What follows belongs to an exercise in optimizing a design on an open flow for small area and a short achievable clock period; a production flow would make more cautious choices. In this exercise RTL edits were held to simulation tests only and were not proved equivalent to the original. The series may have gaps, and a smaller design here may also do less where the tests do not look. Power figures rest on the tool's default switching activity, not on a simulated workload.

`config.mk`:
```
export PLATFORM = sky130hd
export DESIGN_NAME = processor_arm
export DESIGN_NICKNAME = processor_arm
export VERILOG_FILES = /design/flow/design.v
export SDC_FILE = /design/flow/constraint.sdc
export NUM_CORES = 4
export LEC_CHECK = 0
export CAP_MARGIN = 20
export CORE_MARGIN = 2
export CORE_UTILIZATION = 40
export SLEW_MARGIN = 20
```
`run.sh`:
```
#!/bin/bash
# synth_recipe.tcl (not shown) runs the flow's synth.tcl, then flattens the netlist and writes it again
# the make line also repeats each setting of config.mk as NAME=value (left out here)
make -C /OpenROAD-flow-scripts/flow DESIGN_CONFIG=/design/flow/config.mk WORK_HOME=/design/flow/orfs CLKGATE_MAP_FILE= SYNTH_SCRIPT=/design/flow/synth_recipe.tcl finish
```
`design.v`:
```
module flopr #(parameter N=64)
				 (input logic clk,reset,
				 input logic [N-1:0] d,
				 output logic [N-1:0] q);
	always_ff @(posedge clk)
		if (reset) q <= 64'h0; 
		else q <= d;
endmodule 
module mux2 #(parameter N = 64)
				(input logic [N-1:0] d0, d1,
				input logic s,
				output logic [N-1:0] y);
	assign y = s ? d1 : d0;
endmodule
module adder #(parameter N = 64)
					(input logic [N-1:0] a, b,
					output logic [N-1:0] y);
	assign y = a + b;
endmodule
module sl2 #(parameter N = 64)
				(input logic [N-1:0] a,					
				output logic [N-1:0] y);
	assign y[0] = 1'b0;
	assign y[1] = 1'b0;
	assign y[63:2] = a[61:0];
endmodule
module signext (input logic [31:0] a,
                     output logic [63:0] y);
    always_comb
        casez(a[31:21])
            11'b111_1100_0010: y = {{55{a[20]}},a[20:12]};
            11'b111_1100_0000: y = {{55{a[20]}},a[20:12]};
            11'b101_1010_0???: y = {{45{a[23]}},a[23:5]};
				11'b010_1010_0???: y = {{45{a[23]}},a[23:5]};
            default: y = 64'b0;
        endcase 
endmodule 
module regfile(input logic clk, we3,
					input logic [4:0] ra1, ra2, wa3,
					input logic [63:0] wd3,
					output logic [63:0] rd1, rd2);
	logic [61:0] regf [0:31];
	assign rd1 = (ra1 === 5'd31) ? 64'b0 : ((wa3 === ra1) ? wd3 : regf[ra1]);
	assign rd2 = (ra2 === 5'd31) ? 64'b0 : ((wa3 === ra2) ? wd3 : regf[ra2]);
	always_ff @(posedge clk)
		if (we3) regf[wa3] <= wd3;
endmodule 
module alu (input logic [63:0] a, b, 
                input logic [3:0] ALUControl,
                output logic [63:0] result,
                output logic zero, write_flags,
                output logic [3:0] CPSR_flags);
    logic V,N, Z, C;
    always_comb begin
        case(ALUControl)
                4'b0000: {C,result} = a & b;
                4'b0001: {C,result} = a | b;
                4'b0010: {C,result} = a + b;   
                4'b0110: {C,result} = a - b; 
                4'b0111: {C,result} = b; 
                4'b1100: {C,result} = ~(a | b);
                4'b1010: {C,result} = a + b;  
                4'b1110: {C,result} = a + (~b + 64'b1);  
                4'b1001: {C,result} = a;  
            default: {C,result} = 64'b0; 
        endcase
          write_flags = ((ALUControl === 4'b1010) || (ALUControl === 4'b1110));
          zero = (result === 0); 
          V = (a[63] ^ b[63]) ? '0 : (result[63] ^ a[63]);
          N = (result < 0);
          Z = zero;
          if (write_flags) begin
                CPSR_flags[0] = V;
                CPSR_flags[1] = C;
                CPSR_flags[2] = N;
                CPSR_flags[3] = Z;
          end
          else begin
                CPSR_flags = 4'b0;
            end
    end
endmodule 
module bcondcheck(input logic [3:0] CPSR_flags,                  					
						input logic [4:0] qIF_ID,					
						output logic condBranch);
logic Z,N,C,V;
assign Z = CPSR_flags[0];
assign N = CPSR_flags[1];
assign C = CPSR_flags[2];
assign V = CPSR_flags[3];
always_comb
	case(qIF_ID)
		5'b00000: condBranch =  Z;								 
		5'b00001: condBranch = ~Z;								 
		5'b01010: condBranch = (N===V);						 
		5'b01011: condBranch = (N !== V);						 
		5'b01100: condBranch = (Z===0) & (N===V);			 
		5'b01101: condBranch = ~((Z===0) & (N===V));		 
		5'b01000: condBranch = (Z===0) & C;					 
		5'b01001: condBranch = ~((Z===0) & C); 				 
		5'b00010: condBranch =  C;								 
		5'b00011: condBranch = ~C;								 
		5'b00100: condBranch =  N;								 
		5'b00101: condBranch = ~N;								 
		5'b00110: condBranch =  V;								 
		5'b00111: condBranch = ~V;						 		 
		default: condBranch = 1'b0;
	endcase
endmodule 
module maindec(input logic [10:0] Op,
					output logic Reg2Loc, ALUSrc, MemtoReg, RegWrite, MemRead, MemWrite, Branch, 
					output logic [1:0] ALUOp);
	logic [0:8] outp;
	always_comb begin	
		casez(Op)
			11'b111_1100_0010: outp = 9'b0_1111_0000;
			11'b111_1100_0000: outp = 9'b1_1000_1000;
			11'b101_1010_0???: outp = 9'b1_0000_0101;
			11'b010_1010_0???: outp = 9'b1_0000_0101;
			11'b100_0101_1000: outp = 9'b0_0010_0010;
			11'b110_0101_1000: outp = 9'b0_0010_0010;
			11'b100_0101_0000: outp = 9'b0_0010_0010;
			11'b101_0101_0000: outp = 9'b0_0010_0010;
			11'b101_0101_1000: outp = 9'b0_0010_0010;
			11'b111_0101_1000: outp = 9'b0_0010_0010;
			default: outp = 9'b0;
		endcase 
	end 
	assign Reg2Loc = outp[0];
	assign ALUSrc = outp[1];
	assign MemtoReg = outp[2]; 
	assign RegWrite = outp[3];
	assign MemRead = outp[4];
	assign MemWrite = outp[5];
	assign Branch = outp[6];
	assign ALUOp = outp[7:8];
endmodule 
module aludec (input  logic [10:0] funct,  
					input  logic [1:0]  aluop,  
					output logic [3:0] alucontrol);  				
	logic [7:0] fun;
	always_comb
		if (aluop == 2'b00) alucontrol = 4'b0010;			 
		else if ((aluop == 2'b01) & (funct[10:3] == 8'b10110100)) alucontrol = 4'b0111; 	 
		else if ((aluop == 2'b01)  & (funct[10:3] == 8'b01010100)) alucontrol = 4'b1001;  
		else if((aluop == 2'b10)  & (funct == 11'b10001011000)) alucontrol = 4'b0010;	 
		else if((aluop == 2'b10)  & (funct == 11'b11001011000)) alucontrol = 4'b0110;	 
		else if((aluop == 2'b10)  & (funct == 11'b10001010000)) alucontrol = 4'b0000;	 
		else if((aluop == 2'b10)  & (funct == 11'b10101010000)) alucontrol = 4'b0001;	 
		else if((aluop == 2'b10)  & (funct == 11'b10101011000)) alucontrol = 4'b1010;  
		else if((aluop == 2'b10)  & (funct == 11'b11101011000)) alucontrol = 4'b1110;  
		else alucontrol = 4'b0000;
endmodule
module controller(input logic [10:0] instr,
						output logic [3:0] AluControl,						
						output logic reg2loc, regWrite, AluSrc, Branch,
											memtoReg, memRead, memWrite);
	logic [1:0] AluOp_s;
	maindec 	decPpal 	(.Op(instr), 
							.Reg2Loc(reg2loc), 
							.ALUSrc(AluSrc), 
							.MemtoReg(memtoReg), 
							.RegWrite(regWrite), 
							.MemRead(memRead), 
							.MemWrite(memWrite), 
							.Branch(Branch), 
							.ALUOp(AluOp_s));	
	aludec 	decAlu 	(.funct(instr), 
							.aluop(AluOp_s), 
							.alucontrol(AluControl));
endmodule
module fetch #(parameter N = 64)
				(input logic PCSrc_F, clk, reset, 
				 input logic [N-1:0] PCBranch_F,
				 output logic [N-1:0] imem_addr_F);
	logic [N-1:0] addResult, muxResult;			 
	mux2 mux2 (.d0(addResult), .d1(PCBranch_F), .s(PCSrc_F), .y(muxResult));
	flopr fflop (.clk(clk), .reset(reset), .d(muxResult), .q(imem_addr_F));
	adder adder (.a(imem_addr_F), .b(64'b100), .y(addResult));
endmodule
module decode #(parameter N = 64)
					(input logic regWrite_D, reg2loc_D, clk,
					input logic [N-1:0] writeData3_D,
					input logic [31:0] instr_D,
					output logic [N-1:0] signImm_D, readData1_D, readData2_D, 
					input logic [4:0] wa3_D);  
	logic [4:0] ra2;			
	mux2 	#(5) 	ra2mux	(.d0(instr_D[20:16]), .d1(instr_D[4:0]), .s(reg2loc_D), .y(ra2));
	regfile 		registers(.clk(clk), .we3(regWrite_D), .ra1(instr_D[9:5]), .ra2(ra2), .wa3(wa3_D), 
								 .wd3(writeData3_D), .rd1(readData1_D), .rd2(readData2_D));
	signext 		ext		(.a(instr_D), .y(signImm_D));	
endmodule
module execute #(parameter N = 64)
					(input logic AluSrc,
					input logic [3:0] AluControl,
					input logic [N-1:0] PC_E, signImm_E, readData1_E, readData2_E,
					output logic [N-1:0] PCBranch_E, aluResult_E, writeData_E,
					output logic zero_E, write_flags,
					output logic [3:0] CPSR_flags_E);
	logic [N-1:0] y_mux, y_sl2;				
	mux2 alumux (.d0(readData2_E), .d1(signImm_E), .s(AluSrc), .y(y_mux));
	alu alu (.a(readData1_E), .b(y_mux), .ALUControl(AluControl), .result(aluResult_E), .write_flags(write_flags), .zero(zero_E), .CPSR_flags(CPSR_flags_E));
	sl2 sl2 (.a(signImm_E), .y(y_sl2));
	adder add (.a(PC_E), .b(y_sl2), .y(PCBranch_E));
	assign writeData_E = readData2_E;
endmodule 
module memory     (input logic Branch_M, zero_M, write_flags,
						 input logic [3:0] CPSR_flags,
                     input logic [4:0] qIF_ID,
                     output logic PCSrc_M);
    logic condBranch;
    bcondcheck branch (.CPSR_flags(CPSR_flags), .qIF_ID(qIF_ID), .condBranch(condBranch));
    assign PCSrc_M = (write_flags) ? condBranch : (Branch_M & zero_M);
 endmodule
module writeback #(parameter N = 64)
					(input logic [N-1:0] aluResult_W, DM_readData_W,
					input logic memtoReg,
					output logic [N-1:0] writeData3_W);					
	mux2 #(64) MtoRmux (.d0(aluResult_W), .d1(DM_readData_W), .s(memtoReg), .y(writeData3_W));
endmodule
module datapath #(parameter N = 64)
					(input logic reset, clk,
					input logic reg2loc,									
					input logic AluSrc,
					input logic [3:0] AluControl,
					input logic	Branch,
					input logic memRead,
					input logic memWrite,
					input logic regWrite,	
					input logic memtoReg,									
					input logic [31:0] IM_readData,
					input logic [N-1:0] DM_readData,
					output logic [N-1:0] IM_addr, DM_addr, DM_writeData,
					output logic DM_writeEnable, DM_readEnable );					
	logic PCSrc, write_flags_E, write_flags_M;
	logic [3:0] CPSR_flags_E, CPSR_flags_M;
	logic [N-1:0] PCBranch_E, aluResult_E, writeData_E, writeData3; 
	logic [N-1:0] signImm_D, readData1_D, readData2_D;
	logic zero_E;
	logic [95:0] qIF_ID;
	logic [270:0] qID_EX;
	logic [207:0] qEX_MEM;
	logic [134:0] qMEM_WB;
	logic [9:0] qCOND_B;
	fetch 	#(64) 	FETCH 	(.PCSrc_F(PCSrc),
										.clk(clk),
										.reset(reset),
										.PCBranch_F(qEX_MEM[197:134]),
										.imem_addr_F(IM_addr));								
	flopr 	#(96)		IF_ID 	(.clk(clk),
										.reset(reset), 
										.d({IM_addr, IM_readData}),
										.q(qIF_ID));
	decode 	#(64) 	DECODE 	(.regWrite_D(qMEM_WB[134]),
										.reg2loc_D(reg2loc), 
										.clk(clk),
										.writeData3_D(writeData3),
										.instr_D(qIF_ID[31:0]), 
										.signImm_D(signImm_D), 
										.readData1_D(readData1_D),
										.readData2_D(readData2_D),
										.wa3_D(qMEM_WB[4:0]));				
	flopr 	#(271)	ID_EX 	(.clk(clk),
										.reset(reset), 
										.d({AluSrc, AluControl, Branch, memRead, memWrite, regWrite, memtoReg,	
											qIF_ID[95:32], signImm_D, readData1_D, readData2_D, qIF_ID[4:0]}),
										.q(qID_EX));	
	execute 	#(64) 	EXECUTE 	(.AluSrc(qID_EX[270]),
										.AluControl(qID_EX[269:266]),
										.PC_E(qID_EX[260:197]), 
										.signImm_E(qID_EX[196:133]), 
										.readData1_E(qID_EX[132:69]), 
										.readData2_E(qID_EX[68:5]), 
										.PCBranch_E(PCBranch_E), 
										.aluResult_E(aluResult_E), 
										.writeData_E(writeData_E), 
										.zero_E(zero_E),
										.write_flags(write_flags_E),
										.CPSR_flags_E(CPSR_flags_E));											
	flopr 	#(208)	EX_MEM 	(.clk(clk),
										.reset(reset), 
										.d({CPSR_flags_E, write_flags_E, qID_EX[265:261], PCBranch_E, zero_E, aluResult_E, writeData_E, qID_EX[4:0]}),
										.q(qEX_MEM));	
	memory				MEMORY	(.Branch_M(qEX_MEM[202]), 
										.zero_M(qEX_MEM[133]), 
										.CPSR_flags(qCOND_B[5:1]),
										.write_flags(qCOND_B[0]),
										.qIF_ID(qEX_MEM[4:0]),
										.PCSrc_M(PCSrc));
	flopr #(5) COND_B (.clk(clk),
							 .reset(reset),
							 .d({qEX_MEM[207:204], qEX_MEM[203]}),
							 .q(qCOND_B));
	assign DM_writeData = qEX_MEM[68:5];
	assign DM_addr = qEX_MEM[132:69];
	assign DM_writeEnable = qEX_MEM[200];
	assign DM_readEnable = qEX_MEM[201];
	flopr 	#(135)	MEM_WB 	(.clk(clk),
										.reset(reset), 
										.d({qEX_MEM[199:198], qEX_MEM[132:69],	DM_readData, qEX_MEM[4:0]}),
										.q(qMEM_WB));
	writeback #(64) 	WRITEBACK (.aluResult_W(qMEM_WB[132:69]), 
										.DM_readData_W(qMEM_WB[68:5]), 
										.memtoReg(qMEM_WB[133]), 
										.writeData3_W(writeData3));		
endmodule
module processor_arm #(parameter N = 64)
							(input logic CLOCK_50, reset,
							input logic [31:0] IM_readData,
							input logic [N-1:0] DM_readData,
							output logic [N-1:0] IM_addr,
							output logic [N-1:0] DM_writeData, DM_addr,
							output logic DM_writeEnable, DM_readEnable);
	logic [3:0] AluControl;
	logic reg2loc, regWrite, AluSrc, Branch, memtoReg, memRead, memWrite;
	logic [10:0] instr;
	controller 		c 			(.instr(instr), 
									.AluControl(AluControl), 
									.reg2loc(reg2loc), 
									.regWrite(regWrite), 
									.AluSrc(AluSrc), 
									.Branch(Branch),
									.memtoReg(memtoReg), 
									.memRead(memRead), 
									.memWrite(memWrite));
	datapath #(64) dp 		(.reset(reset), 
									.clk(CLOCK_50), 
									.reg2loc(reg2loc), 
									.AluSrc(AluSrc), 
									.AluControl(AluControl), 
									.Branch(Branch), 
									.memRead(memRead),
									.memWrite(memWrite), 
									.regWrite(regWrite), 
									.memtoReg(memtoReg), 
									.IM_readData(IM_readData), 
									.DM_readData(DM_readData), 
									.IM_addr(IM_addr), 
									.DM_addr(DM_addr), 
									.DM_writeData(DM_writeData), 
									.DM_writeEnable(DM_writeEnable), 
									.DM_readEnable(DM_readEnable));				
	flopr #(11)		IF_ID_TOP(.clk(CLOCK_50),
									.reset(reset), 
									.d(IM_readData[31:21]), 
									.q(instr));
endmodule
```
`constraint.sdc`:
```
create_clock -name core_clock -period 9.0 [get_ports {CLOCK_50}]
set_input_delay 1.8000 -clock core_clock [delete_from_list [all_inputs] [get_ports {CLOCK_50}]]
set_output_delay 1.8000 -clock core_clock [all_outputs]
set_load 0.01 [all_outputs]
```
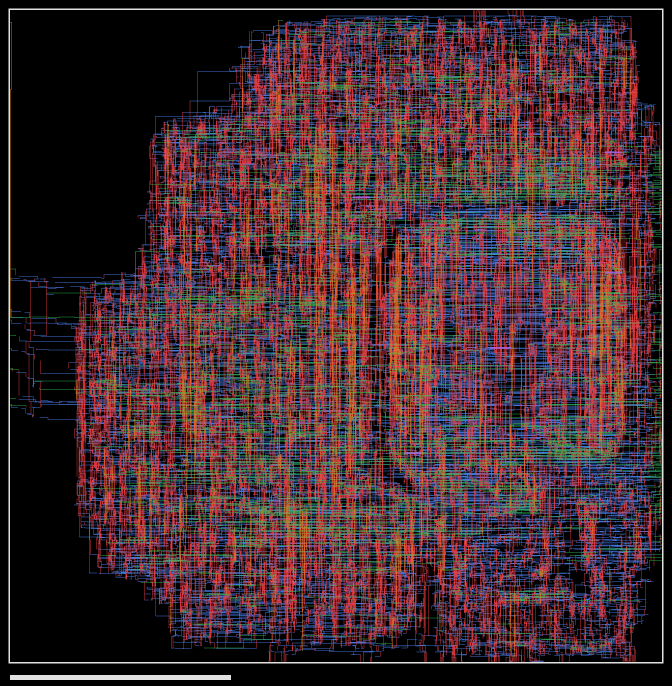
Run 1: signal wires by layer
The bar under the picture is 200 um long.
[M1] blue | wire length: 212 mm
[M5] purple | wire length: 72.7 um
[M4] orange | wire length: 21.9 mm
[M2] red | wire length: 228 mm
[M3] green | wire length: 52.7 mm
wire per inst: 31.9 um
GRT Total Usage: 0.286
Total Wirelength: 514 mm
DR vias: 102k

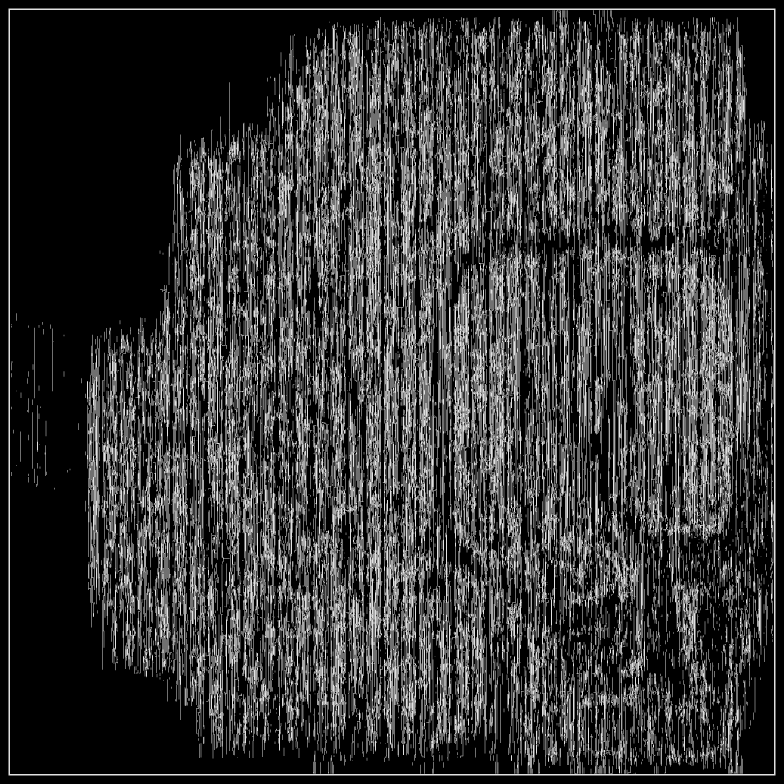
Run 1: metal 2
share of all routed wire: 44%
longest straight run: 179 um
nets with wire on the layer: 9969
main direction: vertical
wire length on this layer: 228 mm

==> out/qor.csv, run 1 <==
metric,value,unit
#FFs+latches synth,2714,
I/O pin cnt,292,
Setup WS pre-CTS,751,ps
comb_multi_in,7520,
clock tree buffer depth,4,
sequential logic power,14.1,mW
count of non-CTS buffers in the layout,544,
Clock-cell share,0.0657,
Worst Hold End,dp.EX_MEM.q[135],
crit path buf inv count,0,
net count after synthesis,11900,
Leak,53.0,nW
"Setup Fix Bufs, Post-CTS",0,
synth warn,15,
die height,589,um
drt first pass iters,6,
area fraction in compound gates after synthesis,0.129,
H-Tree Level Count,5,
nets,11800,
top power group,registers,
Syn Inst Count,11400,
Crit path max-delay family,simple AND/OR/NAND/NOR gates,
crit path time final,8320,ps
initial antenna violation count,65,
clkbuf count,406,
setup tns final,0,ps
Critical Path End,dp.EX_MEM.q[133],
Die W,589,um
sw frac,0.282,
Tap Count,4536,
class of the most critical setup path,reg2reg,
multi-input gate share of total cell area,0.377,
Fmax,0.120,GHz
CP max stage delay,620,ps
"Clk pin slew, worst setup/hold paths",60,ps
Num CTS Buffers,304,
gpl congestion,1.02,
worst hold path stage count,1,
CTS tree,built,
mux contribution to synthesized area,0.143,
Power Combinational,5.00,mW
internal power,22.9,mW
pwr dens,206,nW/um^2
Port Buf Inserts,291,
FFs & Latches,2714,
Post-Synth Adder-Cell Area,0.0309,
r2r startpoint,dp.ID_EX.q[270],
setup ws final,677,ps
inverters,252,
Yosys cell types,103,
buffering overhead,0.0339,
hold_buf cts,0,
FF/Latch Area,74200,um^2
first-pass GRT wire length,721,mm
top_reg_cell synth,edfxtp_1,
top area cells in the synthesized netlist,"edfxtp_1 (43%), dfxtp_1 (11%), mux2i_1 (7.7%)",
clock sinks,2714,
WP depth,25,
die area,347000,um^2
RSZ-0062 raised after global routing,false,
drc violations,0,
Critical-path top delay cell,or4_1,
Net Sw Power,8.97,mW
Post-Syn Area per Cell,12.0,um^2
Largest register FFs,1984,
register share of total power,0.444,
critical path arrival,9150,ps
Critical Path Source Type,flip-flop,
maximum vdd drop,0.155,mV
Site Rows,214,
largest net degree at the start of global routing,197,
Comb power frac,0.157,
area grow syn2layout,12.8,%
Largest cell class,flip-flops and latches,
vias in the first global route,97700,
Post-Synthesis Cell Area,137000,um^2
final setup fails,0,
"Most flops, register",dp.DECODE.registers.regf,
max_slew headroom,0.137,
filler instances,30400,
Tcrit/Tclk final,0.925,
R2R Setup Slk,680,ps
Antenna Cells,10,
Starting Density,0.403,
DR vias/cell,6.34,
floorplan core area,340000,um^2
"Req. time, crit path",9830,ps
worst min-delay path class,reg2reg,
synth cell count leaders,"edfxtp_1 (1984), mux2i_1 (1048), nand2_1 (951)",
Critical Path Start,dp.ID_EX.q[270],
most frequent cell after synthesis,edfxtp_1,
Max Transition Viols Final,0,
area of the multi-input gates,58400,um^2
Synth area leader,edfxtp_1,
CP Capture Type,flip-flop,
share of cells above drive strength 1,0.110,
status,"complete, no violations",
clock network power,12.7,mW
Synth Area in Simple Gates,0.102,
worst reg-to-reg path cell count,25,
Final Skew,77.4,ps
number of enable-type register cells in the synthesized netlist,1984,
Root Buffer,clkbuf_16,
Min Hold Slack,430,ps
fraction of registers with async set/reset,0,
sequential share of cell area,0.480,
clock latency (worst-skew pair),970,ps
dpl hpwl,327,mm
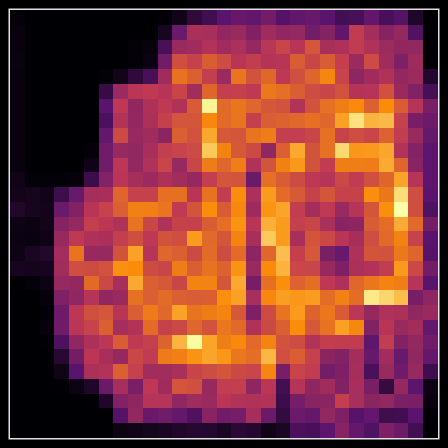
Run 1: wiring heat map
29 x 29 tiles, from black (low) to pale yellow (high), scaled to the fullest tile. Values are wire area over tile area, all layers added.
nearly empty tiles: 15%
mean over tiles: 0.25
densest ninth of the die: center

run 1: routing by layer:
layer | wire length, um | GRT usage | vias up
met1 | 212000 | 0.397 | 51900
met4 | 21900 | 0.108 | 10
met5 | 72 | 0 | -
li1 | - | - | 43300
met3 | 52700 | 0.0564 | 1110
met2 | 228000 | 0.443 | 5957
run 1: placed cells by master (no fill, tap or decap), drive strengths merged, types with 86 or more instances in the layout:
master and count:
a211oi 537, a21oi 566, a311oi 131, a31oi 163, and2 295, buf 252
clkbuf 408, clkdlybuf4s50 290, clkinv 86, dfxtp 730, edfxtp 1984, ha 334
inv 270, mux2i 1049, mux4 372, nand2 951, nand3 92, nor2 594
nor2b 532, nor3 89, o21ai 327, o221ai 211, o22ai 146, xnor2 170
xor2 89
run 1: through the flow:
stage,power [mW],std cells,util,cell area (um^2)
final,31.8,16100,0.454,155000
after global routing,32.7,16100,0.454,155000
after CTS,31.8,16100,0.454,155000
after detailed placement,19.2,15600,0.424,144000
after global placement,19.2,15600,0.424,144000
after floorplan,17.2,11400,-,137000
Run 1, top view of the die:
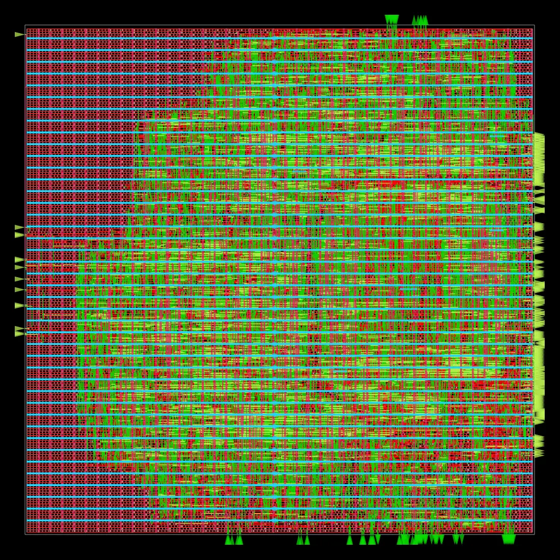

## Run 2: files that changed since run 1, shown whole
==> design.v <==
module rf_aoi3 (input  logic [2:0] s, d,
                output logic       y_n);
	assign y_n = ~|(s & d);
endmodule
module rf_aoi2 (input  logic [1:0] s, d,
                output logic       y_n);
	assign y_n = ~|(s & d);
endmodule
module rf_read (input  logic [30:0][61:0] regs,
                input  logic [63:0]       wd,
                input  logic [4:0]        ra,
                input  logic              byp, zero,
                output logic [63:0]       rd);
	logic [30:0] s;
	logic        sb;
	always_comb
		for (int i = 0; i < 31; i++)
			s[i] = ~zero & ~byp & (ra == i[4:0]);
	assign sb = ~zero & byp;
	for (genvar b = 0; b < 62; b++) begin : bit_
		logic [10:0] g_n;
		for (genvar k = 0; k < 10; k++) begin : grp
			rf_aoi3 u (.s(s[3*k +: 3]),
			           .d({regs[3*k+2][b], regs[3*k+1][b], regs[3*k][b]}),
			           .y_n(g_n[k]));
		end
		rf_aoi2 u10 (.s({sb, s[30]}), .d({wd[b], regs[30][b]}), .y_n(g_n[10]));
		assign rd[b] = ~&g_n;
	end
	assign rd[63:62] = {2{sb}} & wd[63:62];
endmodule
module regfile (input  logic        clk, we,
                input  logic [4:0]  wa,
                input  logic [63:0] wd,
                input  logic [4:0]  ra1, ra2,
                input  logic        byp1, byp2,
                input  logic        zero1, zero2,
                output logic [63:0] rd1, rd2);
	logic [30:0][61:0] regs;
	always_ff @(posedge clk)
		for (int i = 0; i < 31; i++)
			if (we && wa == i[4:0]) regs[i] <= wd[61:0];
	rf_read port1 (.regs(regs), .wd(wd), .ra(ra1), .byp(byp1), .zero(zero1), .rd(rd1));
	rf_read port2 (.regs(regs), .wd(wd), .ra(ra2), .byp(byp2), .zero(zero2), .rd(rd2));
endmodule
module processor_arm #(parameter N = 64)
							(input logic CLOCK_50, reset,
							input logic [31:0] IM_readData,
							input logic [N-1:0] DM_readData,
							output logic [N-1:0] IM_addr,
							output logic [N-1:0] DM_writeData, DM_addr,
							output logic DM_writeEnable, DM_readEnable);
	logic clk;
	assign clk = CLOCK_50;
	logic [63:0] pcF, tgtM;
	logic pcSrc;
	always_ff @(posedge clk)
		if (reset) pcF <= 64'd0;
		else if (pcSrc) pcF <= tgtM;
		else pcF <= pcF + 64'd4;
	assign IM_addr = pcF;
	logic [31:0] insF;
	logic [10:0] opF;
	logic isLDUR, isSTUR, isCBZ, isBC, isADD, isSUB, isAND, isORR, isADDS, isSUBS;
	logic isR, isMem, isBr, reg2loc;
	assign insF   = reset ? 32'd0 : IM_readData;
	assign opF    = insF[31:21];
	assign isLDUR = (opF == 11'b11111000010);
	assign isSTUR = (opF == 11'b11111000000);
	assign isCBZ  = (opF[10:3] == 8'b10110100);
	assign isBC   = (opF[10:3] == 8'b01010100);
	assign isADD  = (opF == 11'b10001011000);
	assign isSUB  = (opF == 11'b11001011000);
	assign isAND  = (opF == 11'b10001010000);
	assign isORR  = (opF == 11'b10101010000);
	assign isADDS = (opF == 11'b10101011000);
	assign isSUBS = (opF == 11'b11101011000);
	assign isR    = isADD | isSUB | isAND | isORR | isADDS | isSUBS;
	assign isMem  = isLDUR | isSTUR;
	assign isBr   = isCBZ | isBC;
	assign reg2loc = isSTUR | isBr;
	logic [1:0] aluF;
	assign aluF = (isSUB | isSUBS)        ? 2'b01 :
	              isAND                   ? 2'b10 :
	              (isORR | isBr)          ? 2'b11 : 2'b00;
	logic [18:0] offF;
	assign offF = isMem ? {{10{insF[20]}}, insF[20:12]} :
	              isBr  ? insF[23:5] : 19'd0;
	logic [63:0] wdW;
	logic [4:0]  rdW, rdM;
	logic        regWriteW, nzW, nzM;
	logic [4:0]  ra1F, ra2F;
	logic        nzWn, z1F, z2F, b1F, b2F;
	assign ra1F = insF[9:5];
	assign ra2F = reg2loc ? insF[4:0] : insF[20:16];
	assign nzWn = ~reset & nzM;
	assign z1F = (ra1F == 5'd31) | (~nzWn & (ra1F == 5'd0)) | isCBZ;
	assign z2F = (ra2F == 5'd31) | (~nzWn & (ra2F == 5'd0)) | isBC;
	assign b1F = nzWn & (rdM == ra1F);
	assign b2F = nzWn & (rdM == ra2F);
	logic [63:0] pcD;
	logic [18:0] offD;
	logic [4:0]  ra1D, ra2D, rdD;
	logic [1:0]  aluD;
	logic        z1D, z2D, b1D, b2D, memD, ldD, stD, brD, wfD, rwD;
	always_ff @(posedge clk) begin
		pcD  <= pcF;
		offD <= offF;
		ra1D <= ra1F;
		ra2D <= ra2F;
		rdD  <= insF[4:0];
		z1D  <= z1F;
		z2D  <= z2F;
		b1D  <= b1F & ~z1F;
		b2D  <= b2F & ~z2F;
		aluD <= aluF;
		memD <= isMem;
		ldD  <= isLDUR;
		stD  <= isSTUR;
		brD  <= isBr;
		wfD  <= isADDS | isSUBS;
		rwD  <= isLDUR | isR;
	end
	logic [63:0] tgtD;
	assign tgtD = pcD + {{43{offD[18]}}, offD, 2'b00};
	logic [63:0] rd1, rd2;
	regfile registers (.clk(clk), .we(regWriteW), .wa(rdW), .wd(wdW),
	                   .ra1(ra1D), .ra2(ra2D), .byp1(b1D), .byp2(b2D),
	                   .zero1(z1D), .zero2(z2D), .rd1(rd1), .rd2(rd2));
	logic [63:0] aE, r2E, tgtE;
	logic [8:0]  immE;
	logic [4:0]  rdE;
	logic [1:0]  aluE;
	logic        memE, regWriteE, memReadE, memWriteE, branchE, wfE, nzE;
	always_ff @(posedge clk) begin
		aE   <= rd1;
		r2E  <= rd2;
		tgtE <= tgtD;
		immE <= offD[8:0];
		rdE  <= rdD;
		aluE <= aluD;
		memE <= memD;
		if (reset) begin
			regWriteE <= 1'b0; memReadE <= 1'b0; memWriteE <= 1'b0;
			branchE <= 1'b0; wfE <= 1'b0; nzE <= 1'b0;
		end else begin
			regWriteE <= rwD;
			memReadE  <= ldD;
			memWriteE <= stD;
			branchE   <= brD;
			wfE       <= wfD;
			nzE       <= 1'b1;
		end
	end
	logic [63:0] bE, bxE, resE;
	logic [64:0] sumE;
	logic        subE, cE, vE, bzE;
	assign bE   = memE ? {{55{immE[8]}}, immE} : r2E;
	assign subE = (aluE == 2'b01);
	assign bxE  = subE ? ~bE : bE;
	assign sumE = {1'b0, aE} + {1'b0, bxE} + {64'd0, subE};
	always_comb
		case (aluE)
			2'b10:   resE = aE & bE;
			2'b11:   resE = aE | bE;
			default: resE = sumE[63:0];
		endcase
	assign cE  = sumE[64] ^ subE;
	assign vE  = ~(aE[63] ^ bE[63]) & (sumE[63] ^ aE[63]);
	assign bzE = branchE & ~|(aE | bE);
	logic [63:0] resM, wM;
	logic        vM, cM, regWriteM, memReadM, memWriteM, wfM, bzM;
	always_ff @(posedge clk) begin
		resM <= resE;
		wM   <= r2E;
		tgtM <= tgtE;
		rdM  <= rdE;
		vM   <= vE;
		cM   <= cE;
		if (reset) begin
			regWriteM <= 1'b0; memReadM <= 1'b0; memWriteM <= 1'b0;
			wfM <= 1'b0; bzM <= 1'b0; nzM <= 1'b0;
		end else begin
			regWriteM <= regWriteE;
			memReadM  <= memReadE;
			memWriteM <= memWriteE;
			wfM       <= wfE;
			bzM       <= bzE;
			nzM       <= nzE;
		end
	end
	assign DM_addr        = resM;
	assign DM_writeData   = wM;
	assign DM_writeEnable = memWriteM;
	assign DM_readEnable  = memReadM;
	logic zM, condM;
	assign zM = (resM == 64'd0);
	always_comb
		case (rdE)
			5'b00000: condM = vM;
			5'b00001: condM = ~vM;
			5'b00011: condM = 1'b1;
			5'b00100: condM = cM;
			5'b00101: condM = ~cM;
			5'b00110: condM = zM;
			5'b00111: condM = ~zM;
			5'b01001: condM = 1'b1;
			5'b01010: condM = (cM == zM);
			5'b01011: condM = (cM != zM);
			5'b01100: condM = ~vM & (cM == zM);
			5'b01101: condM = vM | (cM != zM);
			default:  condM = 1'b0;
		endcase
	logic wfW, condW;
	always_ff @(posedge clk) begin
		condW <= condM;
		if (reset) wfW <= 1'b0;
		else wfW <= wfM;
	end
	assign pcSrc = wfW ? condW : bzM;
	always_ff @(posedge clk) begin
		wdW <= memReadM ? DM_readData : resM;
		rdW <= rdM;
		if (reset) begin
			regWriteW <= 1'b0; nzW <= 1'b0;
		end else begin
			regWriteW <= regWriteM;
			nzW       <= nzM;
		end
	end
endmodule
==> config.mk <==
export PLATFORM = sky130hd
export DESIGN_NAME = processor_arm
export DESIGN_NICKNAME = processor_arm
export VERILOG_FILES = /design/flow/design.v
export SDC_FILE = /design/flow/constraint.sdc
export NUM_CORES = 4
export LEC_CHECK = 0
export ABC_CLOCK_PERIOD_IN_PS = 3000
export CAP_MARGIN = 20
export CORE_MARGIN = 2
export CORE_UTILIZATION = 45
export CTS_CLUSTER_DIAMETER = 100
export CTS_CLUSTER_SIZE = 30
export SETUP_SLACK_MARGIN = 5
export SLEW_MARGIN = 20
export SYNTH_HIERARCHICAL = 1
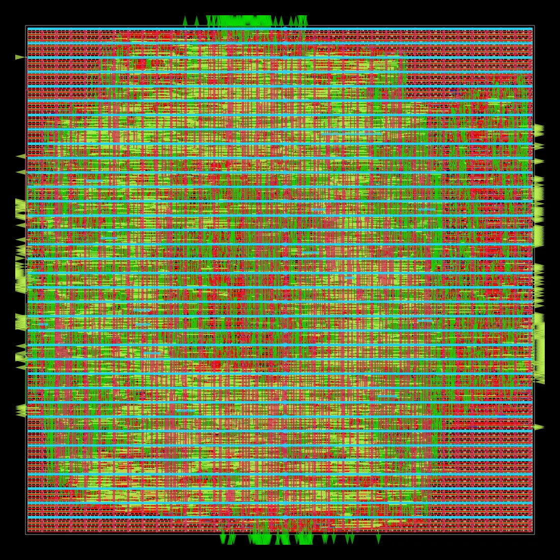
Run 2: top view of the die
non-filler instance count after layout: 10.3k
Die W: 482 um
post-route cell area: 116000 um^2
die area: 232000 um^2
I/O pin cnt: 292

==> out/qor.csv, run 2 <==
metric,value,unit
"commonest non-fill, non-tap cell in the layout",edfxtp_1,
worst reg-to-reg path cell count,15,
worst min-delay path class,reg2reg,
Synth Area in Simple Gates,0.0708,
GRT Total Usage,0.366,
placed cell count,10100,
mux contribution to synthesized area,0.00888,
CTS tree,built,
drc violations,0,
first-pass GRT wire length,592,mm
vias in the first global route,74300,
drt first pass iters,13,
largest net degree at the start of global routing,84,
"Req. time, crit path",7200,ps
"Most flops, register",registers.regs,
Critical Path End,DM_addr[63],
#FFs+latches synth,2588,
dpl hpwl,258,mm
maximum vdd drop,0.173,mV
clock sinks,2588,
Max Transition Viols Final,0,
area fraction in compound gates after synthesis,0.179,
synth cell count leaders,"edfxtp_1 (1922), a222oi_1 (1240), dfxtp_1 (666)",
Post-Syn Area per Cell,15.4,um^2
crit path time final,4020,ps
Post-Synth Adder-Cell Area,0.0213,
Site Rows,175,
initial antenna violation count,39,
Min Hold Slack,323,ps
top area cells in the synthesized netlist,"edfxtp_1 (56%), dfxtp_1 (13%), a222oi_1 (12%)",
Critical-path top delay cell,dfxtp_1,
clock network power,6.27,mW
RSZ-0062 raised after global routing,true,
most frequent cell after synthesis,edfxtp_1,
CP Capture Type,output pin,
WP depth,1,
R2R Setup Slk,5050,ps
Total Wirelength,441,mm
fin util,0.509,
clock latency (worst-skew pair),860,ps
register share of total power,0.633,
number of enable-type register cells in the synthesized netlist,1922,
wire per inst,42.8,um
"Clk pin slew, worst setup/hold paths",110,ps
Comb power frac,0.114,
max_slew headroom,0.199,
sw frac,0.283,
Largest register FFs,1922,
Leak,38.4,nW
crit path buf inv count,1,
Synth area leader,edfxtp_1,
Setup WS pre-CTS,3030,ps
CP max stage delay,730,ps
synth warn,9,
Crit path max-delay family,flip-flops,
Post-Synthesis Cell Area,103000,um^2
critical path arrival,2220,ps
class of the most critical setup path,reg2out,
filler instances,19000,
top_reg_cell synth,edfxtp_1,
fraction of registers with async set/reset,0,
hold_buf cts,0,
Tcrit/Tclk final,0.446,
Num CTS Buffers,104,
Tot Pwr,24.8,mW
setup tns final,0,ps
nets,7419,
Starting Density,0.452,
r2r startpoint,memE,
Port Buf Inserts,291,
net count after synthesis,6898,
top power group,registers,
pwr dens,215,nW/um^2
placed cell areas,112000,um^2
floorplan core area,227000,um^2
status,"complete, no violations",
Yosys cell types,89,
Critical Path Source Type,flip-flop,
DR vias,79000,
Power Combinational,2.84,mW
Root Buffer,clkbuf_16,
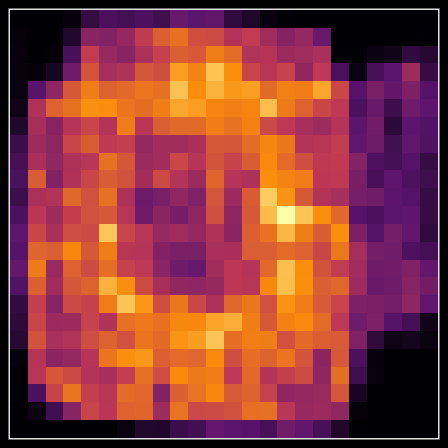
Run 2: wiring heat map
24 x 24 tiles, from black (low) to pale yellow (high), scaled to the fullest tile. Values are wire area over tile area, all layers added.
fullest tile: 0.81
mean over tiles: 0.35
nearly empty tiles: 10%
tiles over half the peak: 44%

## run 2: cell count changes after synthesis, moves of 400 or more
| cell | before | now |
|---|---|---|
| clkbuf_1 | 646 | 128 |
| mux2i_1 | 1048 | 12 |
| nor2_1 | 594 | 194 |
| nor2b_1 | 532 | 46 |
| a222oi_1 | 4 | 1240 |
| a211oi_1 | 533 | 59 |
| nand2_1 | 951 | 200 |
## run 2: layer usage
metal,part of all wire,global-route usage,vias to the layer above
li1,-,-,30700
met1,0.34,0.463,39000
met2,0.43,0.546,7699
met3,0.15,0.110,1576
met4,0.080,0.238,28
met5,0.00050,0.00145,-
## run 2: worst min path at each step
stage	end	slack (ps)	cells after the start
after global placement	tgtM[46]	310	0
after global routing	tgtM[52]	330	0
after floorplan	aluE[0]	310	0
after detailed placement	rdE[2]	310	0
final	tgtM[52]	320	0
after CTS	tgtM[52]	330	0
## run 2: area by class of cell
cell class              instances  area [um^2]  share of cell area
repair buffers                558         5290              0.0457
well taps                    3009         3760              0.0325
clock buffers                 164         3000              0.0259
clock inverters                27          400             0.00346
multi-input cells            3894        32000               0.276
diodes                         19         47.5            0.000411
flip-flops and latches       2588        71100               0.614
inverters                      44          170             0.00147
==> inputs of run 3 (changes only) <==
--- a/design.v
+++ b/design.v
@@ -64,5 +64,5 @@
 	logic isLDUR, isSTUR, isCBZ, isBC, isADD, isSUB, isAND, isORR, isADDS, isSUBS;
 	logic isR, isMem, isBr, reg2loc;
-	assign insF   = reset ? 32'd0 : IM_readData;
+	assign insF   = IM_readData;
 	assign opF    = insF[31:21];
 	assign isLDUR = (opF == 11'b11111000010);
@@ -90,13 +90,19 @@
 	logic [4:0]  rdW, rdM;
 	logic        regWriteW, nzW, nzM;
-	logic [4:0]  ra1F, ra2F;
-	logic        nzWn, z1F, z2F, b1F, b2F;
+	logic [4:0]  ra1F, ra2F, raA, raB;
+	logic        nzWn, z1F, z2F, b1F, b2F, zA, zB, eqA, eqB;
 	assign ra1F = insF[9:5];
-	assign ra2F = reg2loc ? insF[4:0] : insF[20:16];
-	assign nzWn = ~reset & nzM;
+	assign raA  = insF[4:0];
+	assign raB  = insF[20:16];
+	assign ra2F = reg2loc ? raA : raB;
+	assign nzWn = nzM;
 	assign z1F = (ra1F == 5'd31) | (~nzWn & (ra1F == 5'd0)) | isCBZ;
-	assign z2F = (ra2F == 5'd31) | (~nzWn & (ra2F == 5'd0)) | isBC;
-	assign b1F = nzWn & (rdM == ra1F);
-	assign b2F = nzWn & (rdM == ra2F);
+	assign zA  = (raA == 5'd31) | (~nzWn & (raA == 5'd0));
+	assign zB  = (raB == 5'd31) | (~nzWn & (raB == 5'd0));
+	assign z2F = isBC | (reg2loc ? zA : zB);
+	assign eqA = (rdM == raA);
+	assign eqB = (rdM == raB);
+	assign b1F = nzWn & (rdM == ra1F) & ~z1F;
+	assign b2F = nzWn & (reg2loc ? eqA : eqB) & ~z2F;
 	logic [63:0] pcD;
 	logic [18:0] offD;
@@ -109,16 +115,22 @@
 		ra1D <= ra1F;
 		ra2D <= ra2F;
-		rdD  <= insF[4:0];
-		z1D  <= z1F;
-		z2D  <= z2F;
-		b1D  <= b1F & ~z1F;
-		b2D  <= b2F & ~z2F;
 		aluD <= aluF;
-		memD <= isMem;
-		ldD  <= isLDUR;
-		stD  <= isSTUR;
-		brD  <= isBr;
-		wfD  <= isADDS | isSUBS;
-		rwD  <= isLDUR | isR;
+		if (reset) begin
+			rdD <= 5'd0;
+			z1D <= 1'b1; z2D <= 1'b1; b1D <= 1'b0; b2D <= 1'b0;
+			memD <= 1'b0; ldD <= 1'b0; stD <= 1'b0; brD <= 1'b0; wfD <= 1'b0; rwD <= 1'b0;
+		end else begin
+			rdD  <= insF[4:0];
+			z1D  <= z1F;
+			z2D  <= z2F;
+			b1D  <= b1F;
+			b2D  <= b2F;
+			memD <= isMem;
+			ldD  <= isLDUR;
+			stD  <= isSTUR;
+			brD  <= isBr;
+			wfD  <= isADDS | isSUBS;
+			rwD  <= isLDUR | isR;
+		end
 	end
 	logic [63:0] tgtD;
@@ -128,17 +140,17 @@
 	                   .ra1(ra1D), .ra2(ra2D), .byp1(b1D), .byp2(b2D),
 	                   .zero1(z1D), .zero2(z2D), .rd1(rd1), .rd2(rd2));
-	logic [63:0] aE, r2E, tgtE;
-	logic [8:0]  immE;
+	logic [63:0] bD;
+	assign bD = (memD ? {{55{offD[8]}}, offD[8:0]} : rd2) ^ {64{aluD == 2'b01}};
+	logic [63:0] aE, bE, wE, tgtE;
 	logic [4:0]  rdE;
 	logic [1:0]  aluE;
-	logic        memE, regWriteE, memReadE, memWriteE, branchE, wfE, nzE;
+	logic        regWriteE, memReadE, memWriteE, branchE, wfE, nzE;
 	always_ff @(posedge clk) begin
 		aE   <= rd1;
-		r2E  <= rd2;
+		bE   <= bD;
+		wE   <= rd2;
 		tgtE <= tgtD;
-		immE <= offD[8:0];
 		rdE  <= rdD;
 		aluE <= aluD;
-		memE <= memD;
 		if (reset) begin
 			regWriteE <= 1'b0; memReadE <= 1'b0; memWriteE <= 1'b0;
@@ -153,11 +165,9 @@
 		end
 	end
-	logic [63:0] bE, bxE, resE;
+	logic [63:0] resE;
 	logic [64:0] sumE;
 	logic        subE, cE, vE, bzE;
-	assign bE   = memE ? {{55{immE[8]}}, immE} : r2E;
 	assign subE = (aluE == 2'b01);
-	assign bxE  = subE ? ~bE : bE;
-	assign sumE = {1'b0, aE} + {1'b0, bxE} + {64'd0, subE};
+	assign sumE = {1'b0, aE} + {1'b0, bE} + {64'd0, subE};
 	always_comb
 		case (aluE)
@@ -167,5 +177,5 @@
 		endcase
 	assign cE  = sumE[64] ^ subE;
-	assign vE  = ~(aE[63] ^ bE[63]) & (sumE[63] ^ aE[63]);
+	assign vE  = ~(aE[63] ^ bE[63] ^ subE) & (sumE[63] ^ aE[63]);
 	assign bzE = branchE & ~|(aE | bE);
 	logic [63:0] resM, wM;
@@ -173,5 +183,5 @@
 	always_ff @(posedge clk) begin
 		resM <= resE;
-		wM   <= r2E;
+		wM   <= wE;
 		tgtM <= tgtE;
 		rdM  <= rdE;
==> flow/run.sh (new file) <==
#!/bin/bash
set -euo pipefail
bash standard.sh SETUP_SLACK_MARGIN=5.7 finish > standard.log 2>&1
==> standard.sh (new file) <==
#!/bin/bash
# synth_recipe.tcl (not shown) runs the flow's synth.tcl, then flattens the netlist and writes it again
# the make line also repeats each setting of config.mk as NAME=value (left out here)
make -C /OpenROAD-flow-scripts/flow DESIGN_CONFIG=/design/flow/config.mk WORK_HOME=/design/flow/orfs CLKGATE_MAP_FILE= SYNTH_SCRIPT=/design/flow/synth_recipe.tcl "${@:-finish}"
--- a/config.mk
+++ b/config.mk
@@ -6,5 +6,4 @@
 export NUM_CORES = 4
 export LEC_CHECK = 0
-export ABC_CLOCK_PERIOD_IN_PS = 3000
 export CAP_MARGIN = 20
 export CORE_MARGIN = 2
@@ -12,5 +11,4 @@
 export CTS_CLUSTER_DIAMETER = 100
 export CTS_CLUSTER_SIZE = 30
-export SETUP_SLACK_MARGIN = 5
 export SLEW_MARGIN = 20
 export SYNTH_HIERARCHICAL = 1
removed: run.sh
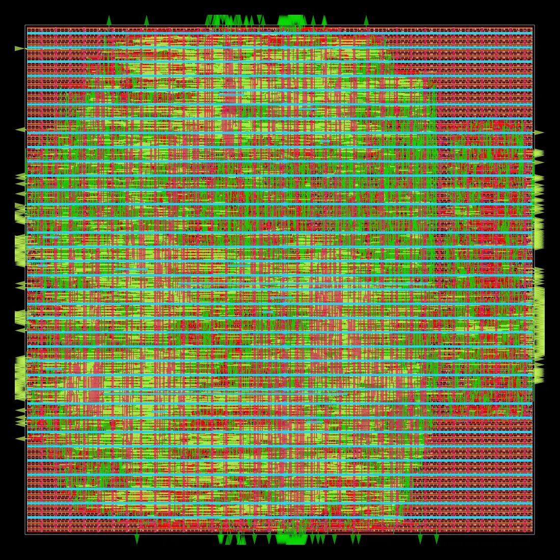
Run 3: top view of the die
Total Wirelength: 444 mm
fin util: 0.516

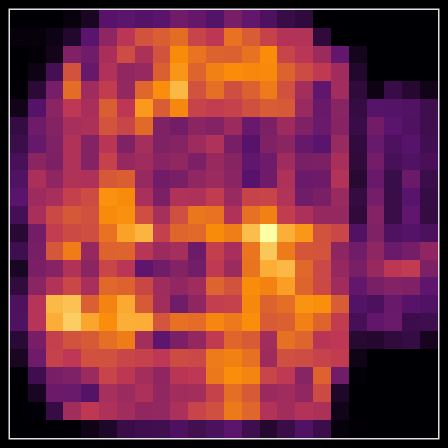
Run 3: wiring heat map
24 x 24 tiles, from black (low) to pale yellow (high), scaled to the fullest tile. Values are wire area over tile area, all layers added.
mean over tiles: 0.35
emptiest ninth of the die: north-east
fullest tile: 0.90
nearly empty tiles: 11%
tiles over half the peak: 33%
DR vias: 80.2k
GRT Total Usage: 0.359

==> out/qor.csv, run 3 <==
metric,value,unit
final setup fails,0,
Syn Inst Count,6885,
post-route cell area,120000,um^2
floorplan core area,232000,um^2
number of enable-type register cells in the synthesized netlist,1922,
Leak,40.2,nW
Setup WS pre-CTS,4390,ps
drt first pass iters,14,
"Req. time, crit path",9710,ps
Critical Path End,bE[32],
nets,7820,
worst min-delay path class,reg2reg,
CTS tree,built,
non-filler instance count after layout,10700,
synth warn,9,
clock latency (worst-skew pair),890,ps
Port Buf Inserts,291,
met3 WL,74.2,mm
Yosys cell types,89,
top_reg_cell synth,edfxtp_1,
top power group,registers,
fraction of registers with async set/reset,0,
CP Capture Type,flip-flop,
top area cells in the synthesized netlist,"edfxtp_1 (55%), dfxtp_1 (14%), a222oi_1 (12%)",
dpl hpwl,251,mm
R2R Setup Slk,5590,ps
critical path arrival,4130,ps
Min Hold Slack,335,ps
area fraction in compound gates after synthesis,0.178,
gpl congestion,0.994,
wire per inst,41.5,um
Post-Synthesis Cell Area,105000,um^2
Worst Hold End,wM[57],
Tot Pwr,24.3,mW
metal2 WL,185,mm
filler instances,19300,
I/O pin cnt,292,
Power Combinational,2.56,mW
setup ws final,5590,ps
clock network power,6.58,mW
#FFs+latches synth,2642,
Fmax,0.293,GHz
die height,487,um
Max Transition Viols Final,0,
"Setup Fix Bufs, Post-CTS",128,
"Most flops, register",registers.regs,
clock sinks,2642,
crit path time final,3410,ps
"Clk pin slew, worst setup/hold paths",110,ps
Tcrit/Tclk final,0.379,
Comb power frac,0.105,
internal power,17.7,mW
setup tns final,0,ps
status,"complete, no violations",
Critical Path Source Type,flip-flop,
worst hold path stage count,0,
Die W,487,um
most frequent cell after synthesis,edfxtp_1,
drc violations,0,
global routing met1 resource utilization,0.455,
Largest register FFs,1922,
DR vias/cell,7.51,
sequential logic power,15.2,mW
largest net degree at the start of global routing,86,
Root Buffer,clkbuf_16,
met3 Track Usage GR,0.142,
r2r startpoint,z2D,
"commonest non-fill, non-tap cell in the layout",edfxtp_1,
vias in the first global route,75700,
max_slew headroom,0.129,
initial antenna violation count,49,
Critical Path Start,z2D,
Site Rows,177,
share of cells above drive strength 1,0.170,
most frequent cells in the layout,"edfxtp_1 (1922), a222oi_1 (1240), dfxtp_1 (560)",
placed cell count,10300,
mux contribution to synthesized area,0.00936,
register share of total power,0.624,
RSZ-0062 raised after global routing,true,
Final Skew,72.2,ps
## run 3: cell types whose count changed after synthesis, moves of 53 or more
cell | before | now
ha_1 | 129 | 190
a21o_1 | 142 | 85
dfxtp_1 | 666 | 720
xor2_1 | 142 | 87
inv_1 | 42 | 180
xnor2_1 | 104 | 158
maj3_1 | 53 | 0
## run 3: cell families after synthesis
logic type / count (synthesis)
AO/OA/AOI/OAI: 2088
multiplexers: 89
adder cells (fa/ha/maj): 193
buffers and inverters: 332
AND/OR/NAND/NOR: 1296
flip-flops: 2642
XOR/XNOR: 245
## run 3: worst max-delay path, stage by stage, from the launching register on
cell      delay, ps
dfxtp_1         360
or3_1           370
clkbuf_8        250
nor3_4          220
buf_4          1000
a222oi_1        230
nand4_1         180
or3_1           370
a21oi_2         100
xnor2_1         160
## run 3: final cells by class
class | count | area, um^2 | share of cell area
antenna | 17 | 42.5 | 0.000355
clock buffer | 166 | 3040 | 0.0253
clock inverter | 39 | 593 | 0.00495
inverter | 180 | 678 | 0.00566
multi-input combinational | 3912 | 32900 | 0.275
sequential | 2642 | 72600 | 0.606
tap | 3043 | 3810 | 0.0318
timing repair buffer | 683 | 6080 | 0.0508
==> inputs of run 4 (changes only) <==
--- a/design.v
+++ b/design.v
@@ -1,2 +1,39 @@
+module pg_black (input  logic gh, ph, gl, pl,
+                 output logic g, p);
+	assign g = gh | (ph & gl);
+	assign p = ph & pl;
+endmodule
+module pg_gray (input  logic gh, ph, gl,
+                output logic g);
+	assign g = gh | (ph & gl);
+endmodule
+module adder #(parameter N = 64)
+					(input  logic [N-1:0] a, b,
+					 output logic [N-1:0] y,
+					 output logic         cout);
+	localparam L = 6;    
+	logic [N-1:0] g [0:L];
+	logic [N-1:0] p [0:L];
+	logic [N-1:0] hp;
+	assign hp   = a ^ b;
+	assign g[0] = a & b;
+	assign p[0] = hp;
+	for (genvar l = 0; l < L; l++) begin : lvl
+		for (genvar i = 0; i < N; i++) begin : bit_
+			if (i >= (2 << l)) begin : blk
+				pg_black c (.gh(g[l][i]), .ph(p[l][i]), .gl(g[l][i - (1 << l)]), .pl(p[l][i - (1 << l)]),
+				            .g(g[l+1][i]), .p(p[l+1][i]));
+			end else if (i >= (1 << l)) begin : gry
+				pg_gray c (.gh(g[l][i]), .ph(p[l][i]), .gl(g[l][i - (1 << l)]), .g(g[l+1][i]));
+				assign p[l+1][i] = 1'b0;
+			end else begin : pas
+				assign g[l+1][i] = g[l][i];
+				assign p[l+1][i] = 1'b0;
+			end
+		end
+	end
+	assign y    = hp ^ {g[L][N-2:0], 1'b0};
+	assign cout = g[L][N-1];
+endmodule
 module rf_aoi3 (input  logic [2:0] s, d,
                 output logic       y_n);
@@ -134,21 +171,29 @@
 		end
 	end
-	logic [63:0] tgtD;
-	assign tgtD = pcD + {{43{offD[18]}}, offD, 2'b00};
+	logic [19:0] tgtLoD;
+	logic [1:0]  tgtAdjD;
+	assign tgtLoD  = {1'b0, pcD[20:2]} + {1'b0, offD};
+	assign tgtAdjD = {~tgtLoD[19] & offD[18], tgtLoD[19] ^ offD[18]};
 	logic [63:0] rd1, rd2;
 	regfile registers (.clk(clk), .we(regWriteW), .wa(rdW), .wd(wdW),
 	                   .ra1(ra1D), .ra2(ra2D), .byp1(b1D), .byp2(b2D),
 	                   .zero1(z1D), .zero2(z2D), .rd1(rd1), .rd2(rd2));
-	logic [63:0] bD;
-	assign bD = (memD ? {{55{offD[8]}}, offD[8:0]} : rd2) ^ {64{aluD == 2'b01}};
-	logic [63:0] aE, bE, wE, tgtE;
+	logic [63:0] aD, bD;
+	assign aD = rd1 ^ {64{aluD == 2'b01}};
+	assign bD = memD ? {{55{offD[8]}}, offD[8:0]} : rd2;
+	logic [63:0] aE, bE, wE;
+	logic [42:0] pcHiE;
+	logic [20:0] tgtLoE;
+	logic [1:0]  tgtAdjE;
 	logic [4:0]  rdE;
 	logic [1:0]  aluE;
 	logic        regWriteE, memReadE, memWriteE, branchE, wfE, nzE;
 	always_ff @(posedge clk) begin
-		aE   <= rd1;
+		aE   <= aD;
 		bE   <= bD;
 		wE   <= rd2;
-		tgtE <= tgtD;
+		pcHiE   <= pcD[63:21];
+		tgtLoE  <= {tgtLoD[18:0], pcD[1:0]};
+		tgtAdjE <= tgtAdjD;
 		rdE  <= rdD;
 		aluE <= aluD;
@@ -165,9 +210,29 @@
 		end
 	end
+	logic [63:0] tgtE;
+	logic [42:0] allOne [0:6];
+	logic [42:0] allZero [0:6];
+	assign allOne[0]  = {pcHiE[41:0], 1'b1};
+	assign allZero[0] = {~pcHiE[41:0], 1'b1};
+	for (genvar l = 0; l < 6; l++) begin : pfx
+		for (genvar i = 0; i < 43; i++) begin : b_
+			if (i >= (1 << l)) begin : m
+				assign allOne[l+1][i]  = allOne[l][i] & allOne[l][i - (1 << l)];
+				assign allZero[l+1][i] = allZero[l][i] & allZero[l][i - (1 << l)];
+			end else begin : k
+				assign allOne[l+1][i]  = allOne[l][i];
+				assign allZero[l+1][i] = allZero[l][i];
+			end
+		end
+	end
+	assign tgtE = {pcHiE ^ ({43{tgtAdjE[0] & ~tgtAdjE[1]}} & allOne[6] |
+	                        {43{tgtAdjE[0] &  tgtAdjE[1]}} & allZero[6]), tgtLoE};
 	logic [63:0] resE;
 	logic [64:0] sumE;
 	logic        subE, cE, vE, bzE;
+	logic [64:0] sE;
 	assign subE = (aluE == 2'b01);
-	assign sumE = {1'b0, aE} + {1'b0, bE} + {64'd0, subE};
+	adder #(64) alu_add (.a(aE), .b(bE), .y(sE[63:0]), .cout(sE[64]));
+	assign sumE = {sE[64], sE[63:0] ^ {64{subE}}};
 	always_comb
 		case (aluE)
@@ -176,11 +241,12 @@
 			default: resE = sumE[63:0];
 		endcase
-	assign cE  = sumE[64] ^ subE;
-	assign vE  = ~(aE[63] ^ bE[63] ^ subE) & (sumE[63] ^ aE[63]);
+	assign cE  = sumE[64];
+	assign vE  = ~(aE[63] ^ subE ^ bE[63]) & (sumE[63] ^ aE[63] ^ subE);
 	assign bzE = branchE & ~|(aE | bE);
-	logic [63:0] resM, wM;
+	logic [63:0] resM, addrM, wM;
 	logic        vM, cM, regWriteM, memReadM, memWriteM, wfM, bzM;
 	always_ff @(posedge clk) begin
 		resM <= resE;
+		addrM <= resE & {64{memReadE | memWriteE}};
 		wM   <= wE;
 		tgtM <= tgtE;
@@ -200,5 +266,5 @@
 		end
 	end
-	assign DM_addr        = resM;
+	assign DM_addr        = addrM;
 	assign DM_writeData   = wM;
 	assign DM_writeEnable = memWriteM;
==> flow/run.sh (replaced) <==
#!/bin/bash
set -euo pipefail
bash standard.sh \
  'BUFFER_PORTS_ARGS=-inputs -outputs -buffer_cell sky130_fd_sc_hd__buf_2' \
  SETUP_SLACK_MARGIN=5.9 \
  finish > standard.log 2>&1
--- a/config.mk
+++ b/config.mk
@@ -6,9 +6,10 @@
 export NUM_CORES = 4
 export LEC_CHECK = 0
-export CAP_MARGIN = 20
+export CAP_MARGIN = 10
 export CORE_MARGIN = 2
-export CORE_UTILIZATION = 45
+export CORE_UTILIZATION = 52
 export CTS_CLUSTER_DIAMETER = 100
 export CTS_CLUSTER_SIZE = 30
-export SLEW_MARGIN = 20
+export PLACE_DENSITY = 0.62
+export SLEW_MARGIN = 10
 export SYNTH_HIERARCHICAL = 1
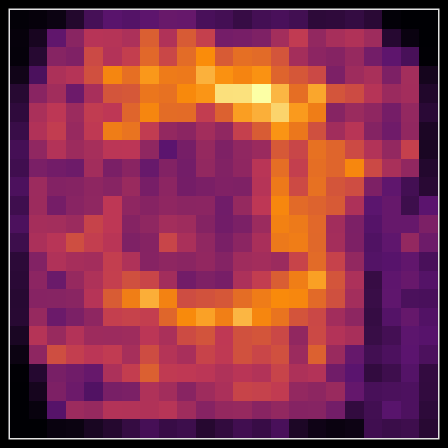
Run 4: wiring heat map
23 x 23 tiles, from black (low) to pale yellow (high), scaled to the fullest tile. Values are wire area over tile area, all layers added.
fullest tile: 1.0
tiles over half the peak: 30%
emptiest ninth of the die: south-east
mean over tiles: 0.41
GRT Total Usage: 0.424
DR vias: 82.2k

==> out/qor.csv, run 4 <==
metric,value,unit
FF/Latch Area,74000,um^2
"Req. time, crit path",7200,ps
Synth area leader,edfxtp_1,
R2R Setup Slk,5790,ps
class of the most critical setup path,reg2out,
sequential logic power,15.5,mW
worst min-delay path class,reg2reg,
Power Combinational,2.33,mW
Synth Area in Simple Gates,0.0744,
Post-Synth Adder-Cell Area,0.0102,
"Setup Fix Bufs, Post-CTS",89,
area fraction in compound gates after synthesis,0.182,
setup tns final,0,ps
Largest register FFs,1922,
net count after synthesis,7098,
FFs & Latches,2708,
Crit path max-delay family,flip-flops,
floorplan core area,203000,um^2
Setup WS pre-CTS,4430,ps
maximum vdd drop,0.237,mV
sequential share of cell area,0.617,
"Clk pin slew, worst setup/hold paths",120,ps
Critical-path top delay cell,dfxtp_4,
Critical Path Start,memReadM,
CP max stage delay,450,ps
max_slew headroom,0.133,
Clock-cell share,0.0273,
most frequent cells in the layout,"edfxtp_1 (1922), a222oi_1 (1240), dfxtp_1 (554)",
number of enable-type register cells in the synthesized netlist,1922,
Net Sw Power,6.38,mW
hold_buf cts,0,
clkbuf count,173,
Final Skew,49.1,ps
synth cell count leaders,"edfxtp_1 (1922), a222oi_1 (1240), dfxtp_1 (786)",
internal power,17.8,mW
Post-Synthesis Cell Area,106000,um^2
status,"complete, no violations",
drt first pass iters,15,
synth warn,16,
crit path time final,3210,ps
nets,7721,
fraction of registers with async set/reset,0,
fin util,0.591,
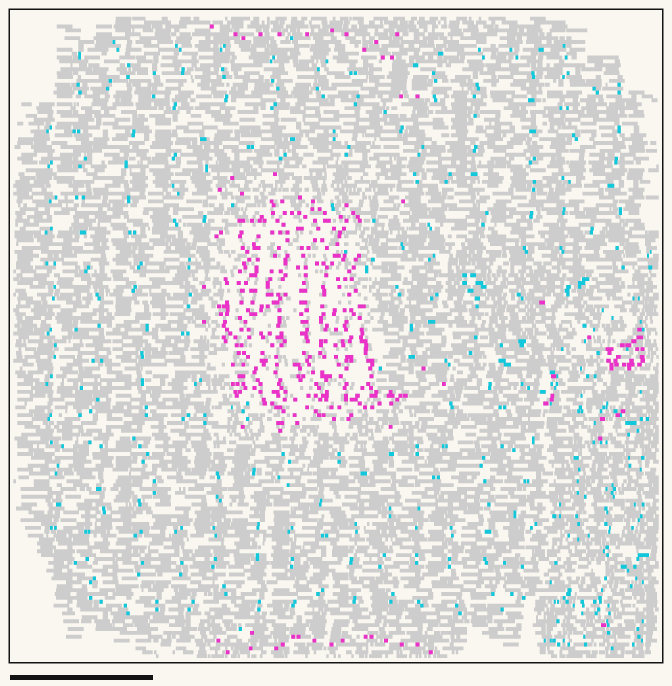
Run 4: logic cells by family
The bar under the picture is 100 um long.
[nand cells] cyan | cells: 547 | most used: nand4_1 | where: all over the die
[non-inverting ao/oa cells] magenta | cells: 400 | most used: a21o_1 | where: center
commonest non-fill, non-tap cell in the layout: edfxtp_1
non-filler instance count after layout: 10.3k
multi-input gate share of total cell area: 0.279

run 4: cell count changes after synthesis, moves of 38 or more:
| cell | change |
|---|---|
| ha_1 | -105 |
| nor2_1 | -72 |
| o211ai_1 | -59 |
| a21o_1 | +251 |
| dfxtp_1 | +66 |
| a21oi_1 | -94 |
| xor2_1 | +40 |
| o21ai_0 | +38 |
| inv_1 | -99 |
| nand2_1 | -138 |
| o22ai_1 | +62 |
| a211oi_1 | -40 |
| and2_1 | +250 |
run 4: layer usage:
| metal | wire (um) | part of all wire | track usage |
|---|---|---|---|
| met1 | 154000 | 0.33 | 0.537 |
| met2 | 191000 | 0.42 | 0.608 |
| met3 | 78300 | 0.17 | 0.167 |
| met4 | 36400 | 0.079 | 0.267 |
| met5 | 429 | 0.00093 | 0.0106 |
run 4: worst min path at each step:
stage | start | to | cells after the start
final | wE[4] | wM[4] | 0
after detailed placement | pcD[39] | pcHiE[18] | 0
after floorplan | pcD[21] | pcHiE[0] | 0
after global placement | pcD[37] | pcHiE[16] | 0
after global routing | rdD[3] | rdE[3] | 0
after CTS | wE[4] | wM[4] | 0
run 4: worst reg2reg max path: cells and delay by family (launching register included):
family        cells  cell delay [ps]
flops             1              580
simple gates      2              780
buf+inv           2             1370
==> inputs of run 5 (changes only) <==
--- a/design.v
+++ b/design.v
@@ -8,31 +8,48 @@
 	assign g = gh | (ph & gl);
 endmodule
-module adder #(parameter N = 64)
-					(input  logic [N-1:0] a, b,
-					 output logic [N-1:0] y,
-					 output logic         cout);
-	localparam L = 6;    
-	logic [N-1:0] g [0:L];
-	logic [N-1:0] p [0:L];
-	logic [N-1:0] hp;
+module adder (input  logic [63:0] a, b,
+              output logic [63:0] y,
+              output logic        cout);
+	logic [63:0] g [0:6];
+	logic [63:0] p [0:6];
+	logic [63:0] hp, cy;
 	assign hp   = a ^ b;
 	assign g[0] = a & b;
 	assign p[0] = hp;
-	for (genvar l = 0; l < L; l++) begin : lvl
-		for (genvar i = 0; i < N; i++) begin : bit_
-			if (i >= (2 << l)) begin : blk
-				pg_black c (.gh(g[l][i]), .ph(p[l][i]), .gl(g[l][i - (1 << l)]), .pl(p[l][i - (1 << l)]),
-				            .g(g[l+1][i]), .p(p[l+1][i]));
-			end else if (i >= (1 << l)) begin : gry
-				pg_gray c (.gh(g[l][i]), .ph(p[l][i]), .gl(g[l][i - (1 << l)]), .g(g[l+1][i]));
-				assign p[l+1][i] = 1'b0;
-			end else begin : pas
-				assign g[l+1][i] = g[l][i];
-				assign p[l+1][i] = 1'b0;
+	for (genvar i = 0; i < 64; i++) begin : s1
+		if (i % 2 == 0) begin : ev
+			assign g[1][i] = g[0][i];
+			assign p[1][i] = p[0][i];
+		end else if (i == 1) begin : gry
+			pg_gray c (.gh(g[0][i]), .ph(p[0][i]), .gl(g[0][i-1]), .g(g[1][i]));
+			assign p[1][i] = 1'b0;
+		end else begin : blk
+			pg_black c (.gh(g[0][i]), .ph(p[0][i]), .gl(g[0][i-1]), .pl(p[0][i-1]),
+			            .g(g[1][i]), .p(p[1][i]));
+		end
+	end
+	for (genvar k = 1; k < 6; k++) begin : ks
+		for (genvar i = 0; i < 64; i++) begin : b_
+			if (i % 2 == 0 || i < (1 << k) + 1) begin : pas
+				assign g[k+1][i] = g[k][i];
+				assign p[k+1][i] = p[k][i];
+			end else if (i <= (2 << k) - 1) begin : gry
+				pg_gray c (.gh(g[k][i]), .ph(p[k][i]), .gl(g[k][i - (1 << k)]), .g(g[k+1][i]));
+				assign p[k+1][i] = 1'b0;
+			end else begin : blk
+				pg_black c (.gh(g[k][i]), .ph(p[k][i]), .gl(g[k][i - (1 << k)]), .pl(p[k][i - (1 << k)]),
+				            .g(g[k+1][i]), .p(p[k+1][i]));
 			end
 		end
 	end
-	assign y    = hp ^ {g[L][N-2:0], 1'b0};
-	assign cout = g[L][N-1];
+	for (genvar i = 0; i < 64; i++) begin : s7
+		if (i % 2 == 1 || i == 0) begin : od
+			assign cy[i] = g[6][i];
+		end else begin : ev
+			pg_gray c (.gh(g[6][i]), .ph(p[6][i]), .gl(g[6][i-1]), .g(cy[i]));
+		end
+	end
+	assign y    = hp ^ {cy[62:0], 1'b0};
+	assign cout = cy[63];
 endmodule
 module rf_aoi3 (input  logic [2:0] s, d,
@@ -189,4 +206,5 @@
 	logic [1:0]  aluE;
 	logic        regWriteE, memReadE, memWriteE, branchE, wfE, nzE;
+	logic        ldSelE;
 	always_ff @(posedge clk) begin
 		aE   <= aD;
@@ -198,4 +216,5 @@
 		rdE  <= rdD;
 		aluE <= aluD;
+		ldSelE <= ldD;
 		if (reset) begin
 			regWriteE <= 1'b0; memReadE <= 1'b0; memWriteE <= 1'b0;
@@ -233,5 +252,5 @@
 	logic [64:0] sE;
 	assign subE = (aluE == 2'b01);
-	adder #(64) alu_add (.a(aE), .b(bE), .y(sE[63:0]), .cout(sE[64]));
+	adder alu_add (.a(aE), .b(bE), .y(sE[63:0]), .cout(sE[64]));
 	assign sumE = {sE[64], sE[63:0] ^ {64{subE}}};
 	always_comb
@@ -245,5 +264,5 @@
 	assign bzE = branchE & ~|(aE | bE);
 	logic [63:0] resM, addrM, wM;
-	logic        vM, cM, regWriteM, memReadM, memWriteM, wfM, bzM;
+	logic        vM, cM, regWriteM, memReadM, memWriteM, wfM, bzM, ldSelM;
 	always_ff @(posedge clk) begin
 		resM <= resE;
@@ -252,4 +271,5 @@
 		tgtM <= tgtE;
 		rdM  <= rdE;
+		ldSelM <= ldSelE;
 		vM   <= vE;
 		cM   <= cE;
@@ -296,5 +316,5 @@
 	assign pcSrc = wfW ? condW : bzM;
 	always_ff @(posedge clk) begin
-		wdW <= memReadM ? DM_readData : resM;
+		wdW <= ldSelM ? DM_readData : resM;
 		rdW <= rdM;
 		if (reset) begin
--- a/config.mk
+++ b/config.mk
@@ -9,6 +9,6 @@
 export CORE_MARGIN = 2
 export CORE_UTILIZATION = 52
-export CTS_CLUSTER_DIAMETER = 100
-export CTS_CLUSTER_SIZE = 30
+export CTS_CLUSTER_DIAMETER = 80
+export CTS_CLUSTER_SIZE = 26
 export PLACE_DENSITY = 0.62
 export SLEW_MARGIN = 10
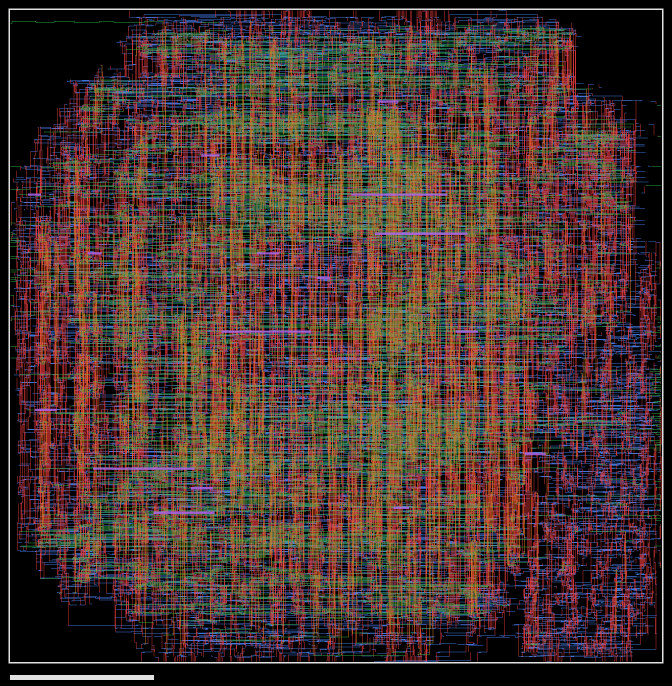
Run 5: signal wires by layer
The bar under the picture is 100 um long.
[M4] orange | wire length: 38.4 mm
[M1] blue | wire length: 146 mm
[M2] red | wire length: 182 mm
[M3] green | wire length: 77.3 mm
[M5] purple | wire length: 422 um

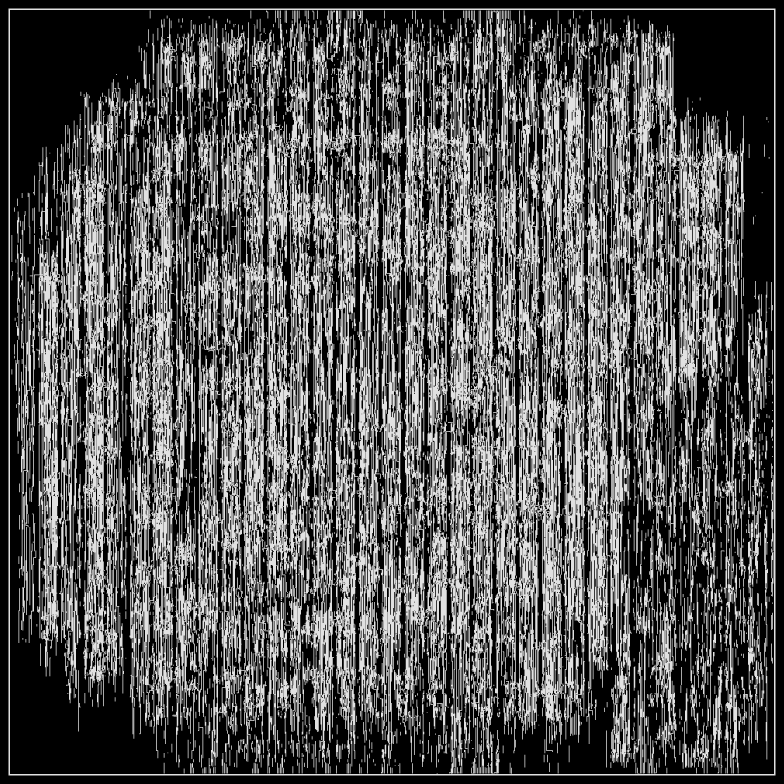
Run 5: metal 2
nets with wire on the layer: 6754
wire length on this layer: 182 mm
main direction: vertical

==> out/qor.csv, run 5 <==
metric,value,unit
Post-Synth Adder-Cell Area,0.0103,
Comb power frac,0.093,
status,"complete, no violations",
clock network power,7.27,mW
Synth Area in Simple Gates,0.0682,
pwr dens,210,nW/um^2
net count after synthesis,6847,
met3 Track Usage GR,0.165,
Synth area leader,edfxtp_1,
Root Buffer,clkbuf_16,
crit path time final,3270,ps
Hold Path Origin,rdD[4],
FF/Latch Area,74000,um^2
Site Rows,164,
number of enable-type register cells in the synthesized netlist,1922,
vias in the first global route,75100,
Final Skew,49.9,ps
mux contribution to synthesized area,0.00906,
Crit path max-delay family,flip-flops,
Power Combinational,2.32,mW
global routing met1 resource utilization,0.526,
"Most Used Layer, Global Route",met2,
sw frac,0.263,
count of non-CTS buffers in the layout,644,
r2r startpoint,regWriteW,
nets,7497,
#FFs+latches synth,2710,
top area cells in the synthesized netlist,"edfxtp_1 (55%), dfxtp_1 (15%), a222oi_1 (12%)",
Net Sw Power,6.58,mW
synth warn,16,
most frequent cell after synthesis,edfxtp_1,
die height,453,um
fin util,0.597,
CTS tree,built,
buffering overhead,0.0479,
Leak,41.6,nW
I/O pin cnt,292,
die area,205000,um^2
placed cell count,9712,
Post-Synthesis Cell Area,105000,um^2
initial antenna violation count,33,
DR vias/cell,7.97,
worst hold path stage count,0,
met2 Track Usage GR,0.586,
H-Tree Level Count,4,
WP depth,1,
placed cell areas,112000,um^2
"commonest non-fill, non-tap cell in the layout",edfxtp_1,
run 5: changes by cell type in the layout (fill, tap and decap cells not counted), moves of 13 or more:
cell,previous run,this run
o21ai_0,127,110
nor2_1,80,97
nor2b_1,38,21
o21a_1,45,61
a21oi_1,118,102
buf_2,144,157
buf_4,276,254
and2_1,269,140
clkbuf_16,109,143
a21o_1,324,194
run 5: routing by layer:
metal / wire, um / part of all wire
met5: 422 / 0.00095
met4: 38400 / 0.086
met3: 77300 / 0.17
met2: 182000 / 0.41
met1: 146000 / 0.33
run 5: kinds of logic (layout without fill, tap and decap cells):
| logic type | after synthesis | count (layout) |
|---|---|---|
| AO/OA/AOI/OAI | 2062 | 2062 |
| XOR/XNOR | 313 | 313 |
| adder cells (fa/ha/maj) | 86 | 86 |
| buffers and inverters | 207 | 963 |
| flip-flops | 2710 | 2710 |
| multiplexers | 85 | 85 |
| other | 0 | 11 |
| AND/OR/NAND/NOR | 1200 | 1203 |
run 5: repair_timing:
item	CTS	global route
endpoints found under the hold margin	0	0
gates cloned	3	4
hold buffers	0	0
setup endpoints to repair	655	515
pin swaps	30	19
gates resized for setup	487	237
buffers inserted	94	20

==> gallery <==
Logic cells by family.
The bar under the picture is 100 um long.
shot_01.png
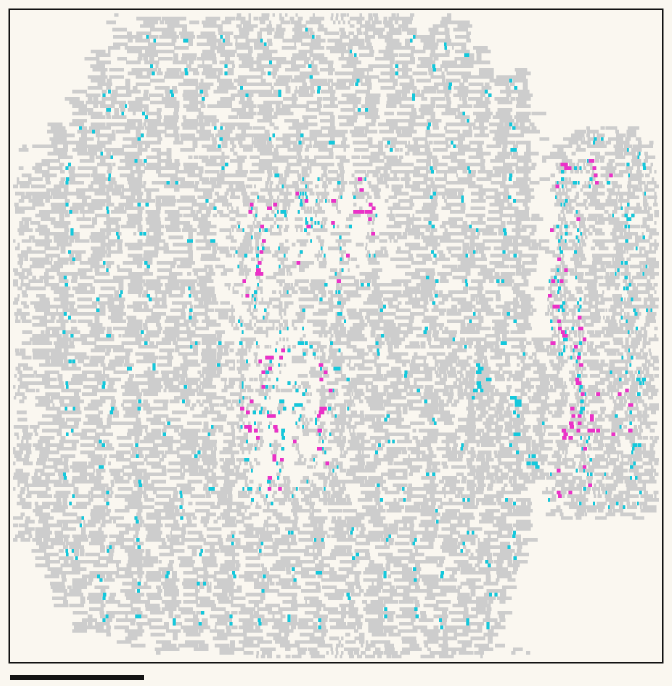
shot_02.png
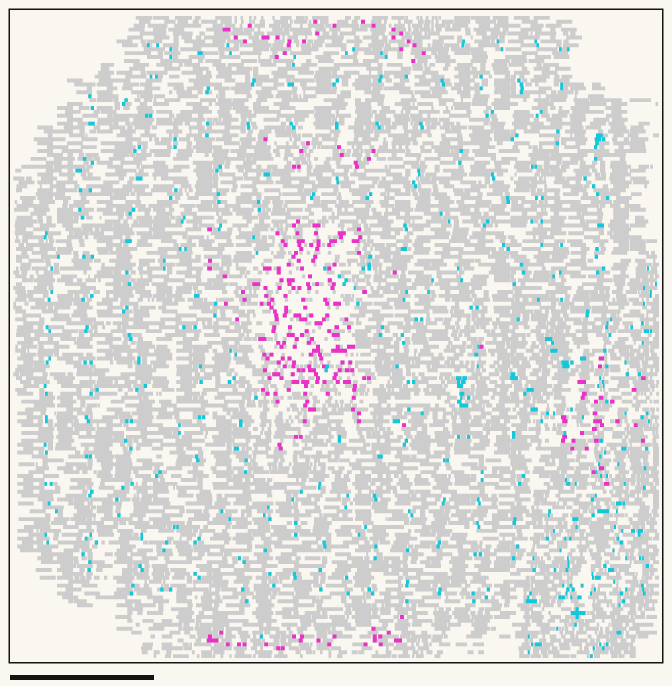
shot_03.png
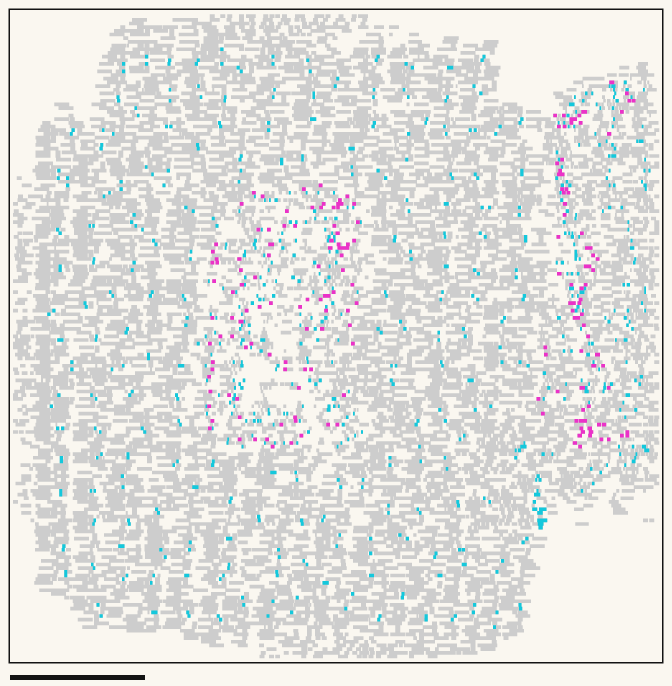
Run 2 is shot_03.png.
Run 5 is shot_02.png.
Run 3 is shot_01.png.


==> gallery <==
Signal wires by layer.
The bar under the picture is 100 um long.
image #1
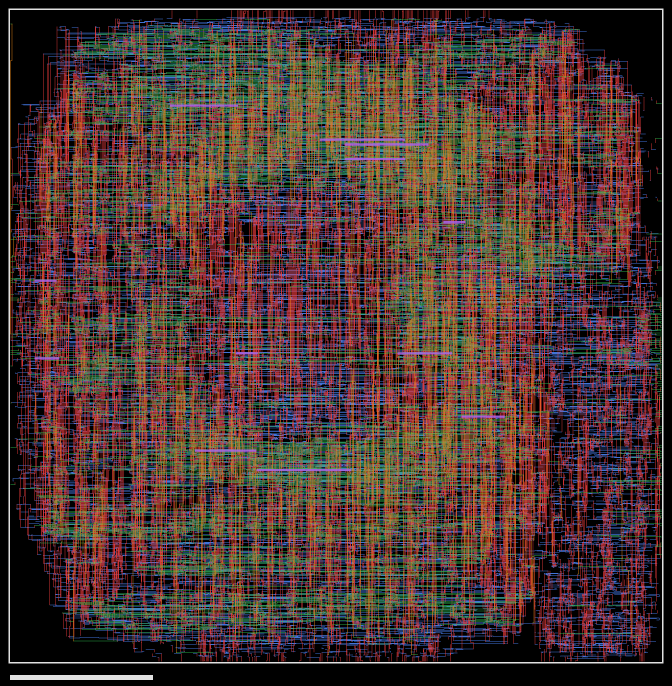
image #2
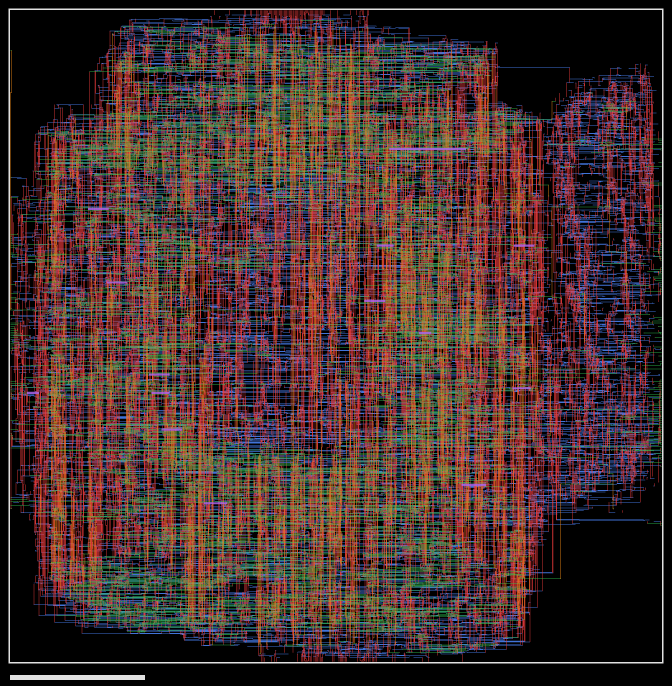
- run 2 = image #2
- run 4 = image #1

## separate check: timing with driven ports
How much do the figures lean on ideal ports? The routed layouts below were timed once more, with nothing changed but the port constraints. Step 1 sets driving cells, clkbuf_16 on the clock port and buf_2 on the other inputs (assumed; they add their load-dependent delay and slew). Step 2, shift: input delay + t, output delay - t, t = (earliest + latest rising clock arrival at the registers) / 2. This alone moves slack from input paths to output paths. Three values: no drivers, after step 1, after step 2; two values: the first two.
run	t, ns	slack for setup (ns)	hold slack, ns	latest minus earliest clock arrival (ns)
run 1	1.022	0.677 / 0.677 / 0.677	0.430 / 0.430 / 0.430	0.089 / 0.088
run 2	0.913	4.982 / 4.890 / 4.291	0.323 / 0.323 / 0.323	0.076 / 0.076
run 3	0.936	5.586 / 5.586 / 4.893	0.335 / 0.335 / 0.335	0.098 / 0.098
run 4	0.923	5.787 / 5.696 / 5.057	0.334 / 0.334 / 0.334	0.054 / 0.054
run 5	0.939	5.731 / 5.632 / 5.167	0.330 / 0.330 / 0.330	0.053 / 0.054
After both steps every run listed still meets setup and hold. For run 4, which loses most, drivers alone change the setup slack by -0.091 ns; drivers and shift together by -0.730 ns.
